Source: an optimization exercise on an open RTL-to-GDS flow (aim: small area, a short achievable clock period and few clock cycles). Production flows keep margins and buffers that such runs may drop.
In this exercise RTL edits were held to simulation tests only and were not proved equivalent to the original.
The series may have gaps, and a smaller design here may also do less where the tests do not look.
No activity file was given, so power comes from the tool's default toggle rates.

`design/flow/config.mk`:
```
export PLATFORM = sky130hd
export DESIGN_NAME = mgm
export DESIGN_NICKNAME = mgm
export VERILOG_FILES = /design/flow/design.v
export SDC_FILE = /design/flow/constraint.sdc
export NUM_CORES = 4
export LEC_CHECK = 0
export CAP_MARGIN = 20
export CORE_MARGIN = 2
export CORE_UTILIZATION = 40
export SLEW_MARGIN = 20
```
`design/flow/constraint.sdc`:
```
create_clock -name core_clock -period 7.5 [get_ports {clk}]
set_input_delay 1.5000 -clock core_clock [delete_from_list [all_inputs] [get_ports {clk}]]
set_output_delay 1.5000 -clock core_clock [all_outputs]
set_load 0.01 [all_outputs]
```
`design/flow/design.v`:
```
function [3:0] S1( input [3:0] x );
  begin
    case(x)
      4'd00: S1 = 4'hC;
      4'd01: S1 = 4'h4;
      4'd02: S1 = 4'h6;
      4'd03: S1 = 4'h2;
      4'd04: S1 = 4'hA;
      4'd05: S1 = 4'h5;
      4'd06: S1 = 4'hB;
      4'd07: S1 = 4'h9;
      4'd08: S1 = 4'hE;
      4'd09: S1 = 4'h8;
      4'd10: S1 = 4'hD;
      4'd11: S1 = 4'h7;
      4'd12: S1 = 4'h0;
      4'd13: S1 = 4'h3;
      4'd14: S1 = 4'hF;
      4'd15: S1 = 4'h1;
      default: S1 = 4'hX;
    endcase
  end
endfunction
function [3:0] S2( input [3:0] x );
  begin
    case(x)
      4'd00: S2 = 4'h6;
      4'd01: S2 = 4'h8;
      4'd02: S2 = 4'h2;
      4'd03: S2 = 4'h3;
      4'd04: S2 = 4'h9;
      4'd05: S2 = 4'hA;
      4'd06: S2 = 4'h5;
      4'd07: S2 = 4'hC;
      4'd08: S2 = 4'h1;
      4'd09: S2 = 4'hE;
      4'd10: S2 = 4'h4;
      4'd11: S2 = 4'h7;
      4'd12: S2 = 4'hB;
      4'd13: S2 = 4'hD;
      4'd14: S2 = 4'h0;
      4'd15: S2 = 4'hF;
      default: S2 = 4'hX;
    endcase
  end
endfunction
function [3:0] S3( input [3:0] x );
  begin
    case(x)
      4'd00: S3 = 4'hB;
      4'd01: S3 = 4'h3;
      4'd02: S3 = 4'h5;
      4'd03: S3 = 4'h8;
      4'd04: S3 = 4'h2;
      4'd05: S3 = 4'hF;
      4'd06: S3 = 4'hA;
      4'd07: S3 = 4'hD;
      4'd08: S3 = 4'hE;
      4'd09: S3 = 4'h1;
      4'd10: S3 = 4'h7;
      4'd11: S3 = 4'h4;
      4'd12: S3 = 4'hC;
      4'd13: S3 = 4'h9;
      4'd14: S3 = 4'h6;
      4'd15: S3 = 4'h0;
      default: S3 = 4'hX;
    endcase
  end
endfunction
function [3:0] S4( input [3:0] x );
  begin
    case(x)
      4'd00: S4 = 4'hC;
      4'd01: S4 = 4'h8;
      4'd02: S4 = 4'h2;
      4'd03: S4 = 4'h1;
      4'd04: S4 = 4'hD;
      4'd05: S4 = 4'h4;
      4'd06: S4 = 4'hF;
      4'd07: S4 = 4'h6;
      4'd08: S4 = 4'h7;
      4'd09: S4 = 4'h0;
      4'd10: S4 = 4'hA;
      4'd11: S4 = 4'h5;
      4'd12: S4 = 4'h3;
      4'd13: S4 = 4'hE;
      4'd14: S4 = 4'h9;
      4'd15: S4 = 4'hB;
      default: S4 = 4'hX;
    endcase
  end
endfunction
function [3:0] S5( input [3:0] x );
  begin
    case(x)
      4'd00: S5 = 4'h7;
      4'd01: S5 = 4'hF;
      4'd02: S5 = 4'h5;
      4'd03: S5 = 4'hA;
      4'd04: S5 = 4'h8;
      4'd05: S5 = 4'h1;
      4'd06: S5 = 4'h6;
      4'd07: S5 = 4'hD;
      4'd08: S5 = 4'h0;
      4'd09: S5 = 4'h9;
      4'd10: S5 = 4'h3;
      4'd11: S5 = 4'hE;
      4'd12: S5 = 4'hB;
      4'd13: S5 = 4'h4;
      4'd14: S5 = 4'h2;
      4'd15: S5 = 4'hC;
      default: S5 = 4'hX;
    endcase
  end
endfunction
function [3:0] S6( input [3:0] x );
  begin
    case(x)
      4'd00: S6 = 4'h5;
      4'd01: S6 = 4'hD;
      4'd02: S6 = 4'hF;
      4'd03: S6 = 4'h6;
      4'd04: S6 = 4'h9;
      4'd05: S6 = 4'h2;
      4'd06: S6 = 4'hC;
      4'd07: S6 = 4'hA;
      4'd08: S6 = 4'hB;
      4'd09: S6 = 4'h7;
      4'd10: S6 = 4'h8;
      4'd11: S6 = 4'h1;
      4'd12: S6 = 4'h4;
      4'd13: S6 = 4'h3;
      4'd14: S6 = 4'hE;
      4'd15: S6 = 4'h0;
      default: S6 = 4'hX;
    endcase
  end
endfunction
function [3:0] S7( input [3:0] x );
  begin
    case(x)
      4'd00: S7 = 4'h8;
      4'd01: S7 = 4'hE;
      4'd02: S7 = 4'h2;
      4'd03: S7 = 4'h5;
      4'd04: S7 = 4'h6;
      4'd05: S7 = 4'h9;
      4'd06: S7 = 4'h1;
      4'd07: S7 = 4'hC;
      4'd08: S7 = 4'hF;
      4'd09: S7 = 4'h4;
      4'd10: S7 = 4'hB;
      4'd11: S7 = 4'h0;
      4'd12: S7 = 4'hD;
      4'd13: S7 = 4'hA;
      4'd14: S7 = 4'h3;
      4'd15: S7 = 4'h7;
      default: S7 = 4'hX;
    endcase
  end
endfunction
function [3:0] S8( input [3:0] x );
  begin
    case(x)
      4'd00: S8 = 4'h1;
      4'd01: S8 = 4'h7;
      4'd02: S8 = 4'hE;
      4'd03: S8 = 4'hD;
      4'd04: S8 = 4'h0;
      4'd05: S8 = 4'h5;
      4'd06: S8 = 4'h8;
      4'd07: S8 = 4'h3;
      4'd08: S8 = 4'h4;
      4'd09: S8 = 4'hF;
      4'd10: S8 = 4'hA;
      4'd11: S8 = 4'h6;
      4'd12: S8 = 4'h9;
      4'd13: S8 = 4'hC;
      4'd14: S8 = 4'hB;
      4'd15: S8 = 4'h2;
      default: S8 = 4'hX;
    endcase
  end
endfunction
`timescale 1ns / 100ps
module gost_28147_89 (clk, rst, mode, load, done, key, pdata, cdata);
  input  clk;     
  input  rst;     
  input  mode;    
  input  load;    
  output done;    
  input [255:0] key;    
  input  [63:0] pdata;  
  output [63:0] cdata;  
function [3:0] S1( input [3:0] x );
  begin
    case(x)
      4'd00: S1 = 4'hC;
      4'd01: S1 = 4'h4;
      4'd02: S1 = 4'h6;
      4'd03: S1 = 4'h2;
      4'd04: S1 = 4'hA;
      4'd05: S1 = 4'h5;
      4'd06: S1 = 4'hB;
      4'd07: S1 = 4'h9;
      4'd08: S1 = 4'hE;
      4'd09: S1 = 4'h8;
      4'd10: S1 = 4'hD;
      4'd11: S1 = 4'h7;
      4'd12: S1 = 4'h0;
      4'd13: S1 = 4'h3;
      4'd14: S1 = 4'hF;
      4'd15: S1 = 4'h1;
      default: S1 = 4'hX;
    endcase
  end
endfunction
function [3:0] S2( input [3:0] x );
  begin
    case(x)
      4'd00: S2 = 4'h6;
      4'd01: S2 = 4'h8;
      4'd02: S2 = 4'h2;
      4'd03: S2 = 4'h3;
      4'd04: S2 = 4'h9;
      4'd05: S2 = 4'hA;
      4'd06: S2 = 4'h5;
      4'd07: S2 = 4'hC;
      4'd08: S2 = 4'h1;
      4'd09: S2 = 4'hE;
      4'd10: S2 = 4'h4;
      4'd11: S2 = 4'h7;
      4'd12: S2 = 4'hB;
      4'd13: S2 = 4'hD;
      4'd14: S2 = 4'h0;
      4'd15: S2 = 4'hF;
      default: S2 = 4'hX;
    endcase
  end
endfunction
function [3:0] S3( input [3:0] x );
  begin
    case(x)
      4'd00: S3 = 4'hB;
      4'd01: S3 = 4'h3;
      4'd02: S3 = 4'h5;
      4'd03: S3 = 4'h8;
      4'd04: S3 = 4'h2;
      4'd05: S3 = 4'hF;
      4'd06: S3 = 4'hA;
      4'd07: S3 = 4'hD;
      4'd08: S3 = 4'hE;
      4'd09: S3 = 4'h1;
      4'd10: S3 = 4'h7;
      4'd11: S3 = 4'h4;
      4'd12: S3 = 4'hC;
      4'd13: S3 = 4'h9;
      4'd14: S3 = 4'h6;
      4'd15: S3 = 4'h0;
      default: S3 = 4'hX;
    endcase
  end
endfunction
function [3:0] S4( input [3:0] x );
  begin
    case(x)
      4'd00: S4 = 4'hC;
      4'd01: S4 = 4'h8;
      4'd02: S4 = 4'h2;
      4'd03: S4 = 4'h1;
      4'd04: S4 = 4'hD;
      4'd05: S4 = 4'h4;
      4'd06: S4 = 4'hF;
      4'd07: S4 = 4'h6;
      4'd08: S4 = 4'h7;
      4'd09: S4 = 4'h0;
      4'd10: S4 = 4'hA;
      4'd11: S4 = 4'h5;
      4'd12: S4 = 4'h3;
      4'd13: S4 = 4'hE;
      4'd14: S4 = 4'h9;
      4'd15: S4 = 4'hB;
      default: S4 = 4'hX;
    endcase
  end
endfunction
function [3:0] S5( input [3:0] x );
  begin
    case(x)
      4'd00: S5 = 4'h7;
      4'd01: S5 = 4'hF;
      4'd02: S5 = 4'h5;
      4'd03: S5 = 4'hA;
      4'd04: S5 = 4'h8;
      4'd05: S5 = 4'h1;
      4'd06: S5 = 4'h6;
      4'd07: S5 = 4'hD;
      4'd08: S5 = 4'h0;
      4'd09: S5 = 4'h9;
      4'd10: S5 = 4'h3;
      4'd11: S5 = 4'hE;
      4'd12: S5 = 4'hB;
      4'd13: S5 = 4'h4;
      4'd14: S5 = 4'h2;
      4'd15: S5 = 4'hC;
      default: S5 = 4'hX;
    endcase
  end
endfunction
function [3:0] S6( input [3:0] x );
  begin
    case(x)
      4'd00: S6 = 4'h5;
      4'd01: S6 = 4'hD;
      4'd02: S6 = 4'hF;
      4'd03: S6 = 4'h6;
      4'd04: S6 = 4'h9;
      4'd05: S6 = 4'h2;
      4'd06: S6 = 4'hC;
      4'd07: S6 = 4'hA;
      4'd08: S6 = 4'hB;
      4'd09: S6 = 4'h7;
      4'd10: S6 = 4'h8;
      4'd11: S6 = 4'h1;
      4'd12: S6 = 4'h4;
      4'd13: S6 = 4'h3;
      4'd14: S6 = 4'hE;
      4'd15: S6 = 4'h0;
      default: S6 = 4'hX;
    endcase
  end
endfunction
function [3:0] S7( input [3:0] x );
  begin
    case(x)
      4'd00: S7 = 4'h8;
      4'd01: S7 = 4'hE;
      4'd02: S7 = 4'h2;
      4'd03: S7 = 4'h5;
      4'd04: S7 = 4'h6;
      4'd05: S7 = 4'h9;
      4'd06: S7 = 4'h1;
      4'd07: S7 = 4'hC;
      4'd08: S7 = 4'hF;
      4'd09: S7 = 4'h4;
      4'd10: S7 = 4'hB;
      4'd11: S7 = 4'h0;
      4'd12: S7 = 4'hD;
      4'd13: S7 = 4'hA;
      4'd14: S7 = 4'h3;
      4'd15: S7 = 4'h7;
      default: S7 = 4'hX;
    endcase
  end
endfunction
function [3:0] S8( input [3:0] x );
  begin
    case(x)
      4'd00: S8 = 4'h1;
      4'd01: S8 = 4'h7;
      4'd02: S8 = 4'hE;
      4'd03: S8 = 4'hD;
      4'd04: S8 = 4'h0;
      4'd05: S8 = 4'h5;
      4'd06: S8 = 4'h8;
      4'd07: S8 = 4'h3;
      4'd08: S8 = 4'h4;
      4'd09: S8 = 4'hF;
      4'd10: S8 = 4'hA;
      4'd11: S8 = 4'h6;
      4'd12: S8 = 4'h9;
      4'd13: S8 = 4'hC;
      4'd14: S8 = 4'hB;
      4'd15: S8 = 4'h2;
      default: S8 = 4'hX;
    endcase
  end
endfunction
reg [4:0] i;  
always @(posedge clk)
  if(rst || load)
    i <= 5'h0;
  else  
    i <= i + 1;
wire [2:0] enc_index = (&i[4:3]) ? ~i[2:0] : i[2:0];  
wire [2:0] dec_index = (|i[4:3]) ? ~i[2:0] : i[2:0];  
wire [2:0] kindex    = mode ? dec_index : enc_index;  
wire [31:0] K [0:7];  
assign {K[0],K[1],K[2],K[3],K[4],K[5],K[6],K[7]} = key;
wire [31:0] k0,k1,k2,k3,k4,k5,k6,k7;
assign {k0,k1,k2,k3,k4,k5,k6,k7} = {K[0], K[1], K[2], K[3], K[4], K[5], K[6], K[7]};
reg   [31:0] b, a;  
wire  [31:0] state_addmod32 = a + K[kindex];   
wire [31:0] Kkindex = K[kindex];
wire  [31:0] state_sbox     = {S8(state_addmod32[31:28]),S7(state_addmod32[27:24]),S6(state_addmod32[23:20]),S5(state_addmod32[19:16]),S4(state_addmod32[15:12]),S3(state_addmod32[11:8]),S2(state_addmod32[7:4]),S1(state_addmod32[3:0])};  
wire  [31:0] state_shift11  = {state_sbox[20:0],state_sbox[31:21]};  
always @(posedge clk)
  if(rst)
    {b,a} <= {64{1'b0}};
  else if(load)
    {b,a} <= pdata;
  else   begin
    a <= b ^ state_shift11;
    b <= a;
  end
reg r_done;
always @(posedge clk)
  if(rst)
    r_done <= 1'b0;
  else
    r_done <= (&i) & ~load;
assign done  = r_done;   
assign cdata = {a,b};
endmodule
`timescale 1ns / 100ps
module mul (clk, rst, load, done, v1, v2, v);
input  clk;     
input  rst;     
input  load;    
output reg done; 
input [64-1:0] v1;
input [64-1:0] v2;
output reg [64-1:0] v;
reg [64-1:0] next_v, next_v2, v2_tmp;
reg dummy;    
reg signed [6+1:0] i, j, k, next_i;  
reg [1:0] next_state, state;   
localparam STATE_LAZY = 0;
localparam STATE_PREPARE = 1;
localparam STATE_COUNT = 2;
always @(*) begin
    next_state = STATE_LAZY;
    next_i = 0;
    next_v = v;
    next_v2 = v2;
    done = 0;
    dummy = 0;
    j = 0;
    case (state)
        STATE_LAZY: begin
            next_i = 0;
            next_v2 = v2;
            next_v = v; 
            if (load) next_state = STATE_PREPARE;
            else next_state = STATE_LAZY;             
            done = 0;            
        end
        STATE_PREPARE: begin
            next_state = STATE_COUNT;
            next_v = 64'h0;
            next_i = 0;
            next_v2 = v2;
            done = 0;
        end
        STATE_COUNT: begin 
            if (i < 64) begin
                next_i = i + 1;
                next_state = STATE_COUNT;
                done = 0;
                next_v = v;
            end else begin
                done = 1;
                next_state = STATE_LAZY;
                next_i = 0;
                next_v = v;
            end
            dummy = v[64-1];
            for (j = 64-1; j >= 1; j = j - 1) begin
                if (j == 1 | j == 3 | j == 4) begin
                    next_v[j] = v[j-1] ^ dummy ^ (v1[j] & v2_tmp[64-1]);
                end else begin
                    next_v[j] = v[j-1] ^ (v1[j] & v2_tmp[64-1]);
                end
            end
            next_v[0] = 0 ^ dummy ^ (v1[0] & v2_tmp[64-1]);
            next_v2 = v2_tmp << 1;
        end  
    endcase
end
always @(posedge clk) begin
  if(rst) begin 
    state <= STATE_LAZY;
    i <= 0; 
    v <= 64'h0;
  end else begin
    v <= next_v; 
    state <= next_state;
    i <= next_i; 
    v2_tmp <= next_v2;
  end
end
endmodule
`timescale 1ns / 100ps
module mgm(clk, rst, len_A, len_M, cmd, done, key, A, M, C, T, nonce);
    input clk;
    input rst;
    input [32-1:0] len_A; 
    input [32-1:0] len_M; 
    input [5:0] cmd;
    output reg done;
    input [256-1:0] key;
    input [64-1:0] A;
    input [64-1:0] M;  
    output reg [64-1:0] C;
    output reg [64-1:0] T;
    input [64-2:0] nonce;
wire enc_done, mul_done;
reg enc_load, mul_load;
reg [64-1:0] pdata;
wire [64-1:0] cdata;  
reg [64-1:0] v1,v2, next_v;
reg [64-1:0] v1_q, v2_q;  
wire [64-1:0] v;
gost_28147_89 enc(
    .clk(clk),
    .key(key),
    .mode(1'h0),
    .rst(rst),
    .load(enc_load),
    .done(enc_done),
    .pdata(pdata),
    .cdata(cdata)
);
mul m(
    .clk(clk), 
    .rst(rst),
    .load(mul_load),
    .done(mul_done),
    .v1(v1_q),
    .v2(v2_q),
    .v(v)
);
localparam STATE_LAZY = 1;
localparam STATE_PREPARE_1 = 2;
localparam STATE_EXTRA_1 = 3;
localparam STATE_ENCRYPT = 4;
localparam STATE_PROC_Z = 5;
localparam STATE_PROC_A = 6;
localparam STATE_FIN_PROC_Z = 7;
localparam STATE_FIN_A = 8;
localparam STATE_PREPARE_2 = 9;
localparam STATE_EXTRA_2 = 10;
localparam STATE_PROC_DOUBLE_Z = 11;
localparam STATE_PROC_Y = 12;
localparam STATE_PROC_M = 13; 
localparam STATE_FIN_PROC_DOUBLE_Z = 14;
localparam STATE_FIN_PROC_Y = 15;
localparam STATE_FIN_M = 16;
localparam STATE_LAST_PROC_Z = 17;
localparam STATE_PROC_LEN = 18;
localparam STATE_PROC_LEN_FIN = 19; 
localparam STATE_FIN = 20; 
localparam STATE_MULNXOR = 21;
reg [7-1:0] state;
reg lazy;
reg [64-1:0] tmp;  
reg [32-1:0] total_len_A; 
reg [32-1:0] total_len_M; 
reg [64-1:0] H; 
reg [64-1:0] Z;
reg [64-1:0] Y; 
reg [64-1:0] res; 
reg [7-1:0] next_state;
reg [7-1:0] state_after_encrypt;
reg [7-1:0] next_state_after_encrypt;
reg [64-1:0] next_tmp; 
reg [64-1:0] next_res;   
reg [32-1:0] next_total_len_A; 
reg [32-1:0] next_total_len_M;
reg [64-1:0] next_H; 
reg [64-1:0] next_Z;
reg [64-1:0] next_Y; 
reg [64-1:0] next_C;
reg [64-1:0] next_T;  
reg next_done; 
always @(*) begin
    next_state = state;
    next_state_after_encrypt = state_after_encrypt;
    next_tmp = tmp;
    next_res = res;
    next_total_len_A = total_len_A;
    next_total_len_M = total_len_M;
    next_H = H;
    next_Z = Z;
    next_Y = Y;
    next_C = C;
    next_T = T;
    next_done = 0;
    pdata = 64'h0;
    enc_load = 0;
    mul_load = 0;
    v1 = v1_q;
    v2 = v2_q;
    case (state)
        STATE_LAZY: begin
            case (cmd)
                0: next_state = STATE_LAZY;
                1: next_state = STATE_PREPARE_1;
                2: next_state = STATE_PROC_Z; 
                3: next_state = STATE_FIN_PROC_Z;
                4: next_state = STATE_PREPARE_2;
                5: next_state = STATE_PROC_DOUBLE_Z;  
                6: next_state = STATE_FIN_PROC_DOUBLE_Z;
                7: next_state = STATE_LAST_PROC_Z; 
            endcase       
            next_done = 0;
            next_state_after_encrypt = state_after_encrypt;
            next_C = 64'h0;
            next_T = 64'h0;
            next_tmp = tmp;            
            next_total_len_A = total_len_A; 
            next_total_len_M = total_len_M;  
            next_res = res;
            next_Z = Z;
            next_Y = Y; 
            next_H = H;   
        end
        STATE_PREPARE_1: begin 
            pdata = {1'h1,nonce};
            next_tmp = 64'h0;
            enc_load = 1;
            next_state = STATE_ENCRYPT; 
            next_state_after_encrypt = STATE_EXTRA_1;
            next_C = 64'h0;
            next_T = 64'h0;
            next_total_len_M = 0;
            next_total_len_A = 0;
            next_res = 64'h0;
            next_Z = 64'h0;
            next_Y = 64'h0; 
            next_H = 64'h0; 
            next_done = 0;
            mul_load = 0;
        end
        STATE_EXTRA_1: begin
        	next_Z = tmp;
            next_state = STATE_LAZY;
            next_C = 64'h0;
            next_T = 64'h0;
            enc_load = 1;
            next_state_after_encrypt = 0;
            next_total_len_M = 0;
            next_total_len_A = 0;
            next_res = res;
            next_tmp = tmp;  
            next_Y = 64'h0; 
            next_H = 64'h0;
            next_done = 1;
            mul_load = 0;
        end
        STATE_ENCRYPT: begin
            enc_load = 0;
            mul_load = 0;
            next_state_after_encrypt = state_after_encrypt;            
            next_C = 64'h0;
            next_T = 64'h0;           
            next_total_len_A = total_len_A; 
            next_total_len_M = total_len_M; 
            next_res = res;
            if (enc_done) begin
                next_tmp = cdata;
                next_done = done;
                next_state = state_after_encrypt; 
            end else begin
                next_state = STATE_ENCRYPT;
                next_done = 0;
                next_tmp = tmp;  
            end
            next_Z = Z;
            next_Y = Y;  
            next_H = H; 
        end
        STATE_PROC_Z: begin
        	pdata = Z; 
        	next_Z = {Z[64-1:64/2]+32'h1,Z[64/2-1:0]};
        	enc_load = 1;
            next_state = STATE_ENCRYPT;
        	next_state_after_encrypt = STATE_PROC_A;
            next_C = 64'h0;
            next_T = 64'h0;
            next_total_len_M = total_len_M;
            next_total_len_A = total_len_A; 
            next_tmp = tmp; 
            next_Y = 64'h0;  
            next_H = 64'h0; 
            next_res = res;
            next_done = 0;
            mul_load = 0;
        end
		STATE_PROC_A: begin 
            v1 = tmp;
            v2 = A;
            mul_load = 1;
        	next_res = res; 
            next_state = STATE_MULNXOR;
            next_total_len_A = total_len_A + len_A;
            next_C = 64'h0;
            next_T = 64'h0;
            enc_load = 0;
            next_state_after_encrypt = STATE_LAZY;
            next_total_len_M = 0;
            next_tmp = tmp;
            next_Z = Z;
            next_Y = 64'h0;  
            next_H = tmp; 
            next_done = 0;  
        end 
        STATE_FIN_PROC_Z: begin
            pdata = Z; 
            next_Z = {Z[64-1:64/2]+32'h1,Z[64/2-1:0]};
            enc_load = 1;
            next_state = STATE_ENCRYPT;
            next_state_after_encrypt = STATE_FIN_A; 
            next_C = 64'h0;
            next_T = 64'h0;
            next_total_len_M = total_len_M;
            next_total_len_A = total_len_A;
            next_res = res;
            next_tmp = tmp;  
            next_Y = 64'h0; 
            next_done = 0;
            mul_load = 0;
        end
        STATE_FIN_A: begin   
            v1 = tmp;
            v2 = A;
            mul_load = 1;
            next_res = res; 
            next_state = STATE_MULNXOR; 
            next_total_len_A = total_len_A + len_A;
            next_C = 64'h0;
            next_T = 64'h0;
            enc_load = 0;
            next_state_after_encrypt = STATE_LAZY;
            next_total_len_M = total_len_M;
            next_tmp = tmp;
            next_Z = Z;
            next_Y = 64'h0;  
            next_H = tmp;
            next_done = 0; 
        end
        STATE_PREPARE_2: begin 
            pdata = {1'h0,nonce};
            enc_load = 1;
            next_state = STATE_ENCRYPT;
            next_state_after_encrypt = STATE_EXTRA_2;
            next_C = 64'h0;
            next_T = 64'h0;
            next_total_len_M = total_len_M;
            next_total_len_A = total_len_A;
            next_res = res;
            next_tmp = tmp;
            next_Z = Z;
            next_Y = 64'h0;  
            next_H = 64'h0;
            next_done = 0;
            mul_load = 0;
        end
        STATE_EXTRA_2: begin
            next_Y = tmp;
            next_state = STATE_LAZY;
            next_C = 64'h0;
            next_T = 64'h0;
            enc_load = 0;
            next_state_after_encrypt = 0;
            next_total_len_M = total_len_M;
            next_total_len_A = total_len_A;
            next_res = res;
            next_tmp = tmp;
            next_Z = Z;   
            next_H = 64'h0; 
            next_done = 1;
            mul_load = 0;
        end
        STATE_PROC_DOUBLE_Z: begin 
        	pdata = Z; 
        	next_Z = {Z[64-1:64/2]+32'h1,Z[64/2-1:0]};
        	enc_load = 1;
            next_state = STATE_ENCRYPT;
        	next_state_after_encrypt = STATE_PROC_Y; 
            next_C = 64'h0;
            next_T = 64'h0;
            next_total_len_M = total_len_M;
            next_total_len_A = total_len_A;
            next_res = res;
            next_tmp = tmp; 
            next_Y = Y;  
            next_H = 64'h0;
            next_done = 0;
            mul_load = 0;
        end
        STATE_PROC_Y: begin 
            next_H = tmp;
            pdata = Y;  
            next_Y = {Y[64-1:64/2],Y[64/2-1:0]+32'h1};
            enc_load = 1;
            next_state = STATE_ENCRYPT;
            next_state_after_encrypt = STATE_PROC_M;
            next_C = 64'h0;
            next_T = 64'h0;
            next_total_len_M = total_len_M;
            next_total_len_A = total_len_A;
            next_res = res;
            next_tmp = tmp;
            next_Z = Z;  
            next_done = 0;
            mul_load = 0;
        end 
        STATE_PROC_M: begin 
            next_C = tmp ^ M;
            v1 = H;
            v2 = tmp ^ M;
            mul_load = 1;
            next_res = res;  
            next_state = STATE_MULNXOR;
            next_total_len_M = total_len_M + len_M;
            next_T = 64'h0;
            enc_load = 0;
            next_state_after_encrypt = STATE_LAZY;
            next_total_len_A = total_len_A; 
            next_Z = Z;
            next_Y = Y;  
            next_H = H;
            next_done = 0; 
        end 
        STATE_FIN_PROC_DOUBLE_Z: begin
        	pdata = Z; 
        	next_Z = {Z[64-1:64/2]+32'h1,Z[64/2-1:0]};
        	enc_load = 1;
            next_state = STATE_ENCRYPT;
        	next_state_after_encrypt = STATE_FIN_PROC_Y; 
            next_C = 64'h0;
            next_T = 64'h0;
            next_total_len_M = total_len_M;
            next_total_len_A = total_len_A;
            next_res = res;
            next_tmp = tmp; 
            next_H = H;
            next_done = 0;
            mul_load = 0;
        end
        STATE_FIN_PROC_Y: begin 
			next_H = tmp;
        	pdata = Y;  
        	next_Y = {Y[64-1:64/2],Y[64/2-1:0]+32'h1};
        	enc_load = 1;
            next_state = STATE_ENCRYPT;
        	next_state_after_encrypt = STATE_FIN_M;
            next_C = 64'h0;
            next_T = 64'h0;
            next_total_len_M = total_len_M;
            next_total_len_A = total_len_A;
            next_res = res; 
            next_Y = Y;
            next_done = 0;
            next_tmp = tmp;
            mul_load = 0;
        end
		STATE_FIN_M: begin   
			next_C = (tmp ^ M) & (~((64'h1 << (64 -len_M)) - 64'h1));
            v1 = H;
            v2 = (tmp ^ M) & (~((64'h1 << (64 -len_M)) - 64'h1));
            mul_load = 1;
        	next_res = res;  
            next_state = STATE_MULNXOR;  
            next_total_len_M = total_len_M + len_M; 
            next_T = 64'h0;   
            enc_load = 0;      
            next_state_after_encrypt = STATE_LAZY; 
            next_total_len_A = total_len_A;    
            next_tmp = tmp;
            next_Z = Z;
            next_Y = Y; 
            next_H = H; 
            next_done = 0; 
        end
        STATE_LAST_PROC_Z: begin
        	pdata = Z; 
        	next_Z = {Z[64-1:64/2]+32'h1,Z[64/2-1:0]};
        	enc_load = 1;
            next_state = STATE_ENCRYPT;
        	next_state_after_encrypt = STATE_PROC_LEN; 
            next_C = 64'h0;
            next_T = 64'h0;
            next_total_len_M = total_len_M;
            next_total_len_A = total_len_A;
            next_res = res;
            next_Z = Z;  
            next_H = H;
            next_done = 0;
            next_tmp = tmp;
            mul_load = 0;
        end
        STATE_PROC_LEN: begin
            v1 = tmp;
            v2 = {total_len_A, total_len_M}; 
            mul_load = 1;
        	enc_load = 0;
            next_state = STATE_MULNXOR;
        	next_state_after_encrypt = STATE_PROC_LEN_FIN; 
            next_C = 64'h0;
            next_T = 64'h0;
            next_total_len_M = total_len_M;
            next_total_len_A = total_len_A;
            next_res = res;
            next_tmp = tmp;
            next_Z = Z;
            next_Y = Y; 
            next_H = tmp;
            next_done = 0;
        end
        STATE_PROC_LEN_FIN: begin 
            pdata = res; 
            enc_load = 1;
            next_state = STATE_ENCRYPT;
            next_state_after_encrypt = STATE_FIN; 
            next_C = 64'h0;
            next_T = 64'h0;
            next_total_len_M = total_len_M;
            next_total_len_A = total_len_A;
            next_res = res;
            next_tmp = tmp;
            next_Z = Z;
            next_Y = Y; 
            next_H = tmp;
            next_done = 0;
            mul_load = 0;
        end
        STATE_FIN: begin
        	next_T = tmp;
            next_state = STATE_LAZY;
            next_C = 64'h0; 
            enc_load = 0;
            next_state_after_encrypt = 0;
            next_total_len_M = total_len_M;
            next_total_len_A = total_len_A;
            next_res = res;
            next_tmp = tmp;
            next_Z = Z;
            next_Y = Y; 
            next_H = H;
            next_done = 1;
            mul_load = 0;
        end
        STATE_MULNXOR: begin 
            if (mul_done) begin
                next_state = state_after_encrypt;
                next_res = res ^ v;
                if (state_after_encrypt == STATE_PROC_LEN_FIN) next_done = 0;
                else next_done = 1;
            end else begin
                next_state = STATE_MULNXOR;
                next_res = res;
                next_done = 0;
            end
            next_C = C;
            next_T = T; 
            enc_load = 0;
            mul_load = 0;
            next_state_after_encrypt = state_after_encrypt;
            next_total_len_M = total_len_M;
            next_total_len_A = total_len_A;
            next_tmp = tmp;
            next_Z = Z;
            next_Y = Y; 
            next_H = H;
        end
    endcase
end  
always @(posedge clk) begin
    if (rst) begin 
        state <= STATE_LAZY;
        done <= 0;
        state_after_encrypt <= 0; 
    end else begin
    state <= next_state;
    tmp <= next_tmp;   
    res <= next_res;
    total_len_A <= next_total_len_A;
    total_len_M <= next_total_len_M; 
    state_after_encrypt <= next_state_after_encrypt;
    Z <= next_Z;
    Y <= next_Y;
    H <= next_H;
    done <= next_done;
    C <= next_C;
    T <= next_T; 
    end
end
always @(posedge clk)
    if (mul_load) begin
        v1_q <= v1;
        v2_q <= v2;
    end
endmodule
```
`design/flow/run.sh`:
```
#!/bin/bash
# synth_recipe.tcl (not shown) runs the flow's synth.tcl, then flattens the netlist and writes it again
# the make line also repeats each setting of config.mk as NAME=value (left out here)
make -C /OpenROAD-flow-scripts/flow DESIGN_CONFIG=/design/flow/config.mk WORK_HOME=/design/flow/orfs CLKGATE_MAP_FILE= SYNTH_SCRIPT=/design/flow/synth_recipe.tcl finish
```
Figure 1. Pin map (run 1).
Drawn at 1.5 px/µm. Pins as bars across the die edge, other pins in gray.
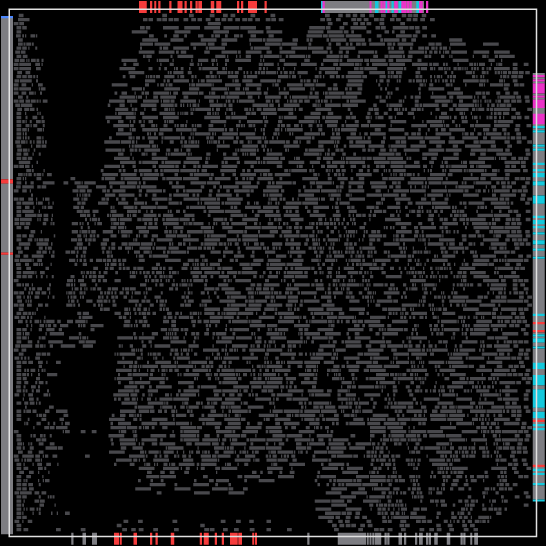
color	port	pins	direction	edge
magenta	len_A	32	input	17 right, 15 top
red	nonce	63	input	31 top, 25 bottom, 4 right, 3 left
blue	clk	1	input	left
cyan	A	64	input	54 right, 10 top
all pins by edge	254 left, 210 right, 106 top, 78 bottom

Figure 2. Cells by drive strength (run 1).
Drawn at 1.5 px/µm.
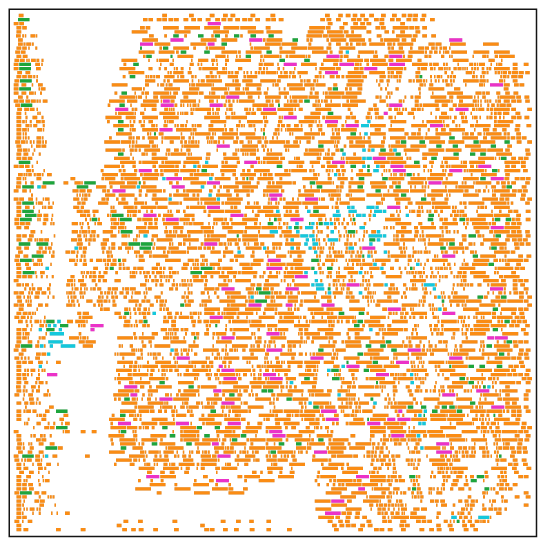
color	size	cells	share
green	drive 2	223	4.3%
orange	drive 1 or less	4780	91%
cyan	drive 3 to 4	124	2.4%
magenta	drive 6 and up	120	2.3%

Figure 3. Nets reached from selected ports (run 1).
Drawn at 1 px/µm.
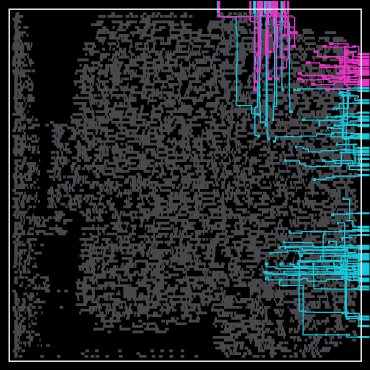
color	port	bits	direction	edge	end cells	buffers	wire
cyan	A	64	input	54 right, 10 top	64	64	4700 µm
magenta	len_A	32	input	17 right, 15 top	33	32	1720 µm

==> flow_summary.rst, run 1 <==
.. list-table::
   :header-rows: 1

   * - Metric
     - Value
   * - Worst R2R Path Depth
     - 20
   * - Leading cell types in the layout, fill and taps excluded
     - sky130_fd_sc_hd__edfxtp_1, sky130_fd_sc_hd__clkdlybuf4s50_1, sky130_fd_sc_hd__nand2_1
   * - Root Driver
     - sky130_fd_sc_hd__clkbuf_16
   * - Headroom to the max-slew limit
     - 27.1%
   * - Type of the tightest min-delay check
     - flip-flop to flip-flop
   * - Number of nets produced by synthesis
     - 5261
   * - Run status
     - complete, no violations
   * - Setup-violating endpoint count in the final report
     - 0
   * - CP startpoint kind
     - flip-flop
   * - Power dissipated by switching net loads
     - 0.00741 W
   * - Met2 Use GR
     - 51.3%
   * - Element type at the critical path end
     - flip-flop
   * - Port Buffers
     - 647
   * - Max Cap Violations
     - 0
   * - Fraction of power consumed by the clock network
     - 24.1%
   * - Overflow left after global routing
     - 0
   * - Placed Instance Area
     - 56600 µm²
   * - Cts-stage hold buffer count
     - 0
   * - Origin of the worst setup path
     - enc.i[3]
   * - Register clock-pin slew on the reported worst setup and hold paths
     - 70 ps
   * - Final ANT Viol Nets
     - 0
   * - Final Skew
     - 36.3 ps
   * - Worst slew pin tran
     - 1090 ps
   * - Worst slack, placed
     - 433 ps
   * - Post-synth ARST share
     - 0%
   * - Maximum resistive drop on vdd
     - 0.000213 V
   * - Post-detailed-route via-to-cell ratio
     - 5.87
   * - Post-layout minimum cycle time
     - 6470 ps
   * - Worst EP arrival
     - 7040 ps
   * - Number of antenna violations at the first check in global routing
     - 23
   * - Unrepaired setup endpoints after global routing
     - no
   * - Power Clock
     - 0.00470 W
   * - Final worst-path setup slack
     - 1030 ps
   * - Largest net degree at the start of global routing
     - 73
   * - Standby leakage power
     - 21.3 nW
   * - Critical R2R Capture
     - enc.a[10]
   * - Top post-synthesis cells by count
     - sky130_fd_sc_hd__edfxtp_1, sky130_fd_sc_hd__nand2_1, sky130_fd_sc_hd__nor2_1, sky130_fd_sc_hd__a21oi_1, sky130_fd_sc_hd__xnor2_1
   * - Total wire length
     - 193000 µm
   * - Total core area
     - 119000 µm²
   * - Width of the die
     - 350 µm
   * - Cell type with the largest total area after synthesis
     - sky130_fd_sc_hd__edfxtp_1
   * - Footprint of the flip-flops and latches
     - 24200 µm²
   * - Worst Hold Endpoint
     - m.i[0]
   * - Most numerous cell on the critical path
     - sky130_fd_sc_hd__a21oi_1
   * - Number of max-slew violations in the final report
     - 0
   * - Layout Utilization
     - 49.9%
   * - Crit path max-delay family
     - compound AO/OA/AOI/OAI gates
   * - Share of final layout cell area taken by non-clock buffers
     - 12.1%
   * - Sequential cell count
     - 859
   * - Largest contributor to cell area by class
     - sequential cells
   * - Most common cell after layout, fill and taps aside
     - sky130_fd_sc_hd__edfxtp_1
   * - Seq pwr share
     - 32.9%
   * - Global routing's busiest layer
     - met2
   * - Gate count of the mapped netlist
     - 4594
   * - Met1 wire length
     - 73200 µm
   * - Main synth FF type
     - sky130_fd_sc_hd__edfxtp_1
   * - Power group with the highest consumption
     - combinational logic
   * - Area Overhead vs Synth
     - 24.3%
Testbench counts for the RTL of run 1, summed over its fixed seeds: cycles 34,228.
Figure 4. Logic cells by family (run 1).
Drawn at 1.5 px/µm.
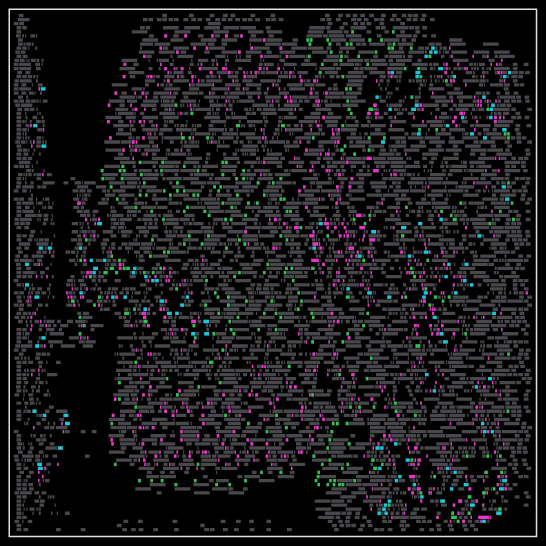

--- run 2 (changed files replaced; the others as in run 1) ---
==> design/flow/design.v <==
function [3:0] S1( input [3:0] x );
  begin
    case(x)
      4'd00: S1 = 4'hC;
      4'd01: S1 = 4'h4;
      4'd02: S1 = 4'h6;
      4'd03: S1 = 4'h2;
      4'd04: S1 = 4'hA;
      4'd05: S1 = 4'h5;
      4'd06: S1 = 4'hB;
      4'd07: S1 = 4'h9;
      4'd08: S1 = 4'hE;
      4'd09: S1 = 4'h8;
      4'd10: S1 = 4'hD;
      4'd11: S1 = 4'h7;
      4'd12: S1 = 4'h0;
      4'd13: S1 = 4'h3;
      4'd14: S1 = 4'hF;
      4'd15: S1 = 4'h1;
      default: S1 = 4'hX;
    endcase
  end
endfunction
function [3:0] S2( input [3:0] x );
  begin
    case(x)
      4'd00: S2 = 4'h6;
      4'd01: S2 = 4'h8;
      4'd02: S2 = 4'h2;
      4'd03: S2 = 4'h3;
      4'd04: S2 = 4'h9;
      4'd05: S2 = 4'hA;
      4'd06: S2 = 4'h5;
      4'd07: S2 = 4'hC;
      4'd08: S2 = 4'h1;
      4'd09: S2 = 4'hE;
      4'd10: S2 = 4'h4;
      4'd11: S2 = 4'h7;
      4'd12: S2 = 4'hB;
      4'd13: S2 = 4'hD;
      4'd14: S2 = 4'h0;
      4'd15: S2 = 4'hF;
      default: S2 = 4'hX;
    endcase
  end
endfunction
function [3:0] S3( input [3:0] x );
  begin
    case(x)
      4'd00: S3 = 4'hB;
      4'd01: S3 = 4'h3;
      4'd02: S3 = 4'h5;
      4'd03: S3 = 4'h8;
      4'd04: S3 = 4'h2;
      4'd05: S3 = 4'hF;
      4'd06: S3 = 4'hA;
      4'd07: S3 = 4'hD;
      4'd08: S3 = 4'hE;
      4'd09: S3 = 4'h1;
      4'd10: S3 = 4'h7;
      4'd11: S3 = 4'h4;
      4'd12: S3 = 4'hC;
      4'd13: S3 = 4'h9;
      4'd14: S3 = 4'h6;
      4'd15: S3 = 4'h0;
      default: S3 = 4'hX;
    endcase
  end
endfunction
function [3:0] S4( input [3:0] x );
  begin
    case(x)
      4'd00: S4 = 4'hC;
      4'd01: S4 = 4'h8;
      4'd02: S4 = 4'h2;
      4'd03: S4 = 4'h1;
      4'd04: S4 = 4'hD;
      4'd05: S4 = 4'h4;
      4'd06: S4 = 4'hF;
      4'd07: S4 = 4'h6;
      4'd08: S4 = 4'h7;
      4'd09: S4 = 4'h0;
      4'd10: S4 = 4'hA;
      4'd11: S4 = 4'h5;
      4'd12: S4 = 4'h3;
      4'd13: S4 = 4'hE;
      4'd14: S4 = 4'h9;
      4'd15: S4 = 4'hB;
      default: S4 = 4'hX;
    endcase
  end
endfunction
function [3:0] S5( input [3:0] x );
  begin
    case(x)
      4'd00: S5 = 4'h7;
      4'd01: S5 = 4'hF;
      4'd02: S5 = 4'h5;
      4'd03: S5 = 4'hA;
      4'd04: S5 = 4'h8;
      4'd05: S5 = 4'h1;
      4'd06: S5 = 4'h6;
      4'd07: S5 = 4'hD;
      4'd08: S5 = 4'h0;
      4'd09: S5 = 4'h9;
      4'd10: S5 = 4'h3;
      4'd11: S5 = 4'hE;
      4'd12: S5 = 4'hB;
      4'd13: S5 = 4'h4;
      4'd14: S5 = 4'h2;
      4'd15: S5 = 4'hC;
      default: S5 = 4'hX;
    endcase
  end
endfunction
function [3:0] S6( input [3:0] x );
  begin
    case(x)
      4'd00: S6 = 4'h5;
      4'd01: S6 = 4'hD;
      4'd02: S6 = 4'hF;
      4'd03: S6 = 4'h6;
      4'd04: S6 = 4'h9;
      4'd05: S6 = 4'h2;
      4'd06: S6 = 4'hC;
      4'd07: S6 = 4'hA;
      4'd08: S6 = 4'hB;
      4'd09: S6 = 4'h7;
      4'd10: S6 = 4'h8;
      4'd11: S6 = 4'h1;
      4'd12: S6 = 4'h4;
      4'd13: S6 = 4'h3;
      4'd14: S6 = 4'hE;
      4'd15: S6 = 4'h0;
      default: S6 = 4'hX;
    endcase
  end
endfunction
function [3:0] S7( input [3:0] x );
  begin
    case(x)
      4'd00: S7 = 4'h8;
      4'd01: S7 = 4'hE;
      4'd02: S7 = 4'h2;
      4'd03: S7 = 4'h5;
      4'd04: S7 = 4'h6;
      4'd05: S7 = 4'h9;
      4'd06: S7 = 4'h1;
      4'd07: S7 = 4'hC;
      4'd08: S7 = 4'hF;
      4'd09: S7 = 4'h4;
      4'd10: S7 = 4'hB;
      4'd11: S7 = 4'h0;
      4'd12: S7 = 4'hD;
      4'd13: S7 = 4'hA;
      4'd14: S7 = 4'h3;
      4'd15: S7 = 4'h7;
      default: S7 = 4'hX;
    endcase
  end
endfunction
function [3:0] S8( input [3:0] x );
  begin
    case(x)
      4'd00: S8 = 4'h1;
      4'd01: S8 = 4'h7;
      4'd02: S8 = 4'hE;
      4'd03: S8 = 4'hD;
      4'd04: S8 = 4'h0;
      4'd05: S8 = 4'h5;
      4'd06: S8 = 4'h8;
      4'd07: S8 = 4'h3;
      4'd08: S8 = 4'h4;
      4'd09: S8 = 4'hF;
      4'd10: S8 = 4'hA;
      4'd11: S8 = 4'h6;
      4'd12: S8 = 4'h9;
      4'd13: S8 = 4'hC;
      4'd14: S8 = 4'hB;
      4'd15: S8 = 4'h2;
      default: S8 = 4'hX;
    endcase
  end
endfunction
`timescale 1ns / 100ps
module gost_round (a, b, k, a_n, b_n);
  input  [31:0] a, b, k;
  output [31:0] a_n, b_n;
function [3:0] S1( input [3:0] x );
  begin
    case(x)
      4'd00: S1 = 4'hC;
      4'd01: S1 = 4'h4;
      4'd02: S1 = 4'h6;
      4'd03: S1 = 4'h2;
      4'd04: S1 = 4'hA;
      4'd05: S1 = 4'h5;
      4'd06: S1 = 4'hB;
      4'd07: S1 = 4'h9;
      4'd08: S1 = 4'hE;
      4'd09: S1 = 4'h8;
      4'd10: S1 = 4'hD;
      4'd11: S1 = 4'h7;
      4'd12: S1 = 4'h0;
      4'd13: S1 = 4'h3;
      4'd14: S1 = 4'hF;
      4'd15: S1 = 4'h1;
      default: S1 = 4'hX;
    endcase
  end
endfunction
function [3:0] S2( input [3:0] x );
  begin
    case(x)
      4'd00: S2 = 4'h6;
      4'd01: S2 = 4'h8;
      4'd02: S2 = 4'h2;
      4'd03: S2 = 4'h3;
      4'd04: S2 = 4'h9;
      4'd05: S2 = 4'hA;
      4'd06: S2 = 4'h5;
      4'd07: S2 = 4'hC;
      4'd08: S2 = 4'h1;
      4'd09: S2 = 4'hE;
      4'd10: S2 = 4'h4;
      4'd11: S2 = 4'h7;
      4'd12: S2 = 4'hB;
      4'd13: S2 = 4'hD;
      4'd14: S2 = 4'h0;
      4'd15: S2 = 4'hF;
      default: S2 = 4'hX;
    endcase
  end
endfunction
function [3:0] S3( input [3:0] x );
  begin
    case(x)
      4'd00: S3 = 4'hB;
      4'd01: S3 = 4'h3;
      4'd02: S3 = 4'h5;
      4'd03: S3 = 4'h8;
      4'd04: S3 = 4'h2;
      4'd05: S3 = 4'hF;
      4'd06: S3 = 4'hA;
      4'd07: S3 = 4'hD;
      4'd08: S3 = 4'hE;
      4'd09: S3 = 4'h1;
      4'd10: S3 = 4'h7;
      4'd11: S3 = 4'h4;
      4'd12: S3 = 4'hC;
      4'd13: S3 = 4'h9;
      4'd14: S3 = 4'h6;
      4'd15: S3 = 4'h0;
      default: S3 = 4'hX;
    endcase
  end
endfunction
function [3:0] S4( input [3:0] x );
  begin
    case(x)
      4'd00: S4 = 4'hC;
      4'd01: S4 = 4'h8;
      4'd02: S4 = 4'h2;
      4'd03: S4 = 4'h1;
      4'd04: S4 = 4'hD;
      4'd05: S4 = 4'h4;
      4'd06: S4 = 4'hF;
      4'd07: S4 = 4'h6;
      4'd08: S4 = 4'h7;
      4'd09: S4 = 4'h0;
      4'd10: S4 = 4'hA;
      4'd11: S4 = 4'h5;
      4'd12: S4 = 4'h3;
      4'd13: S4 = 4'hE;
      4'd14: S4 = 4'h9;
      4'd15: S4 = 4'hB;
      default: S4 = 4'hX;
    endcase
  end
endfunction
function [3:0] S5( input [3:0] x );
  begin
    case(x)
      4'd00: S5 = 4'h7;
      4'd01: S5 = 4'hF;
      4'd02: S5 = 4'h5;
      4'd03: S5 = 4'hA;
      4'd04: S5 = 4'h8;
      4'd05: S5 = 4'h1;
      4'd06: S5 = 4'h6;
      4'd07: S5 = 4'hD;
      4'd08: S5 = 4'h0;
      4'd09: S5 = 4'h9;
      4'd10: S5 = 4'h3;
      4'd11: S5 = 4'hE;
      4'd12: S5 = 4'hB;
      4'd13: S5 = 4'h4;
      4'd14: S5 = 4'h2;
      4'd15: S5 = 4'hC;
      default: S5 = 4'hX;
    endcase
  end
endfunction
function [3:0] S6( input [3:0] x );
  begin
    case(x)
      4'd00: S6 = 4'h5;
      4'd01: S6 = 4'hD;
      4'd02: S6 = 4'hF;
      4'd03: S6 = 4'h6;
      4'd04: S6 = 4'h9;
      4'd05: S6 = 4'h2;
      4'd06: S6 = 4'hC;
      4'd07: S6 = 4'hA;
      4'd08: S6 = 4'hB;
      4'd09: S6 = 4'h7;
      4'd10: S6 = 4'h8;
      4'd11: S6 = 4'h1;
      4'd12: S6 = 4'h4;
      4'd13: S6 = 4'h3;
      4'd14: S6 = 4'hE;
      4'd15: S6 = 4'h0;
      default: S6 = 4'hX;
    endcase
  end
endfunction
function [3:0] S7( input [3:0] x );
  begin
    case(x)
      4'd00: S7 = 4'h8;
      4'd01: S7 = 4'hE;
      4'd02: S7 = 4'h2;
      4'd03: S7 = 4'h5;
      4'd04: S7 = 4'h6;
      4'd05: S7 = 4'h9;
      4'd06: S7 = 4'h1;
      4'd07: S7 = 4'hC;
      4'd08: S7 = 4'hF;
      4'd09: S7 = 4'h4;
      4'd10: S7 = 4'hB;
      4'd11: S7 = 4'h0;
      4'd12: S7 = 4'hD;
      4'd13: S7 = 4'hA;
      4'd14: S7 = 4'h3;
      4'd15: S7 = 4'h7;
      default: S7 = 4'hX;
    endcase
  end
endfunction
function [3:0] S8( input [3:0] x );
  begin
    case(x)
      4'd00: S8 = 4'h1;
      4'd01: S8 = 4'h7;
      4'd02: S8 = 4'hE;
      4'd03: S8 = 4'hD;
      4'd04: S8 = 4'h0;
      4'd05: S8 = 4'h5;
      4'd06: S8 = 4'h8;
      4'd07: S8 = 4'h3;
      4'd08: S8 = 4'h4;
      4'd09: S8 = 4'hF;
      4'd10: S8 = 4'hA;
      4'd11: S8 = 4'h6;
      4'd12: S8 = 4'h9;
      4'd13: S8 = 4'hC;
      4'd14: S8 = 4'hB;
      4'd15: S8 = 4'h2;
      default: S8 = 4'hX;
    endcase
  end
endfunction
  wire [31:0] s  = a + k;
  wire [31:0] sb = {S8(s[31:28]),S7(s[27:24]),S6(s[23:20]),S5(s[19:16]),S4(s[15:12]),S3(s[11:8]),S2(s[7:4]),S1(s[3:0])};
  assign a_n = b ^ {sb[20:0], sb[31:21]};
  assign b_n = a;
endmodule
`timescale 1ns / 100ps
module mul (x, y, t, xn);
  input  [64-1:0] x;
  input  [1:0]        y;
  output [64-1:0] t;
  output [64-1:0] xn;
  wire [64-1:0] x1 = {x[62:0], 1'b0} ^ (x[63] ? 64'h1B : 64'h0);
  assign xn = {x1[62:0], 1'b0} ^ (x1[63] ? 64'h1B : 64'h0);
  assign t  = (y[0] ? x : 64'h0) ^ (y[1] ? x1 : 64'h0);
endmodule
`timescale 1ns / 100ps
module mgm(clk, rst, len_A, len_M, cmd, done, key, A, M, C, T, nonce);
    input clk;
    input rst;
    input [32-1:0] len_A;
    input [32-1:0] len_M;
    input [5:0] cmd;
    output reg done;
    input [256-1:0] key;
    input [64-1:0] A;
    input [64-1:0] M;
    output [64-1:0] C;
    output [64-1:0] T;
    input [64-2:0] nonce;
localparam S_IDLE = 4'd0, S_N1 = 4'd1, S_N1B = 4'd2, S_ZA = 4'd3, S_N0 = 4'd4,
           S_ZM = 4'd5, S_YM = 4'd6, S_ZF = 4'd7, S_WF = 4'd8, S_SF = 4'd9;
localparam P_N1 = 3'd0, P_N0 = 3'd1, P_Z = 3'd2, P_Y = 3'd3, P_S = 3'd4;
reg [3:0]  st, st_n;
reg [2:0]  pc;           
reg        run, rdy;     
reg [4:0]  rc;           
reg [31:0] a, b, kreg;   
reg [63:0] Z, Y, S, x, y;
reg [31:0] LA, LM;
reg        mbusy;
reg [4:0]  mc;
reg load, clr_rdy, clr_pc, done_n, ld_z, ld_y, ld_h, ld_ya, ld_yc, ld_yl, mstart, clr_acc;
reg [2:0] psel;
always @(*) begin
    st_n = st; load = 0; psel = P_Z; clr_rdy = 0; clr_pc = 0; done_n = 0;
    ld_z = 0; ld_y = 0; ld_h = 0; ld_ya = 0; ld_yc = 0; ld_yl = 0; mstart = 0; clr_acc = 0;
    case (st)
        S_IDLE: if (pc == 1) begin
            load = 1; psel = P_N1; clr_acc = 1; st_n = S_N1;
        end
        S_N1: if (rdy) begin
            ld_z = 1; clr_rdy = 1; done_n = 1; clr_pc = 1; st_n = S_N1B;
        end
        S_N1B: begin
            load = 1; psel = P_Z; st_n = S_ZA;
        end
        S_ZA: if (rdy && !mbusy && (pc == 2 || pc == 3)) begin
            ld_h = 1; ld_ya = 1; mstart = 1; done_n = 1; clr_pc = 1; load = 1;
            if (pc == 2) begin psel = P_Z; st_n = S_ZA; end
            else begin psel = P_N0; st_n = S_N0; end
        end
        S_N0: if (rdy && pc == 4) begin
            ld_y = 1; done_n = 1; clr_pc = 1; load = 1; psel = P_Z; st_n = S_ZM;
        end
        S_ZM: if (rdy && !mbusy) begin
            ld_h = 1; load = 1; psel = P_Y; st_n = S_YM;
        end
        S_YM: if (rdy && (pc == 5 || pc == 6)) begin
            ld_yc = 1; mstart = 1; done_n = 1; clr_pc = 1; load = 1; psel = P_Z;
            st_n = (pc == 5) ? S_ZM : S_ZF;
        end
        S_ZF: if (rdy && !mbusy && pc == 7) begin
            ld_h = 1; ld_yl = 1; mstart = 1; clr_rdy = 1; st_n = S_WF;
        end
        S_WF: if (!mbusy) begin
            load = 1; psel = P_S; st_n = S_SF;
        end
        S_SF: if (run && rc == 5'd31) begin
            done_n = 1; clr_pc = 1; st_n = S_IDLE;
        end
        default: st_n = S_IDLE;
    endcase
end
always @(posedge clk) begin
    if (rst) begin
        st <= S_IDLE;
        pc <= 3'd0;
        done <= 1'b0;
    end else begin
        st <= st_n;
        done <= done_n;
        if (cmd != 6'd0) pc <= cmd[2:0];
        else if (clr_pc) pc <= 3'd0;
    end
end
wire [31:0] K [0:7];
assign {K[0],K[1],K[2],K[3],K[4],K[5],K[6],K[7]} = key;
reg [63:0] pdata;
always @(*) begin
    case (psel)
        P_N1: pdata = {1'b1, nonce};
        P_N0: pdata = {1'b0, nonce};
        P_Y:  pdata = Y;
        P_S:  pdata = S;
        default: pdata = Z;
    endcase
end
wire [4:0] rc_n = load ? 5'd0 : rc + 5'd1;
wire [2:0] kidx = (&rc_n[4:3]) ? ~rc_n[2:0] : rc_n[2:0];
wire [31:0] ra, rb;
gost_round rnd(.a(a), .b(b), .k(kreg), .a_n(ra), .b_n(rb));
always @(posedge clk) begin
    if (rst) begin
        run <= 1'b0;
        rdy <= 1'b0;
    end else if (load) begin
        run <= 1'b1;
        rdy <= 1'b0;
    end else if (run && rc == 5'd31) begin
        run <= 1'b0;
        rdy <= 1'b1;
    end else if (clr_rdy) begin
        rdy <= 1'b0;
    end
end
always @(posedge clk) begin
    if (load || run) begin
        rc <= rc_n;
        kreg <= K[kidx];
    end
    if (load) {b, a} <= pdata;
    else if (run) {a, b} <= {ra, rb};
end
assign T = {a, b};
wire [63:0] mask = ~((64'h1 << (64 - len_M)) - 64'h1);
wire [63:0] cval = (pc == 6) ? (({a, b} ^ M) & mask) : ({a, b} ^ M);
wire [63:0] mt, xn;
mul m(.x(x), .y(y[1:0]), .t(mt), .xn(xn));
always @(posedge clk) begin
    if (rst) begin
        mbusy <= 1'b0;
    end else if (mstart) begin
        mbusy <= 1'b1;
    end else if (mbusy && mc == 5'd31) begin
        mbusy <= 1'b0;
    end
    if (mstart) mc <= 5'd0;
    else if (mbusy) mc <= mc + 5'd1;
    if (ld_z) Z <= {a, b};
    else if (load && psel == P_Z) Z[63:32] <= Z[63:32] + 32'h1;
    if (ld_y) Y <= {a, b};
    else if (load && psel == P_Y) Y[31:0] <= Y[31:0] + 32'h1;
    if (ld_h) x <= {a, b};
    else if (mbusy) x <= xn;
    if (ld_ya) y <= A;
    else if (ld_yc) y <= cval;
    else if (ld_yl) y <= {LA, LM};
    else if (mbusy) y <= {2'b00, y[63:2]};
    if (clr_acc) S <= 64'h0;
    else if (mbusy) S <= S ^ mt;
    if (clr_acc) LA <= 32'h0;
    else if (ld_ya) LA <= LA + len_A;
    if (clr_acc) LM <= 32'h0;
    else if (ld_yc) LM <= LM + len_M;
end
assign C = y;
endmodule
Figure 5. Logic cells by family (run 2).
Drawn at 1.5 px/µm.
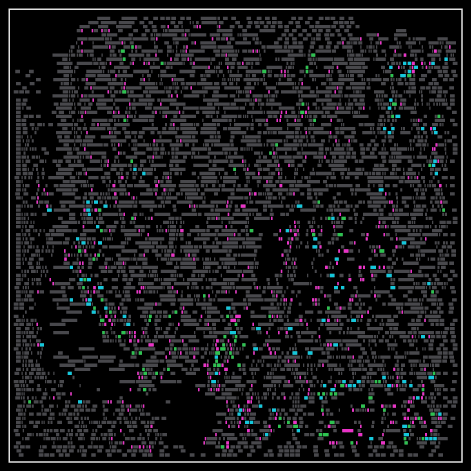
color	family	cells	where
magenta	NOR gates	456	widely spread
cyan	AND-OR and OR-AND gates	104	widely spread
green	AND and OR gates	106	widely spread

Figure 6. Pin map (run 2).
Drawn at 1.5 px/µm. Pins as bars across the die edge, other pins in gray.
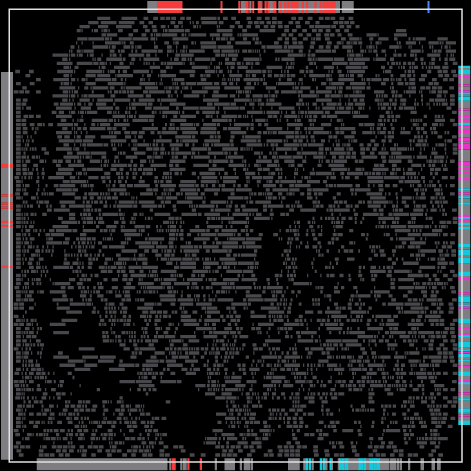
color	port	pins	direction	edge
red	nonce	63	input	51 top, 8 left, 4 bottom
blue	clk	1	input	top
magenta	len_A	32	input	right
cyan	A	64	input	45 right, 19 bottom

==> flow_summary.rst, run 2 <==
.. list-table::
   :header-rows: 1

   * - Metric
     - Value
   * - Run status
     - complete, no violations
   * - Sequential cell count
     - 501
   * - Share of final layout cell area taken by non-clock buffers
     - 16.0%
   * - Cts-stage hold buffer count
     - 0
   * - Gate count of the mapped netlist
     - 4103
   * - Main synth FF type
     - sky130_fd_sc_hd__edfxtp_1
   * - Final worst-path setup slack
     - 941 ps
   * - Met2 Use GR
     - 56.2%
   * - Seq pwr share
     - 22.9%
   * - Number of max-slew violations in the final report
     - 0
   * - Post-layout minimum cycle time
     - 6560 ps
   * - Power dissipated by switching net loads
     - 0.00946 W
   * - Fraction of power consumed by the clock network
     - 16.3%
   * - Area Overhead vs Synth
     - 28.5%
   * - Global routing's busiest layer
     - met2
   * - Footprint of the flip-flops and latches
     - 13600 µm²
   * - Crit path max-delay family
     - compound AO/OA/AOI/OAI gates
   * - Setup-violating endpoint count in the final report
     - 0
   * - Unrepaired setup endpoints after global routing
     - no
   * - CP startpoint kind
     - input port
   * - Arithmetic-cell share of the synthesized area counting full adders, half adders and majority gates
     - 5.25%
   * - Number of nets produced by synthesis
     - 4768
   * - Number of antenna violations at the first check in global routing
     - 11
   * - Element type at the critical path end
     - flip-flop
   * - Origin of the worst setup path
     - len_M[1]
   * - Final Skew
     - 53.8 ps
   * - Cell type with the largest total area after synthesis
     - sky130_fd_sc_hd__edfxtp_1
   * - Root Driver
     - sky130_fd_sc_hd__clkbuf_16
   * - Power Clock
     - 0.00318 W
   * - Global-route wire length before repair
     - 228000 µm
   * - Via Count
     - 34800
   * - Critical R2R Capture
     - a[10]
   * - Number of buffers inserted by post-CTS setup repair
     - 0
   * - Overflow left after global routing
     - 0
   * - Standby leakage power
     - 16.7 nW
   * - Largest contributor to cell area by class
     - multi-input gates
   * - Worst slack, placed
     - 447 ps
   * - Headroom to the max-slew limit
     - 15.2%
   * - Final ANT Viol Nets
     - 0
   * - Maximum resistive drop on vdd
     - 0.000365 V
   * - Max Cap Violations
     - 0
   * - Placed Instance Area
     - 43100 µm²
   * - Final weighted congestion in routability-driven placement
     - 0.997
   * - Post-synth ARST share
     - 0%
   * - Register clock-pin slew on the reported worst setup and hold paths
     - 60 ps
   * - Worst EP arrival
     - 7080 ps
   * - Port Buffers
     - 647
   * - Worst slew pin tran
     - 1270 ps
   * - Top post-synthesis cells by count
     - sky130_fd_sc_hd__nand2_1, sky130_fd_sc_hd__edfxtp_1, sky130_fd_sc_hd__nor2_1, sky130_fd_sc_hd__a21oi_1, sky130_fd_sc_hd__o21ai_0
   * - Worst Hold Endpoint
     - LA[11]
   * - Met1 wire length
     - 62700 µm
   * - Worst R2R Path Depth
     - 16
   * - Total core area
     - 87000 µm²
   * - Post-detailed-route via-to-cell ratio
     - 5.91
   * - Type of the tightest min-delay check
     - flip-flop to flip-flop
   * - Largest net degree at the start of global routing
     - 88
   * - Number of clock buffers inserted by TritonCTS
     - 60
   * - Leading cell types in the layout, fill and taps excluded
     - sky130_fd_sc_hd__nand2_1, sky130_fd_sc_hd__clkdlybuf4s50_1, sky130_fd_sc_hd__edfxtp_1
   * - Most common cell after layout, fill and taps aside
     - sky130_fd_sc_hd__nand2_1
Testbench counts for the RTL of run 2, summed over its fixed seeds: cycles 17,356.
Figure 7. Cells by drive strength (run 2).
Drawn at 1.5 px/µm.
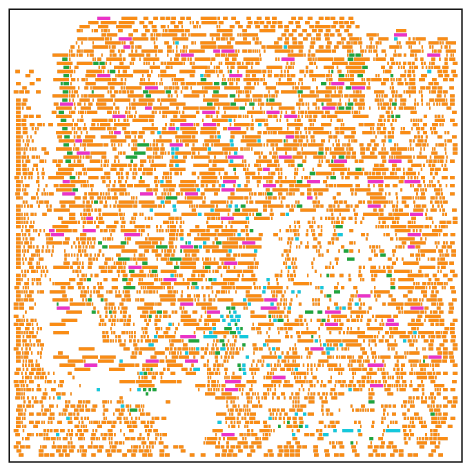
color	size	cells	share
green	drive 2	147	3.1%
cyan	drive 3 to 4	120	2.5%
magenta	drive 6 and up	84	1.8%
orange	drive 1 or less	4375	93%

Figure 8. The whole layout, all layers (run 2).
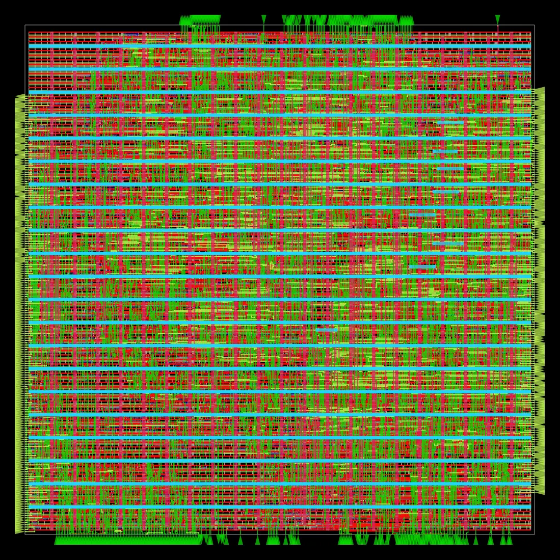
Layout Utilization: 52.0%
overall die height: 301 µm
total wire length: 159000 µm
row cnt: 108
width of the die: 301 µm

Figure 9. Nets reached from selected ports (run 2).
Drawn at 1 px/µm.
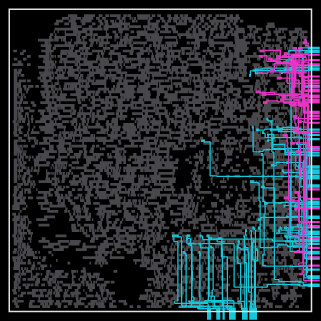

--- run 3 (changed files replaced; the others as in run 2) ---
==> design/flow/design.v <==
function [3:0] S1( input [3:0] x );
  begin
    case(x)
      4'd00: S1 = 4'hC;
      4'd01: S1 = 4'h4;
      4'd02: S1 = 4'h6;
      4'd03: S1 = 4'h2;
      4'd04: S1 = 4'hA;
      4'd05: S1 = 4'h5;
      4'd06: S1 = 4'hB;
      4'd07: S1 = 4'h9;
      4'd08: S1 = 4'hE;
      4'd09: S1 = 4'h8;
      4'd10: S1 = 4'hD;
      4'd11: S1 = 4'h7;
      4'd12: S1 = 4'h0;
      4'd13: S1 = 4'h3;
      4'd14: S1 = 4'hF;
      4'd15: S1 = 4'h1;
      default: S1 = 4'hX;
    endcase
  end
endfunction
function [3:0] S2( input [3:0] x );
  begin
    case(x)
      4'd00: S2 = 4'h6;
      4'd01: S2 = 4'h8;
      4'd02: S2 = 4'h2;
      4'd03: S2 = 4'h3;
      4'd04: S2 = 4'h9;
      4'd05: S2 = 4'hA;
      4'd06: S2 = 4'h5;
      4'd07: S2 = 4'hC;
      4'd08: S2 = 4'h1;
      4'd09: S2 = 4'hE;
      4'd10: S2 = 4'h4;
      4'd11: S2 = 4'h7;
      4'd12: S2 = 4'hB;
      4'd13: S2 = 4'hD;
      4'd14: S2 = 4'h0;
      4'd15: S2 = 4'hF;
      default: S2 = 4'hX;
    endcase
  end
endfunction
function [3:0] S3( input [3:0] x );
  begin
    case(x)
      4'd00: S3 = 4'hB;
      4'd01: S3 = 4'h3;
      4'd02: S3 = 4'h5;
      4'd03: S3 = 4'h8;
      4'd04: S3 = 4'h2;
      4'd05: S3 = 4'hF;
      4'd06: S3 = 4'hA;
      4'd07: S3 = 4'hD;
      4'd08: S3 = 4'hE;
      4'd09: S3 = 4'h1;
      4'd10: S3 = 4'h7;
      4'd11: S3 = 4'h4;
      4'd12: S3 = 4'hC;
      4'd13: S3 = 4'h9;
      4'd14: S3 = 4'h6;
      4'd15: S3 = 4'h0;
      default: S3 = 4'hX;
    endcase
  end
endfunction
function [3:0] S4( input [3:0] x );
  begin
    case(x)
      4'd00: S4 = 4'hC;
      4'd01: S4 = 4'h8;
      4'd02: S4 = 4'h2;
      4'd03: S4 = 4'h1;
      4'd04: S4 = 4'hD;
      4'd05: S4 = 4'h4;
      4'd06: S4 = 4'hF;
      4'd07: S4 = 4'h6;
      4'd08: S4 = 4'h7;
      4'd09: S4 = 4'h0;
      4'd10: S4 = 4'hA;
      4'd11: S4 = 4'h5;
      4'd12: S4 = 4'h3;
      4'd13: S4 = 4'hE;
      4'd14: S4 = 4'h9;
      4'd15: S4 = 4'hB;
      default: S4 = 4'hX;
    endcase
  end
endfunction
function [3:0] S5( input [3:0] x );
  begin
    case(x)
      4'd00: S5 = 4'h7;
      4'd01: S5 = 4'hF;
      4'd02: S5 = 4'h5;
      4'd03: S5 = 4'hA;
      4'd04: S5 = 4'h8;
      4'd05: S5 = 4'h1;
      4'd06: S5 = 4'h6;
      4'd07: S5 = 4'hD;
      4'd08: S5 = 4'h0;
      4'd09: S5 = 4'h9;
      4'd10: S5 = 4'h3;
      4'd11: S5 = 4'hE;
      4'd12: S5 = 4'hB;
      4'd13: S5 = 4'h4;
      4'd14: S5 = 4'h2;
      4'd15: S5 = 4'hC;
      default: S5 = 4'hX;
    endcase
  end
endfunction
function [3:0] S6( input [3:0] x );
  begin
    case(x)
      4'd00: S6 = 4'h5;
      4'd01: S6 = 4'hD;
      4'd02: S6 = 4'hF;
      4'd03: S6 = 4'h6;
      4'd04: S6 = 4'h9;
      4'd05: S6 = 4'h2;
      4'd06: S6 = 4'hC;
      4'd07: S6 = 4'hA;
      4'd08: S6 = 4'hB;
      4'd09: S6 = 4'h7;
      4'd10: S6 = 4'h8;
      4'd11: S6 = 4'h1;
      4'd12: S6 = 4'h4;
      4'd13: S6 = 4'h3;
      4'd14: S6 = 4'hE;
      4'd15: S6 = 4'h0;
      default: S6 = 4'hX;
    endcase
  end
endfunction
function [3:0] S7( input [3:0] x );
  begin
    case(x)
      4'd00: S7 = 4'h8;
      4'd01: S7 = 4'hE;
      4'd02: S7 = 4'h2;
      4'd03: S7 = 4'h5;
      4'd04: S7 = 4'h6;
      4'd05: S7 = 4'h9;
      4'd06: S7 = 4'h1;
      4'd07: S7 = 4'hC;
      4'd08: S7 = 4'hF;
      4'd09: S7 = 4'h4;
      4'd10: S7 = 4'hB;
      4'd11: S7 = 4'h0;
      4'd12: S7 = 4'hD;
      4'd13: S7 = 4'hA;
      4'd14: S7 = 4'h3;
      4'd15: S7 = 4'h7;
      default: S7 = 4'hX;
    endcase
  end
endfunction
function [3:0] S8( input [3:0] x );
  begin
    case(x)
      4'd00: S8 = 4'h1;
      4'd01: S8 = 4'h7;
      4'd02: S8 = 4'hE;
      4'd03: S8 = 4'hD;
      4'd04: S8 = 4'h0;
      4'd05: S8 = 4'h5;
      4'd06: S8 = 4'h8;
      4'd07: S8 = 4'h3;
      4'd08: S8 = 4'h4;
      4'd09: S8 = 4'hF;
      4'd10: S8 = 4'hA;
      4'd11: S8 = 4'h6;
      4'd12: S8 = 4'h9;
      4'd13: S8 = 4'hC;
      4'd14: S8 = 4'hB;
      4'd15: S8 = 4'h2;
      default: S8 = 4'hX;
    endcase
  end
endfunction
`timescale 1ns / 100ps
module gost_round (a, b, k, a_n, b_n);
  input  [31:0] a, b, k;
  output [31:0] a_n, b_n;
function [3:0] S1( input [3:0] x );
  begin
    case(x)
      4'd00: S1 = 4'hC;
      4'd01: S1 = 4'h4;
      4'd02: S1 = 4'h6;
      4'd03: S1 = 4'h2;
      4'd04: S1 = 4'hA;
      4'd05: S1 = 4'h5;
      4'd06: S1 = 4'hB;
      4'd07: S1 = 4'h9;
      4'd08: S1 = 4'hE;
      4'd09: S1 = 4'h8;
      4'd10: S1 = 4'hD;
      4'd11: S1 = 4'h7;
      4'd12: S1 = 4'h0;
      4'd13: S1 = 4'h3;
      4'd14: S1 = 4'hF;
      4'd15: S1 = 4'h1;
      default: S1 = 4'hX;
    endcase
  end
endfunction
function [3:0] S2( input [3:0] x );
  begin
    case(x)
      4'd00: S2 = 4'h6;
      4'd01: S2 = 4'h8;
      4'd02: S2 = 4'h2;
      4'd03: S2 = 4'h3;
      4'd04: S2 = 4'h9;
      4'd05: S2 = 4'hA;
      4'd06: S2 = 4'h5;
      4'd07: S2 = 4'hC;
      4'd08: S2 = 4'h1;
      4'd09: S2 = 4'hE;
      4'd10: S2 = 4'h4;
      4'd11: S2 = 4'h7;
      4'd12: S2 = 4'hB;
      4'd13: S2 = 4'hD;
      4'd14: S2 = 4'h0;
      4'd15: S2 = 4'hF;
      default: S2 = 4'hX;
    endcase
  end
endfunction
function [3:0] S3( input [3:0] x );
  begin
    case(x)
      4'd00: S3 = 4'hB;
      4'd01: S3 = 4'h3;
      4'd02: S3 = 4'h5;
      4'd03: S3 = 4'h8;
      4'd04: S3 = 4'h2;
      4'd05: S3 = 4'hF;
      4'd06: S3 = 4'hA;
      4'd07: S3 = 4'hD;
      4'd08: S3 = 4'hE;
      4'd09: S3 = 4'h1;
      4'd10: S3 = 4'h7;
      4'd11: S3 = 4'h4;
      4'd12: S3 = 4'hC;
      4'd13: S3 = 4'h9;
      4'd14: S3 = 4'h6;
      4'd15: S3 = 4'h0;
      default: S3 = 4'hX;
    endcase
  end
endfunction
function [3:0] S4( input [3:0] x );
  begin
    case(x)
      4'd00: S4 = 4'hC;
      4'd01: S4 = 4'h8;
      4'd02: S4 = 4'h2;
      4'd03: S4 = 4'h1;
      4'd04: S4 = 4'hD;
      4'd05: S4 = 4'h4;
      4'd06: S4 = 4'hF;
      4'd07: S4 = 4'h6;
      4'd08: S4 = 4'h7;
      4'd09: S4 = 4'h0;
      4'd10: S4 = 4'hA;
      4'd11: S4 = 4'h5;
      4'd12: S4 = 4'h3;
      4'd13: S4 = 4'hE;
      4'd14: S4 = 4'h9;
      4'd15: S4 = 4'hB;
      default: S4 = 4'hX;
    endcase
  end
endfunction
function [3:0] S5( input [3:0] x );
  begin
    case(x)
      4'd00: S5 = 4'h7;
      4'd01: S5 = 4'hF;
      4'd02: S5 = 4'h5;
      4'd03: S5 = 4'hA;
      4'd04: S5 = 4'h8;
      4'd05: S5 = 4'h1;
      4'd06: S5 = 4'h6;
      4'd07: S5 = 4'hD;
      4'd08: S5 = 4'h0;
      4'd09: S5 = 4'h9;
      4'd10: S5 = 4'h3;
      4'd11: S5 = 4'hE;
      4'd12: S5 = 4'hB;
      4'd13: S5 = 4'h4;
      4'd14: S5 = 4'h2;
      4'd15: S5 = 4'hC;
      default: S5 = 4'hX;
    endcase
  end
endfunction
function [3:0] S6( input [3:0] x );
  begin
    case(x)
      4'd00: S6 = 4'h5;
      4'd01: S6 = 4'hD;
      4'd02: S6 = 4'hF;
      4'd03: S6 = 4'h6;
      4'd04: S6 = 4'h9;
      4'd05: S6 = 4'h2;
      4'd06: S6 = 4'hC;
      4'd07: S6 = 4'hA;
      4'd08: S6 = 4'hB;
      4'd09: S6 = 4'h7;
      4'd10: S6 = 4'h8;
      4'd11: S6 = 4'h1;
      4'd12: S6 = 4'h4;
      4'd13: S6 = 4'h3;
      4'd14: S6 = 4'hE;
      4'd15: S6 = 4'h0;
      default: S6 = 4'hX;
    endcase
  end
endfunction
function [3:0] S7( input [3:0] x );
  begin
    case(x)
      4'd00: S7 = 4'h8;
      4'd01: S7 = 4'hE;
      4'd02: S7 = 4'h2;
      4'd03: S7 = 4'h5;
      4'd04: S7 = 4'h6;
      4'd05: S7 = 4'h9;
      4'd06: S7 = 4'h1;
      4'd07: S7 = 4'hC;
      4'd08: S7 = 4'hF;
      4'd09: S7 = 4'h4;
      4'd10: S7 = 4'hB;
      4'd11: S7 = 4'h0;
      4'd12: S7 = 4'hD;
      4'd13: S7 = 4'hA;
      4'd14: S7 = 4'h3;
      4'd15: S7 = 4'h7;
      default: S7 = 4'hX;
    endcase
  end
endfunction
function [3:0] S8( input [3:0] x );
  begin
    case(x)
      4'd00: S8 = 4'h1;
      4'd01: S8 = 4'h7;
      4'd02: S8 = 4'hE;
      4'd03: S8 = 4'hD;
      4'd04: S8 = 4'h0;
      4'd05: S8 = 4'h5;
      4'd06: S8 = 4'h8;
      4'd07: S8 = 4'h3;
      4'd08: S8 = 4'h4;
      4'd09: S8 = 4'hF;
      4'd10: S8 = 4'hA;
      4'd11: S8 = 4'h6;
      4'd12: S8 = 4'h9;
      4'd13: S8 = 4'hC;
      4'd14: S8 = 4'hB;
      4'd15: S8 = 4'h2;
      default: S8 = 4'hX;
    endcase
  end
endfunction
  wire [31:0] g = a & k;
  wire [31:0] p = a ^ k;
  wire [7:0] G, P;
  genvar n;
  generate for (n = 0; n < 8; n = n + 1) begin : nib
    assign G[n] = g[4*n+3] | (p[4*n+3] & g[4*n+2]) | (p[4*n+3] & p[4*n+2] & g[4*n+1]) |
                  (p[4*n+3] & p[4*n+2] & p[4*n+1] & g[4*n]);
    assign P[n] = &p[4*n+3:4*n];
  end endgenerate
  wire g01 = G[1] | (P[1] & G[0]);
  wire p01 = P[1] & P[0];
  wire g23 = G[3] | (P[3] & G[2]);
  wire p23 = P[3] & P[2];
  wire g45 = G[5] | (P[5] & G[4]);
  wire p45 = P[5] & P[4];
  wire g03 = g23 | (p23 & g01);
  wire g02 = G[2] | (P[2] & g01);
  wire g04 = G[4] | (P[4] & g03);
  wire g05 = g45 | (p45 & g03);
  wire g06 = G[6] | (P[6] & g05);
  wire [7:0] c = {g06, g05, g04, g03, g02, g01, G[0], 1'b0};
  wire [3:0] s0 [0:7];
  wire [3:0] s1 [0:7];
  generate for (n = 0; n < 8; n = n + 1) begin : sum
    assign s0[n] = a[4*n+3:4*n] + k[4*n+3:4*n];
    assign s1[n] = a[4*n+3:4*n] + k[4*n+3:4*n] + 4'd1;
  end endgenerate
  wire [31:0] x0 = {S8(s0[7]), S7(s0[6]), S6(s0[5]), S5(s0[4]), S4(s0[3]), S3(s0[2]), S2(s0[1]), S1(s0[0])};
  wire [31:0] x1 = {S8(s1[7]), S7(s1[6]), S6(s1[5]), S5(s1[4]), S4(s1[3]), S3(s1[2]), S2(s1[1]), S1(s1[0])};
  wire [31:0] cm = {{4{c[7]}}, {4{c[6]}}, {4{c[5]}}, {4{c[4]}}, {4{c[3]}}, {4{c[2]}}, {4{c[1]}}, {4{c[0]}}};
  wire [31:0] sb = (x1 & cm) | (x0 & ~cm);
  assign a_n = b ^ {sb[20:0], sb[31:21]};
  assign b_n = a;
endmodule
module gost_28147_89 (clk, rst, key, load, take, pdata, q, rdy, fin);
  input clk, rst;
  input [255:0] key;
  input load;           
  input take;           
  input [63:0] pdata;
  output [63:0] q;      
  output reg rdy;
  output fin;           
  reg run;
  reg [4:0] rc;
  reg [31:0] a, b, kreg;
  wire [31:0] K [0:7];
  assign {K[0],K[1],K[2],K[3],K[4],K[5],K[6],K[7]} = key;
  wire [4:0] rc1 = rc + 5'd1;
  wire [2:0] kidx = (&rc1[4:3]) ? ~rc1[2:0] : rc1[2:0];
  assign fin = run & (&rc);
  always @(posedge clk) begin
    if (rst) begin
      run <= 1'b0;
      rdy <= 1'b0;
    end else if (load) begin
      run <= 1'b1;
      rdy <= 1'b0;
    end else if (fin) begin
      run <= 1'b0;
      rdy <= 1'b1;
    end else if (take) begin
      rdy <= 1'b0;
    end
  end
  wire [31:0] ra, rb;
  gost_round rnd(.a(a), .b(b), .k(kreg), .a_n(ra), .b_n(rb));
  always @(posedge clk) begin
    if (load) begin
      rc <= 5'd0;
      kreg <= K[0];
      {b, a} <= pdata;
    end else if (run) begin
      rc <= rc1;
      kreg <= K[kidx];
      {a, b} <= {ra, rb};
    end
  end
  assign q = {a, b};
endmodule
`timescale 1ns / 100ps
module mul (x, y, t, xn);
  input  [64-1:0] x;
  input  [3:0]        y;
  output [64-1:0] t;
  output [64-1:0] xn;
  wire [64-1:0] x1 = {x[62:0], 1'b0} ^ (x[63] ? 64'h1B : 64'h0);
  wire [64-1:0] x2 = {x1[62:0], 1'b0} ^ (x1[63] ? 64'h1B : 64'h0);
  wire [64-1:0] x3 = {x2[62:0], 1'b0} ^ (x2[63] ? 64'h1B : 64'h0);
  assign xn = {x3[62:0], 1'b0} ^ (x3[63] ? 64'h1B : 64'h0);
  assign t  = ({64{y[0]}} & x) ^ ({64{y[1]}} & x1) ^ ({64{y[2]}} & x2) ^ ({64{y[3]}} & x3);
endmodule
`timescale 1ns / 100ps
module mgm(clk, rst, len_A, len_M, cmd, done, key, A, M, C, T, nonce);
    input clk;
    input rst;
    input [32-1:0] len_A;
    input [32-1:0] len_M;
    input [5:0] cmd;
    output reg done;
    input [256-1:0] key;
    input [64-1:0] A;
    input [64-1:0] M;
    output [64-1:0] C;
    output [64-1:0] T;
    input [64-2:0] nonce;
localparam S_IDLE = 3'd0, S_INIT = 3'd1, S_INIT2 = 3'd2, S_INIT3 = 3'd3,
           S_RUN = 3'd4, S_FINW = 3'd5, S_FINS = 3'd6;
reg [2:0]  st, st_n;
reg [2:0]  pc;           
reg        hp, gp;       
reg [63:0] Z, Y, S, x, y;
reg [31:0] LA, LM;
reg        mbusy;
reg [3:0]  mc;
reg [6:0]  lenq;         
reg        lenok;
wire [63:0] h0q, h1q, g0q, g1q;
wire h0r, h1r, g0r, g1r, h0f, h1f, g0f, g1f;
wire [63:0] hq = hp ? h1q : h0q;
wire [63:0] gq = gp ? g1q : g0q;
wire hr = hp ? h1r : h0r;
wire gr = gp ? g1r : g0r;
reg clr_pc, done_n, init, ld_zy, ld_h0, ld_h1, ld_g0, ld_g1, tk_h, tk_g,
    ld_a, ld_c, ld_l, clr_acc, h0_s, h0_n, g0_n;
always @(*) begin
    st_n = st; clr_pc = 0; done_n = 0; init = 0; ld_zy = 0;
    ld_h0 = 0; ld_h1 = 0; ld_g0 = 0; ld_g1 = 0; tk_h = 0; tk_g = 0;
    ld_a = 0; ld_c = 0; ld_l = 0; clr_acc = 0; h0_s = 0; h0_n = 0; g0_n = 0;
    case (st)
        S_IDLE: if (pc == 1) begin
            ld_h0 = 1; h0_n = 1; ld_g0 = 1; g0_n = 1; clr_acc = 1; st_n = S_INIT;
        end
        S_INIT: if (h0r) begin
            ld_zy = 1; done_n = 1; clr_pc = 1; st_n = S_INIT2;
        end
        S_INIT2: begin
            ld_h0 = 1; ld_g0 = 1; st_n = S_INIT3;
        end
        S_INIT3: begin
            ld_h1 = 1; ld_g1 = 1; st_n = S_RUN;
        end
        S_RUN: case (pc)
            2, 3: if (hr && !mbusy) begin
                ld_a = 1; tk_h = 1; ld_h0 = !hp; ld_h1 = hp; done_n = 1; clr_pc = 1;
            end
            4: begin
                done_n = 1; clr_pc = 1;
            end
            5, 6: if (hr && gr && !mbusy) begin
                ld_c = 1; tk_h = 1; tk_g = 1; ld_h0 = !hp; ld_h1 = hp; ld_g0 = !gp; ld_g1 = gp;
                done_n = 1; clr_pc = 1;
            end
            7: if (hr && !mbusy) begin
                ld_l = 1; tk_h = 1; st_n = S_FINW;
            end
            default: ;
        endcase
        S_FINW: if (!mbusy) begin
            ld_h0 = 1; h0_s = 1; st_n = S_FINS;
        end
        S_FINS: if (h0f) begin
            done_n = 1; clr_pc = 1; st_n = S_IDLE;
        end
        default: st_n = S_IDLE;
    endcase
end
always @(posedge clk) begin
    if (rst) begin
        st <= S_IDLE;
        pc <= 3'd0;
        done <= 1'b0;
    end else begin
        st <= st_n;
        done <= done_n;
        if (cmd != 6'd0) pc <= cmd[2:0];
        else if (clr_pc) pc <= 3'd0;
    end
    if (clr_acc) begin
        hp <= 1'b0;
        gp <= 1'b0;
    end else begin
        if (tk_h) hp <= !hp;
        if (tk_g) gp <= !gp;
    end
end
wire [63:0] h0d = h0_n ? {1'b1, nonce} : h0_s ? S : Z;
wire [63:0] g0d = g0_n ? {1'b0, nonce} : Y;
gost_28147_89 h0(.clk(clk), .rst(rst), .key(key), .load(ld_h0), .take(tk_h & !hp),
                 .pdata(h0d), .q(h0q), .rdy(h0r), .fin(h0f));
gost_28147_89 h1(.clk(clk), .rst(rst), .key(key), .load(ld_h1), .take(tk_h & hp),
                 .pdata(Z), .q(h1q), .rdy(h1r), .fin(h1f));
gost_28147_89 g0(.clk(clk), .rst(rst), .key(key), .load(ld_g0), .take(tk_g & !gp),
                 .pdata(g0d), .q(g0q), .rdy(g0r), .fin(g0f));
gost_28147_89 g1(.clk(clk), .rst(rst), .key(key), .load(ld_g1), .take(tk_g & gp),
                 .pdata(Y), .q(g1q), .rdy(g1r), .fin(g1f));
assign T = h0q;
wire [63:0] mask;
genvar i;
generate for (i = 0; i < 64; i = i + 1) begin : msk
    assign mask[i] = lenok && (lenq >= 7'd64 - i);
end endgenerate
wire [63:0] cval = (pc == 6) ? ((gq ^ M) & mask) : (gq ^ M);
wire [63:0] mt, xn;
mul m(.x(x), .y(y[3:0]), .t(mt), .xn(xn));
wire ld_x = ld_a | ld_c | ld_l;
always @(posedge clk) begin
    lenq <= len_M[6:0];
    lenok <= (len_M[31:7] == 25'd0) && (len_M[6:0] <= 7'd64);
    if (rst) begin
        mbusy <= 1'b0;
    end else if (ld_x) begin
        mbusy <= 1'b1;
    end else if (mbusy && mc == 4'd15) begin
        mbusy <= 1'b0;
    end
    if (ld_x) mc <= 4'd0;
    else if (mbusy) mc <= mc + 4'd1;
    if (ld_zy) Z <= h0q;
    else if (ld_h0 && !h0_n && !h0_s || ld_h1) Z[63:32] <= Z[63:32] + 32'h1;
    if (ld_zy) Y <= g0q;
    else if (ld_g0 && !g0_n || ld_g1) Y[31:0] <= Y[31:0] + 32'h1;
    if (ld_x) x <= hq;
    else if (mbusy) x <= xn;
    if (ld_a) y <= A;
    else if (ld_c) y <= cval;
    else if (ld_l) y <= {LA, LM};
    else if (mbusy) y <= {4'b0000, y[63:4]};
    if (clr_acc) S <= 64'h0;
    else if (mbusy) S <= S ^ mt;
    if (clr_acc) LA <= 32'h0;
    else if (ld_a) LA <= LA + len_A;
    if (clr_acc) LM <= 32'h0;
    else if (ld_c) LM <= LM + len_M;
end
assign C = y;
endmodule
==> design/flow/config.mk <==
export PLATFORM = sky130hd
export DESIGN_NAME = mgm
export DESIGN_NICKNAME = mgm
export VERILOG_FILES = /design/flow/design.v
export SDC_FILE = /design/flow/constraint.sdc
export NUM_CORES = 4
export LEC_CHECK = 0
export CAP_MARGIN = 20
export CORE_MARGIN = 2
export CORE_UTILIZATION = 55
export SETUP_SLACK_MARGIN = 4
export SLEW_MARGIN = 20
Figure 10. Nets reached from selected ports (run 3).
Drawn at 1 px/µm.
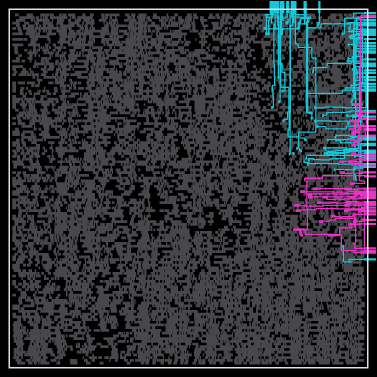
color	port	bits	direction	edge	end cells	buffers	wire
cyan	A	64	input	44 right, 20 top	64	64	3690 µm
magenta	len_A	32	input	right	36	32	1600 µm

Figure 11. Pin map (run 3).
Drawn at 1.5 px/µm. Pins as bars across the die edge, other pins in gray.
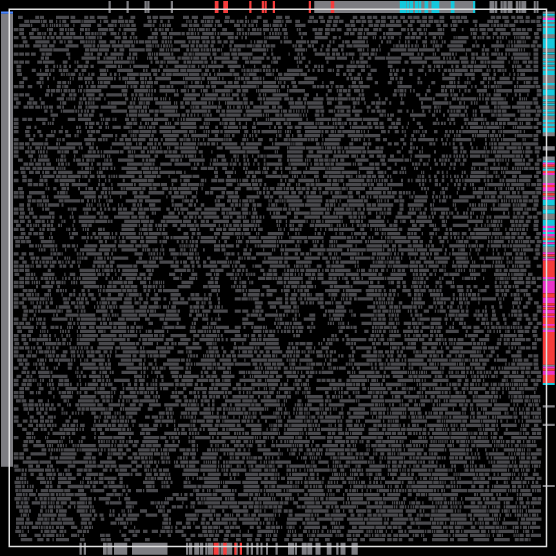
color	port	pins	direction	edge
red	nonce	63	input	44 right, 12 top, 7 bottom
magenta	len_A	32	input	right
blue	clk	1	input	left
cyan	A	64	input	44 right, 20 top

Figure 12. Cells by drive strength (run 3).
Drawn at 1.5 px/µm.
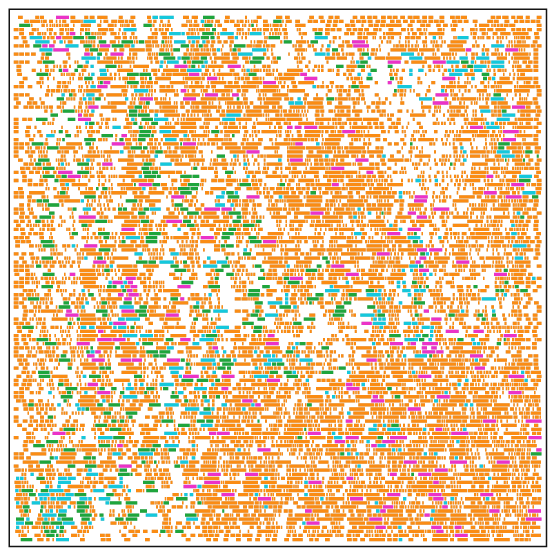
color	size	cells	share
magenta	drive 6 and up	210	2.4%
green	drive 2	457	5.2%
orange	drive 1 or less	7640	88%
cyan	drive 3 to 4	406	4.7%

Figure 13. Logic cells by family (run 3).
Drawn at 1.5 px/µm.
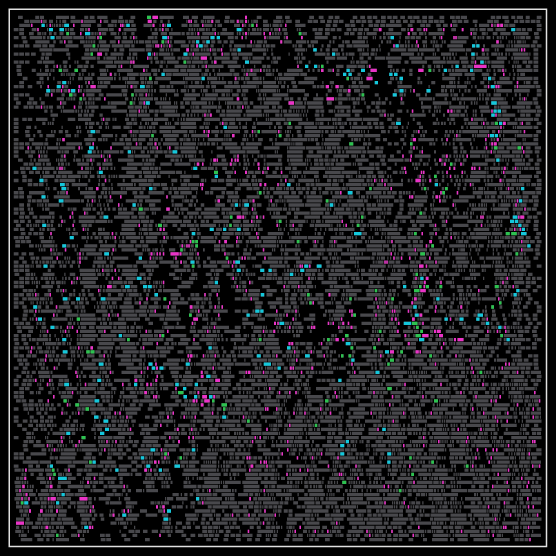
color	family	cells	where
green	AND and OR gates	124	widely spread
magenta	NOR gates	782	widely spread
cyan	AND-OR and OR-AND gates	209	widely spread

==> flow_summary.rst, run 3 <==
.. list-table::
   :header-rows: 1

   * - Metric
     - Value
   * - Largest contributor to cell area by class
     - multi-input gates
   * - Headroom to the max-slew limit
     - 33.3%
   * - Worst EP arrival
     - 4090 ps
   * - Standby leakage power
     - 31.7 nW
   * - Final worst-path setup slack
     - 3900 ps
   * - Met2 Use GR
     - 69.0%
   * - Via Count
     - 72151
   * - Global routing's busiest layer
     - met2
   * - Footprint of the flip-flops and latches
     - 22800 µm²
   * - Cell type with the largest total area after synthesis
     - sky130_fd_sc_hd__edfxtp_1
   * - Maximum resistive drop on vdd
     - 0.000825 V
   * - Crit path max-delay family
     - compound AO/OA/AOI/OAI gates
   * - Arithmetic-cell share of the synthesized area counting full adders, half adders and majority gates
     - 8.41%
   * - Leading cell types in the layout, fill and taps excluded
     - sky130_fd_sc_hd__nand2_1, sky130_fd_sc_hd__a21oi_1, sky130_fd_sc_hd__edfxtp_1
   * - Total core area
     - 124000 µm²
   * - Power group with the highest consumption
     - combinational logic
   * - Post-synth ARST share
     - 0%
   * - Number of antenna violations at the first check in global routing
     - 56
   * - Global-route wire length before repair
     - 453000 µm
   * - Worst R2R Path Depth
     - 12
   * - Layout Utilization
     - 68.5%
   * - Max Cap Violations
     - 0
   * - Run status
     - complete, no violations
   * - Power Clock
     - 0.00509 W
   * - Fraction of power consumed by the clock network
     - 15.4%
   * - Overall die height
     - 357 µm
   * - Final ANT Viol Nets
     - 0
   * - Area Overhead vs Synth
     - 23.6%
   * - Gate count of the mapped netlist
     - 8050
   * - Worst slack, placed
     - 2540 ps
   * - Final weighted congestion in routability-driven placement
     - 1.06
   * - Power dissipated by switching net loads
     - 0.0158 W
   * - Critical R2R Capture
     - h0.kreg[1]
   * - Number of clock buffers inserted by TritonCTS
     - 94
   * - Row cnt
     - 129
   * - Top post-synthesis cells by count
     - sky130_fd_sc_hd__nand2_1, sky130_fd_sc_hd__a21oi_1, sky130_fd_sc_hd__edfxtp_1, sky130_fd_sc_hd__nor2_1, sky130_fd_sc_hd__o21ai_0
   * - Register clock-pin slew on the reported worst setup and hold paths
     - 60 ps
   * - Final Skew
     - 50.8 ps
   * - Origin of the worst setup path
     - h0.rc[1]
   * - Port Buffers
     - 647
   * - Number of buffers inserted by post-CTS setup repair
     - 92
   * - Post-layout minimum cycle time
     - 3600 ps
   * - Largest net degree at the start of global routing
     - 151
   * - Total wire length
     - 330000 µm
   * - Seq pwr share
     - 19.9%
   * - Root Driver
     - sky130_fd_sc_hd__clkbuf_16
   * - Worst Hold Endpoint
     - LA[11]
   * - Width of the die
     - 357 µm
   * - Met1 wire length
     - 110000 µm
   * - Cts-stage hold buffer count
     - 0
   * - CP startpoint kind
     - flip-flop
   * - Number of nets produced by synthesis
     - 9008
Testbench counts for the RTL of run 3, summed over its fixed seeds: cycles 7,567.
Figure 14. The whole layout, all layers (run 3).
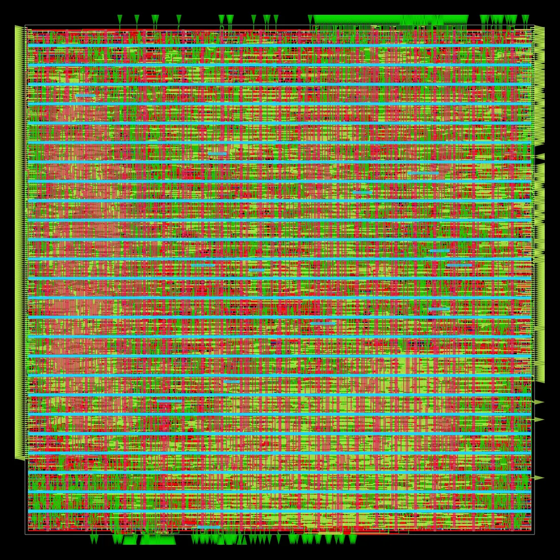

--- run 4: outline of the changes from run 3 ---
design/flow/design.v: 609 -> 603 lines; modules unchanged: 1
  gost_round: edited, 221 -> 220 lines
  gost_28147_89: edited, 46 -> 37 lines
  mgm: edited, 144 -> 148 lines
==> module gost_round as of run 4 <==
module gost_round (a, k, f);
  input  [31:0] a, k;
  output [31:0] f;       
function [3:0] S1( input [3:0] x );
  begin
    case(x)
      4'd00: S1 = 4'hC;
      4'd01: S1 = 4'h4;
      4'd02: S1 = 4'h6;
      4'd03: S1 = 4'h2;
      4'd04: S1 = 4'hA;
      4'd05: S1 = 4'h5;
      4'd06: S1 = 4'hB;
      4'd07: S1 = 4'h9;
      4'd08: S1 = 4'hE;
      4'd09: S1 = 4'h8;
      4'd10: S1 = 4'hD;
      4'd11: S1 = 4'h7;
      4'd12: S1 = 4'h0;
      4'd13: S1 = 4'h3;
      4'd14: S1 = 4'hF;
      4'd15: S1 = 4'h1;
      default: S1 = 4'hX;
    endcase
  end
endfunction
function [3:0] S2( input [3:0] x );
  begin
    case(x)
      4'd00: S2 = 4'h6;
      4'd01: S2 = 4'h8;
      4'd02: S2 = 4'h2;
      4'd03: S2 = 4'h3;
      4'd04: S2 = 4'h9;
      4'd05: S2 = 4'hA;
      4'd06: S2 = 4'h5;
      4'd07: S2 = 4'hC;
      4'd08: S2 = 4'h1;
      4'd09: S2 = 4'hE;
      4'd10: S2 = 4'h4;
      4'd11: S2 = 4'h7;
      4'd12: S2 = 4'hB;
      4'd13: S2 = 4'hD;
      4'd14: S2 = 4'h0;
      4'd15: S2 = 4'hF;
      default: S2 = 4'hX;
    endcase
  end
endfunction
function [3:0] S3( input [3:0] x );
  begin
    case(x)
      4'd00: S3 = 4'hB;
      4'd01: S3 = 4'h3;
      4'd02: S3 = 4'h5;
      4'd03: S3 = 4'h8;
      4'd04: S3 = 4'h2;
      4'd05: S3 = 4'hF;
      4'd06: S3 = 4'hA;
      4'd07: S3 = 4'hD;
      4'd08: S3 = 4'hE;
      4'd09: S3 = 4'h1;
      4'd10: S3 = 4'h7;
      4'd11: S3 = 4'h4;
      4'd12: S3 = 4'hC;
      4'd13: S3 = 4'h9;
      4'd14: S3 = 4'h6;
      4'd15: S3 = 4'h0;
      default: S3 = 4'hX;
    endcase
  end
endfunction
function [3:0] S4( input [3:0] x );
  begin
    case(x)
      4'd00: S4 = 4'hC;
      4'd01: S4 = 4'h8;
      4'd02: S4 = 4'h2;
      4'd03: S4 = 4'h1;
      4'd04: S4 = 4'hD;
      4'd05: S4 = 4'h4;
      4'd06: S4 = 4'hF;
      4'd07: S4 = 4'h6;
      4'd08: S4 = 4'h7;
      4'd09: S4 = 4'h0;
      4'd10: S4 = 4'hA;
      4'd11: S4 = 4'h5;
      4'd12: S4 = 4'h3;
      4'd13: S4 = 4'hE;
      4'd14: S4 = 4'h9;
      4'd15: S4 = 4'hB;
      default: S4 = 4'hX;
    endcase
  end
endfunction
function [3:0] S5( input [3:0] x );
  begin
    case(x)
      4'd00: S5 = 4'h7;
      4'd01: S5 = 4'hF;
      4'd02: S5 = 4'h5;
      4'd03: S5 = 4'hA;
      4'd04: S5 = 4'h8;
      4'd05: S5 = 4'h1;
      4'd06: S5 = 4'h6;
      4'd07: S5 = 4'hD;
      4'd08: S5 = 4'h0;
      4'd09: S5 = 4'h9;
      4'd10: S5 = 4'h3;
      4'd11: S5 = 4'hE;
      4'd12: S5 = 4'hB;
      4'd13: S5 = 4'h4;
      4'd14: S5 = 4'h2;
      4'd15: S5 = 4'hC;
      default: S5 = 4'hX;
    endcase
  end
endfunction
function [3:0] S6( input [3:0] x );
  begin
    case(x)
      4'd00: S6 = 4'h5;
      4'd01: S6 = 4'hD;
      4'd02: S6 = 4'hF;
      4'd03: S6 = 4'h6;
      4'd04: S6 = 4'h9;
      4'd05: S6 = 4'h2;
      4'd06: S6 = 4'hC;
      4'd07: S6 = 4'hA;
      4'd08: S6 = 4'hB;
      4'd09: S6 = 4'h7;
      4'd10: S6 = 4'h8;
      4'd11: S6 = 4'h1;
      4'd12: S6 = 4'h4;
      4'd13: S6 = 4'h3;
      4'd14: S6 = 4'hE;
      4'd15: S6 = 4'h0;
      default: S6 = 4'hX;
    endcase
  end
endfunction
function [3:0] S7( input [3:0] x );
  begin
    case(x)
      4'd00: S7 = 4'h8;
      4'd01: S7 = 4'hE;
      4'd02: S7 = 4'h2;
      4'd03: S7 = 4'h5;
      4'd04: S7 = 4'h6;
      4'd05: S7 = 4'h9;
      4'd06: S7 = 4'h1;
      4'd07: S7 = 4'hC;
      4'd08: S7 = 4'hF;
      4'd09: S7 = 4'h4;
      4'd10: S7 = 4'hB;
      4'd11: S7 = 4'h0;
      4'd12: S7 = 4'hD;
      4'd13: S7 = 4'hA;
      4'd14: S7 = 4'h3;
      4'd15: S7 = 4'h7;
      default: S7 = 4'hX;
    endcase
  end
endfunction
function [3:0] S8( input [3:0] x );
  begin
    case(x)
      4'd00: S8 = 4'h1;
      4'd01: S8 = 4'h7;
      4'd02: S8 = 4'hE;
      4'd03: S8 = 4'hD;
      4'd04: S8 = 4'h0;
      4'd05: S8 = 4'h5;
      4'd06: S8 = 4'h8;
      4'd07: S8 = 4'h3;
      4'd08: S8 = 4'h4;
      4'd09: S8 = 4'hF;
      4'd10: S8 = 4'hA;
      4'd11: S8 = 4'h6;
      4'd12: S8 = 4'h9;
      4'd13: S8 = 4'hC;
      4'd14: S8 = 4'hB;
      4'd15: S8 = 4'h2;
      default: S8 = 4'hX;
    endcase
  end
endfunction
  wire [31:0] g = a & k;
  wire [31:0] p = a ^ k;
  wire [7:0] G, P;
  genvar n;
  generate for (n = 0; n < 8; n = n + 1) begin : nib
    assign G[n] = g[4*n+3] | (p[4*n+3] & g[4*n+2]) | (p[4*n+3] & p[4*n+2] & g[4*n+1]) |
                  (p[4*n+3] & p[4*n+2] & p[4*n+1] & g[4*n]);
    assign P[n] = &p[4*n+3:4*n];
  end endgenerate
  wire g01 = G[1] | (P[1] & G[0]);
  wire p01 = P[1] & P[0];
  wire g23 = G[3] | (P[3] & G[2]);
  wire p23 = P[3] & P[2];
  wire g45 = G[5] | (P[5] & G[4]);
  wire p45 = P[5] & P[4];
  wire g03 = g23 | (p23 & g01);
  wire g02 = G[2] | (P[2] & g01);
  wire g04 = G[4] | (P[4] & g03);
  wire g05 = g45 | (p45 & g03);
  wire g06 = G[6] | (P[6] & g05);
  wire [7:0] c = {g06, g05, g04, g03, g02, g01, G[0], 1'b0};
  wire [3:0] s0 [0:7];
  wire [3:0] s1 [0:7];
  generate for (n = 0; n < 8; n = n + 1) begin : sum
    assign s0[n] = a[4*n+3:4*n] + k[4*n+3:4*n];
    assign s1[n] = a[4*n+3:4*n] + k[4*n+3:4*n] + 4'd1;
  end endgenerate
  wire [31:0] x0 = {S8(s0[7]), S7(s0[6]), S6(s0[5]), S5(s0[4]), S4(s0[3]), S3(s0[2]), S2(s0[1]), S1(s0[0])};
  wire [31:0] x1 = {S8(s1[7]), S7(s1[6]), S6(s1[5]), S5(s1[4]), S4(s1[3]), S3(s1[2]), S2(s1[1]), S1(s1[0])};
  wire [31:0] cm = {{4{c[7]}}, {4{c[6]}}, {4{c[5]}}, {4{c[4]}}, {4{c[3]}}, {4{c[2]}}, {4{c[1]}}, {4{c[0]}}};
  wire [31:0] sb = (x1 & cm) | (x0 & ~cm);
  assign f = {sb[20:0], sb[31:21]};
endmodule
==> module gost_28147_89 as of run 4 <==
module gost_28147_89 (clk, rst, key, load, take, pdata, q, rdy, fin, rdy_n, fin_n);
  input clk, rst;
  input [255:0] key;
  input load;           
  input take;           
  input [63:0] pdata;
  output [63:0] q;      
  output reg rdy;
  output fin;           
  output rdy_n, fin_n;
  reg run;
  reg [4:0] rn;         
  reg [31:0] a, b, kreg;
  wire [31:0] K [0:7];
  assign {K[0],K[1],K[2],K[3],K[4],K[5],K[6],K[7]} = key;
  wire [2:0] kidx = (&rn[4:3]) ? ~rn[2:0] : rn[2:0];
  assign fin = run & (rn == 5'd0);
  wire run_n = rst ? 1'b0 : load ? 1'b1 : fin ? 1'b0 : run;
  assign rdy_n = rst ? 1'b0 : load ? 1'b0 : fin ? 1'b1 : take ? 1'b0 : rdy;
  wire [4:0] rn_n = load ? 5'd1 : rn + 5'd1;
  assign fin_n = run_n & (rn_n == 5'd0);
  always @(posedge clk) begin
    run <= run_n;
    rdy <= rdy_n;
  end
  wire [31:0] f;
  gost_round rnd(.a(a), .k(kreg), .f(f));
  wire        fen = run & ~load;
  wire [31:0] X = load ? pdata[31:0] : (run ? b : a);
  always @(posedge clk) begin
    rn <= rn_n;
    kreg <= load ? K[0] : K[kidx];
    a <= X ^ (f & {32{fen}});
    b <= load ? pdata[63:32] : (run ? a : b);
  end
  assign q = {a, b};
endmodule
==> design/flow/flow/run.sh (new file) <==
#!/bin/bash
# The standard layout (standard.sh: ORFS synthesis, floorplan,
# placement, CTS and routing, unchanged), except that the port buffers that
# global placement puts on every input and output are the smallest buffer
# cell, sky130_fd_sc_hd__buf_1, instead of the slow 10 um2 delay buffer that
# buffer_ports picks by default. Timing repair still resizes them where a
# path needs it.
set -euo pipefail
export BUFFER_PORTS_ARGS="-buffer_cell sky130_fd_sc_hd__buf_1"
bash standard.sh > standard_flow.log 2>&1
==> design/flow/standard.sh (new file) <==
#!/bin/bash
# synth_recipe.tcl (not shown) runs the flow's synth.tcl, then flattens the netlist and writes it again
# the make line also repeats each setting of config.mk as NAME=value (left out here)
make -C /OpenROAD-flow-scripts/flow DESIGN_CONFIG=/design/flow/config.mk WORK_HOME=/design/flow/orfs CLKGATE_MAP_FILE= SYNTH_SCRIPT=/design/flow/synth_recipe.tcl "${@:-finish}"
--- a/design/flow/config.mk
+++ b/design/flow/config.mk
@@ -8,5 +8,5 @@
 export CAP_MARGIN = 20
 export CORE_MARGIN = 2
-export CORE_UTILIZATION = 55
+export CORE_UTILIZATION = 42
 export SETUP_SLACK_MARGIN = 4
 export SLEW_MARGIN = 20
removed: design/flow/run.sh
Figure 15. The whole layout, all layers (run 4).
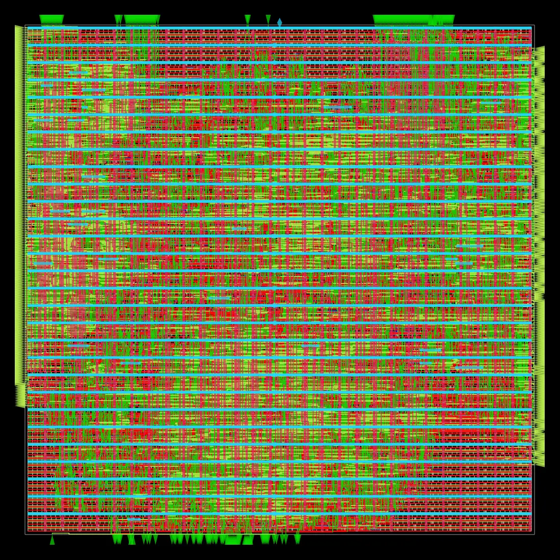
Layout Utilization: 48.3%
width of the die: 399 µm
total I/O pin count: 648
number of standard cells in the final layout excluding fillers: 10199
total wire length: 319000 µm

Figure 16. Pin map (run 4).
Drawn at 1 px/µm. Pins as bars across the die edge, other pins in gray.
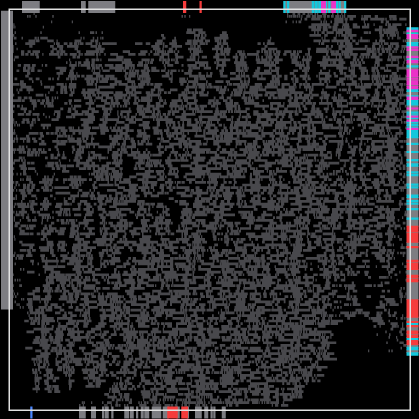
color	port	pins	direction	edge
red	nonce	63	input	44 right, 16 bottom, 3 top
magenta	len_A	32	input	26 right, 6 top
blue	clk	1	input	bottom
cyan	A	64	input	50 right, 14 top

Figure 17. Nets reached from selected ports (run 4).
Drawn at 1 px/µm.
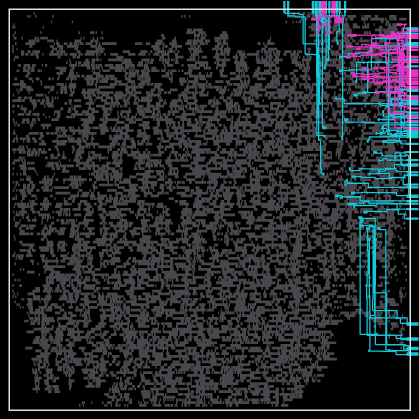
color	port	bits	direction	edge	end cells	buffers	wire
cyan	A	64	input	50 right, 14 top	64	64	4620 µm
magenta	len_A	32	input	26 right, 6 top	35	32	1660 µm

==> flow_summary.rst, run 4 <==
.. list-table::
   :header-rows: 1

   * - Metric
     - Value
   * - Met1 wire length
     - 122000 µm
   * - Worst slack, placed
     - 3120 ps
   * - Power Clock
     - 0.00517 W
   * - Port Buffers
     - 647
   * - Sequential cell count
     - 828
   * - Power dissipated by switching net loads
     - 0.0200 W
   * - Worst Hold Endpoint
     - h1.rn[0]
   * - Power group with the highest consumption
     - combinational logic
   * - Max Cap Violations
     - 0
   * - Largest net degree at the start of global routing
     - 179
   * - Global-route wire length before repair
     - 443000 µm
   * - Final ANT Viol Nets
     - 0
   * - Global routing's busiest layer
     - met2
   * - Worst EP arrival
     - 4030 ps
   * - Element type at the critical path end
     - flip-flop
   * - CP startpoint kind
     - input port
   * - Worst slew pin tran
     - 1210 ps
   * - Maximum resistive drop on vdd
     - 0.000390 V
   * - Cell type with the largest total area after synthesis
     - sky130_fd_sc_hd__edfxtp_1
   * - Post-layout minimum cycle time
     - 3430 ps
   * - Post-detailed-route via-to-cell ratio
     - 6.48
   * - Type of the tightest min-delay check
     - flip-flop to flip-flop
   * - Most common cell after layout, fill and taps aside
     - sky130_fd_sc_hd__nand2_1
   * - Number of clock buffers inserted by TritonCTS
     - 98
   * - Arithmetic-cell share of the synthesized area counting full adders, half adders and majority gates
     - 8.86%
   * - Root Driver
     - sky130_fd_sc_hd__clkbuf_16
   * - Fraction of power consumed by the clock network
     - 13.4%
   * - Critical R2R Capture
     - h1.kreg[2]
   * - Overflow left after global routing
     - 0
   * - Unrepaired setup endpoints after global routing
     - yes
   * - Run status
     - complete, no violations
   * - Row cnt
     - 145
   * - Origin of the worst setup path
     - len_M[1]
   * - Main synth FF type
     - sky130_fd_sc_hd__dfxtp_1
   * - Worst R2R Path Depth
     - 6
   * - Gate count of the mapped netlist
     - 7570
   * - Via Count
     - 66111
   * - Final Skew
     - 43.0 ps
   * - Final worst-path setup slack
     - 4070 ps
   * - Top post-synthesis cells by count
     - sky130_fd_sc_hd__nand2_1, sky130_fd_sc_hd__nor2_1, sky130_fd_sc_hd__o21ai_0, sky130_fd_sc_hd__dfxtp_1, sky130_fd_sc_hd__ha_1
   * - Seq pwr share
     - 18.4%
   * - Total core area
     - 156000 µm²
   * - Placed Instance Area
     - 70300 µm²
   * - Number of buffers inserted by post-CTS setup repair
     - 8
   * - Number of antenna violations at the first check in global routing
     - 87
   * - Final weighted congestion in routability-driven placement
     - 1.05
Testbench counts for the RTL of run 4, summed over its fixed seeds: cycles 7,364.
==> inputs of run 5 (changes only) <==
--- a/design/flow/design.v
+++ b/design/flow/design.v
@@ -403,29 +403,46 @@
   wire [31:0] sb = (x1 & cm) | (x0 & ~cm);
   assign f = {sb[20:0], sb[31:21]};
 endmodule
-module gost_28147_89 (clk, rst, key, load, take, pdata, q, rdy, fin, rdy_n, fin_n);
+module gost_ku (clk, rst, key, load, run, fin, fin_n, kreg);
   input clk, rst;
   input [255:0] key;
-  input load;           
-  input take;           
-  input [63:0] pdata;
-  output [63:0] q;      
-  output reg rdy;
+  input load;
+  output reg run;
   output fin;           
-  output rdy_n, fin_n;
-  reg run;
+  output fin_n;         
+  output reg [31:0] kreg;
   reg [4:0] rn;         
-  reg [31:0] a, b, kreg;
   wire [31:0] K [0:7];
   assign {K[0],K[1],K[2],K[3],K[4],K[5],K[6],K[7]} = key;
   wire [2:0] kidx = (&rn[4:3]) ? ~rn[2:0] : rn[2:0];
   assign fin = run & (rn == 5'd0);
   wire run_n = rst ? 1'b0 : load ? 1'b1 : fin ? 1'b0 : run;
-  assign rdy_n = rst ? 1'b0 : load ? 1'b0 : fin ? 1'b1 : take ? 1'b0 : rdy;
   wire [4:0] rn_n = load ? 5'd1 : rn + 5'd1;
   assign fin_n = run_n & (rn_n == 5'd0);
   always @(posedge clk) begin
     run <= run_n;
+    rn <= rn_n;
+    kreg <= load ? K[0] : K[kidx];
+  end
+endmodule
+module gost_28147_89 (clk, rst, load, take, pdata, kreg, krun, kfin, q, rdy, rdy_n);
+  input clk, rst;
+  input load;           
+  input take;           
+  input [63:0] pdata;
+  input [31:0] kreg;
+  input krun, kfin;
+  output [63:0] q;      
+  output reg rdy;
+  output rdy_n;
+  reg act;
+  reg [31:0] a, b;
+  wire run = act & krun;
+  wire fin = act & kfin;
+  wire act_n = rst ? 1'b0 : load ? 1'b1 : fin ? 1'b0 : act;
+  assign rdy_n = rst ? 1'b0 : load ? 1'b0 : fin ? 1'b1 : take ? 1'b0 : rdy;
+  always @(posedge clk) begin
+    act <= act_n;
     rdy <= rdy_n;
   end
   wire [31:0] f;
@@ -433,8 +450,6 @@
   wire        fen = run & ~load;
   wire [31:0] X = load ? pdata[31:0] : (run ? b : a);
   always @(posedge clk) begin
-    rn <= rn_n;
-    kreg <= load ? K[0] : K[kidx];
     a <= X ^ (f & {32{fen}});
     b <= load ? pdata[63:32] : (run ? a : b);
   end
@@ -470,7 +485,7 @@
            S_RUN = 3'd4, S_FINW = 3'd5, S_FINS = 3'd6;
 reg [2:0]  st;
 reg [2:0]  pc;           
-reg        hp, gp;       
+reg        hp;           
 reg [63:0] Z, Y, S, x, y;
 reg [31:0] LA, LM;
 reg        mbusy;
@@ -478,27 +493,29 @@
 reg        lenok;
 reg c_done, c_clr_pc, c_ld_zy, c_ld_h0, c_ld_h1, c_ld_g0, c_ld_g1, c_tk_h, c_tk_g,
     c_ld_a, c_ld_c, c_ld_l, c_clr_acc, c_h0_s, c_h0_n, c_g0_n, c_zinc, c_yinc;
+wire k0run, k1run, k0fin, k1fin, k0fin_n, k1fin_n;
+wire [31:0] k0reg, k1reg;
 reg [2:0] c_st;          
 wire [63:0] h0q, h1q, g0q, g1q;
-wire h0r, h1r, g0r, g1r, h0f, h1f, g0f, g1f;
-wire h0r_n, h1r_n, g0r_n, g1r_n, h0f_n, h1f_n, g0f_n, g1f_n;
+wire h0r, h1r, g0r, g1r;
+wire h0r_n, h1r_n, g0r_n, g1r_n;
 wire [63:0] hq = hp ? h1q : h0q;
-wire [63:0] gq = gp ? g1q : g0q;
+wire [63:0] gq = hp ? g1q : g0q;
 wire       c_ld_x = c_ld_a | c_ld_c | c_ld_l;
 wire [2:0] st_n = rst ? S_IDLE : c_st;
 wire [2:0] pc_n = rst ? 3'd0 : (cmd != 6'd0) ? cmd[2:0] : c_clr_pc ? 3'd0 : pc;
 wire       hp_n = c_clr_acc ? 1'b0 : c_tk_h ? !hp : hp;
-wire       gp_n = c_clr_acc ? 1'b0 : c_tk_g ? !gp : gp;
 wire       mbusy_n = rst ? 1'b0 : c_ld_x ? 1'b1 : (mbusy && y[63:4] == 60'd0) ? 1'b0 : mbusy;
 wire       hr_n = hp_n ? h1r_n : h0r_n;
-wire       gr_n = gp_n ? g1r_n : g0r_n;
+wire       gr_n = hp_n ? g1r_n : g0r_n;
 reg d_done, d_clr_pc, d_ld_zy, d_ld_h0, d_ld_h1, d_ld_g0, d_ld_g1, d_tk_h, d_tk_g,
-    d_ld_a, d_ld_c, d_ld_l, d_clr_acc, d_h0_s, d_h0_n, d_g0_n;
+    d_ld_a, d_ld_c, d_ld_l, d_clr_acc, d_h0_s, d_h0_n, d_g0_n, d_yinc;
 reg [2:0] d_st;
 always @(*) begin
     d_st = st_n; d_clr_pc = 0; d_done = 0; d_ld_zy = 0;
     d_ld_h0 = 0; d_ld_h1 = 0; d_ld_g0 = 0; d_ld_g1 = 0; d_tk_h = 0; d_tk_g = 0;
     d_ld_a = 0; d_ld_c = 0; d_ld_l = 0; d_clr_acc = 0; d_h0_s = 0; d_h0_n = 0; d_g0_n = 0;
+    d_yinc = 0;
     case (st_n)
         S_IDLE: if (pc_n == 1) begin
             d_ld_h0 = 1; d_h0_n = 1; d_ld_g0 = 1; d_g0_n = 1; d_clr_acc = 1; d_st = S_INIT;
@@ -510,18 +527,21 @@
             d_ld_h0 = 1; d_ld_g0 = 1; d_st = S_INIT3;
         end
         S_INIT3: begin
-            d_ld_h1 = 1; d_ld_g1 = 1; d_st = S_RUN;
+            d_ld_h1 = 1; d_ld_g1 = 1; d_yinc = 1; d_st = S_RUN;
         end
         S_RUN: case (pc_n)
             2, 3: if (hr_n && !mbusy_n) begin
                 d_ld_a = 1; d_tk_h = 1; d_ld_h0 = !hp_n; d_ld_h1 = hp_n; d_done = 1; d_clr_pc = 1;
+                if (pc_n == 3) begin
+                    d_ld_g0 = !hp_n; d_ld_g1 = hp_n; d_yinc = 1;
+                end
             end
             4: begin
                 d_done = 1; d_clr_pc = 1;
             end
             5, 6: if (hr_n && gr_n && !mbusy_n) begin
                 d_ld_c = 1; d_tk_h = 1; d_tk_g = 1; d_ld_h0 = !hp_n; d_ld_h1 = hp_n;
-                d_ld_g0 = !gp_n; d_ld_g1 = gp_n; d_done = 1; d_clr_pc = 1;
+                d_ld_g0 = !hp_n; d_ld_g1 = hp_n; d_yinc = 1; d_done = 1; d_clr_pc = 1;
             end
             7: if (hr_n && !mbusy_n) begin
                 d_ld_l = 1; d_tk_h = 1; d_st = S_FINW;
@@ -531,7 +551,7 @@
         S_FINW: if (!mbusy_n) begin
             d_ld_h0 = 1; d_h0_s = 1; d_st = S_FINS;
         end
-        S_FINS: if (h0f_n) begin
+        S_FINS: if (k0fin_n) begin
             d_done = 1; d_clr_pc = 1; d_st = S_IDLE;
         end
         default: d_st = S_IDLE;
@@ -542,7 +562,6 @@
     pc <= pc_n;
     mbusy <= mbusy_n;
     hp <= hp_n;
-    gp <= gp_n;
     if (rst) begin
         done <= 1'b0;
         {c_done, c_clr_pc, c_ld_zy, c_ld_h0, c_ld_h1, c_ld_g0, c_ld_g1, c_tk_h, c_tk_g,
@@ -556,20 +575,24 @@
         c_ld_a <= d_ld_a; c_ld_c <= d_ld_c; c_ld_l <= d_ld_l; c_clr_acc <= d_clr_acc;
         c_h0_s <= d_h0_s; c_h0_n <= d_h0_n; c_g0_n <= d_g0_n;
         c_zinc <= d_ld_h0 && !d_h0_n && !d_h0_s || d_ld_h1;
-        c_yinc <= d_ld_g0 && !d_g0_n || d_ld_g1;
+        c_yinc <= d_yinc;
         c_st <= d_st;
     end
 end
 wire [63:0] h0d = c_h0_n ? {1'b1, nonce} : c_h0_s ? S : Z;
 wire [63:0] g0d = c_g0_n ? {1'b0, nonce} : Y;
-gost_28147_89 h0(.clk(clk), .rst(rst), .key(key), .load(c_ld_h0), .take(c_tk_h & !hp),
-                 .pdata(h0d), .q(h0q), .rdy(h0r), .fin(h0f), .rdy_n(h0r_n), .fin_n(h0f_n));
-gost_28147_89 h1(.clk(clk), .rst(rst), .key(key), .load(c_ld_h1), .take(c_tk_h & hp),
-                 .pdata(Z), .q(h1q), .rdy(h1r), .fin(h1f), .rdy_n(h1r_n), .fin_n(h1f_n));
-gost_28147_89 g0(.clk(clk), .rst(rst), .key(key), .load(c_ld_g0), .take(c_tk_g & !gp),
-                 .pdata(g0d), .q(g0q), .rdy(g0r), .fin(g0f), .rdy_n(g0r_n), .fin_n(g0f_n));
-gost_28147_89 g1(.clk(clk), .rst(rst), .key(key), .load(c_ld_g1), .take(c_tk_g & gp),
-                 .pdata(Y), .q(g1q), .rdy(g1r), .fin(g1f), .rdy_n(g1r_n), .fin_n(g1f_n));
+gost_ku ku0(.clk(clk), .rst(rst), .key(key), .load(c_ld_h0 | c_ld_g0), .run(k0run),
+            .fin(k0fin), .fin_n(k0fin_n), .kreg(k0reg));
+gost_ku ku1(.clk(clk), .rst(rst), .key(key), .load(c_ld_h1 | c_ld_g1), .run(k1run),
+            .fin(k1fin), .fin_n(k1fin_n), .kreg(k1reg));
+gost_28147_89 h0(.clk(clk), .rst(rst), .load(c_ld_h0), .take(c_tk_h & !hp), .pdata(h0d),
+                 .kreg(k0reg), .krun(k0run), .kfin(k0fin), .q(h0q), .rdy(h0r), .rdy_n(h0r_n));
+gost_28147_89 g0(.clk(clk), .rst(rst), .load(c_ld_g0), .take(c_tk_g & !hp), .pdata(g0d),
+                 .kreg(k0reg), .krun(k0run), .kfin(k0fin), .q(g0q), .rdy(g0r), .rdy_n(g0r_n));
+gost_28147_89 h1(.clk(clk), .rst(rst), .load(c_ld_h1), .take(c_tk_h & hp), .pdata(Z),
+                 .kreg(k1reg), .krun(k1run), .kfin(k1fin), .q(h1q), .rdy(h1r), .rdy_n(h1r_n));
+gost_28147_89 g1(.clk(clk), .rst(rst), .load(c_ld_g1), .take(c_tk_g & hp), .pdata(Y),
+                 .kreg(k1reg), .krun(k1run), .kfin(k1fin), .q(g1q), .rdy(g1r), .rdy_n(g1r_n));
 assign T = h0q;
 wire [63:0] mask;
 genvar i;
@@ -586,14 +609,13 @@
     else if (c_zinc) Z[63:32] <= Z[63:32] + 32'h1;
     if (c_ld_zy) Y <= g0q;
     else if (c_yinc) Y[31:0] <= Y[31:0] + 32'h1;
-    if (c_ld_x) x <= hq;
-    else if (mbusy) x <= xn;
+    x <= c_ld_x ? hq : xn;
     if (c_ld_a) y <= A;
     else if (c_ld_c) y <= cval;
     else if (c_ld_l) y <= {LA, LM};
-    else if (mbusy) y <= {4'b0000, y[63:4]};
-    if (c_clr_acc) S <= 64'h0;
-    else if (mbusy) S <= S ^ mt;
+    else if (c_clr_acc) y <= 64'h0;
+    else y <= {4'b0000, y[63:4]};
+    S <= c_clr_acc ? 64'h0 : S ^ mt;
     if (c_clr_acc) LA <= 32'h0;
     else if (c_ld_a) LA <= LA + len_A;
     if (c_clr_acc) LM <= 32'h0;
--- a/design/flow/config.mk
+++ b/design/flow/config.mk
@@ -7,6 +7,6 @@
 export LEC_CHECK = 0
 export CAP_MARGIN = 20
 export CORE_MARGIN = 2
-export CORE_UTILIZATION = 42
+export CORE_UTILIZATION = 50
 export SETUP_SLACK_MARGIN = 4
 export SLEW_MARGIN = 20
Figure 18. Cells by drive strength (run 5).
Drawn at 1.5 px/µm.
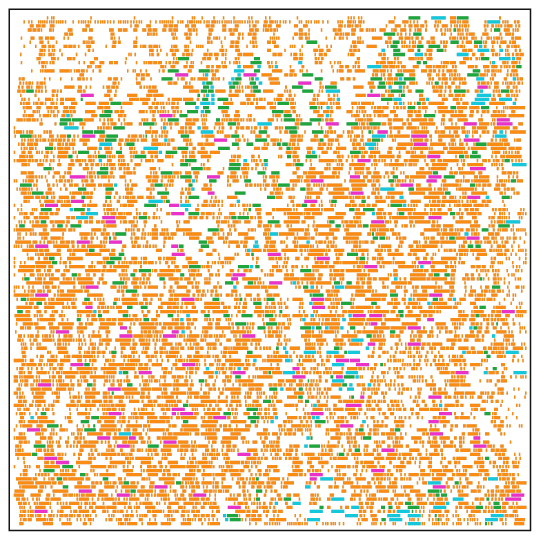
color	size	cells	share
green	drive 2	377	5.1%
orange	drive 1 or less	6767	91%
cyan	drive 3 to 4	181	2.4%
magenta	drive 6 and up	122	1.6%

Figure 19. The whole layout, all layers (run 5).
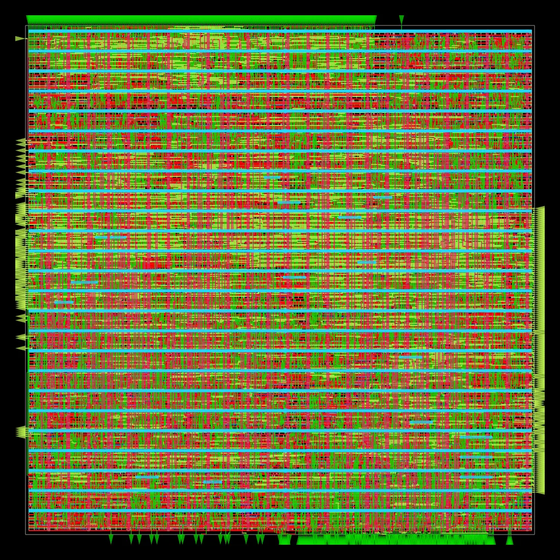
overall die height: 347 µm
overall die area: 120000 µm²

Figure 20. Logic cells by family (run 5).
Drawn at 1.5 px/µm.
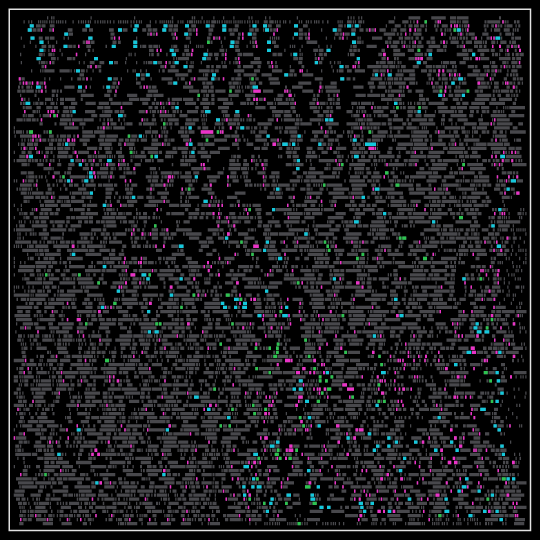
color	family	cells	where
cyan	AND-OR and OR-AND gates	247	widely spread
magenta	NOR gates	740	widely spread
green	AND and OR gates	116	widely spread

Figure 21. Pin map (run 5).
Drawn at 1.5 px/µm. Pins as bars across the die edge, other pins in gray.
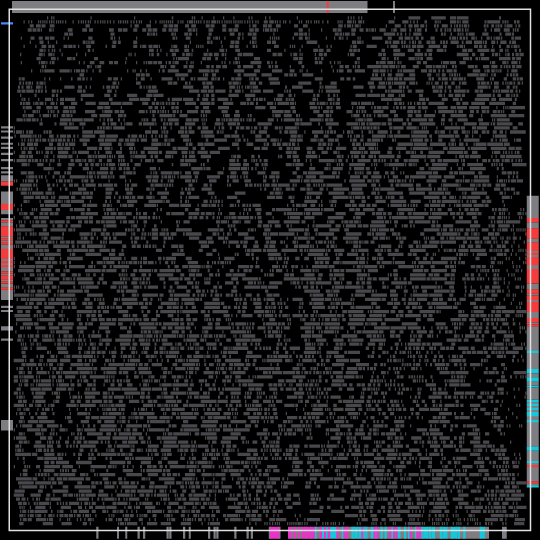
color	port	pins	direction	edge
blue	clk	1	input	left
red	nonce	63	input	37 right, 25 left, 1 top
cyan	A	64	input	48 bottom, 16 right
magenta	len_A	32	input	bottom
all pins by edge	258 top, 171 bottom, 143 right, 76 left

==> flow_summary.rst, run 5 <==
.. list-table::
   :header-rows: 1

   * - Metric
     - Value
   * - Worst R2R Path Depth
     - 13
   * - Final weighted congestion in routability-driven placement
     - 1.04
   * - Standby leakage power
     - 24.8 nW
   * - Cell type with the largest total area after synthesis
     - sky130_fd_sc_hd__dfxtp_1
   * - Setup-violating endpoint count in the final report
     - 0
   * - Main synth FF type
     - sky130_fd_sc_hd__dfxtp_1
   * - Type of the tightest min-delay check
     - flip-flop to flip-flop
   * - Total wire length
     - 271000 µm
   * - Number of max-slew violations in the final report
     - 0
   * - Footprint of the flip-flops and latches
     - 17800 µm²
   * - Total I/O pin count
     - 648
   * - Met1 wire length
     - 104000 µm
   * - Seq pwr share
     - 18.0%
   * - Power dissipated by switching net loads
     - 0.0183 W
   * - Power group with the highest consumption
     - combinational logic
   * - Crit path max-delay family
     - adder cells
   * - Overflow left after global routing
     - 0
   * - Post-synth ARST share
     - 0%
   * - Final worst-path setup slack
     - 4030 ps
   * - Number of nets produced by synthesis
     - 7867
   * - Root Driver
     - sky130_fd_sc_hd__clkbuf_16
   * - Via Count
     - 58734
   * - Area Overhead vs Synth
     - 14.1%
   * - Largest net degree at the start of global routing
     - 150
   * - Run status
     - complete, no violations
   * - Max Cap Violations
     - 0
   * - Maximum resistive drop on vdd
     - 0.000662 V
   * - Arithmetic-cell share of the synthesized area counting full adders, half adders and majority gates
     - 9.77%
   * - Post-layout minimum cycle time
     - 3470 ps
   * - Element type at the critical path end
     - flip-flop
   * - Worst slack, placed
     - 3280 ps
   * - Worst EP arrival
     - 4090 ps
   * - Number of buffers inserted by post-CTS setup repair
     - 9
   * - CP startpoint kind
     - flip-flop
   * - Row cnt
     - 125
   * - Top post-synthesis cells by count
     - sky130_fd_sc_hd__nand2_1, sky130_fd_sc_hd__nor2_1, sky130_fd_sc_hd__dfxtp_1, sky130_fd_sc_hd__o21ai_0, sky130_fd_sc_hd__xnor2_1
   * - Worst Hold Endpoint
     - ku1.rn[0]
   * - Headroom to the max-slew limit
     - 17.9%
   * - Register clock-pin slew on the reported worst setup and hold paths
     - 60 ps
   * - Total core area
     - 116000 µm²
   * - Layout Utilization
     - 57.5%
   * - CP peak stage delay
     - 670 ps
   * - Width of the die
     - 347 µm
   * - Final ANT Viol Nets
     - 0
   * - Number of clock buffers inserted by TritonCTS
     - 89
   * - Gate count of the mapped netlist
     - 6912
   * - Number of standard cells in the final layout excluding fillers
     - 9002
   * - Met2 Use GR
     - 62.5%
   * - Port Buffers
     - 647
   * - Post-detailed-route via-to-cell ratio
     - 6.52
   * - Cts-stage hold buffer count
     - 0
   * - Global-route wire length before repair
     - 379000 µm
   * - Worst slew pin tran
     - 1220 ps
   * - Share of final layout cell area taken by non-clock buffers
     - 4.88%
   * - Largest contributor to cell area by class
     - multi-input gates
   * - Power Clock
     - 0.00459 W
   * - Critical R2R Capture
     - h1.a[25]
   * - Unrepaired setup endpoints after global routing
     - yes
Testbench counts for the RTL of run 5, summed over its fixed seeds: cycles 7,364.

what the ideal ports hide:
How much do the figures lean on ideal ports? The routed layouts below were timed once more, with nothing changed but the port constraints. Step 1 sets driving cells, clkbuf_16 on the clock port and buf_2 on the other inputs (assumed; they add their load-dependent delay and slew). Step 2 times the ports against the registers' clock, not the clock port: input delays grow and output delays shrink by t, the midpoint of the rising clock arrivals with the driver on. Slacks: no drivers / after step 1 / after step 2; pairs: no drivers / after step 1.
| run | shift t [ns] | slack for setup (ns) | worst setup path at the end | worst slew at a driven data input, ns |
|---|---|---|---|---|
| run 1 | 0.756 | 1.031 / 1.031 / 0.388 | input to register | 0.20 |
| run 2 | 0.736 | 0.941 / 0.991 / 0.255 | input to register | 0.15 |
| run 3 | 0.849 | 3.898 / 3.869 / 3.198 | input to register | 0.18 |
| run 4 | 0.805 | 4.066 / 3.991 / 3.310 | input to register | 0.20 |
| run 5 | 0.772 | 4.033 / 3.977 / 3.352 | input to register | 0.19 |
After both steps setup and hold are still met in every run listed. For run 4, which loses most, drivers alone change the setup slack by -0.075 ns; drivers and shift together by -0.756 ns.
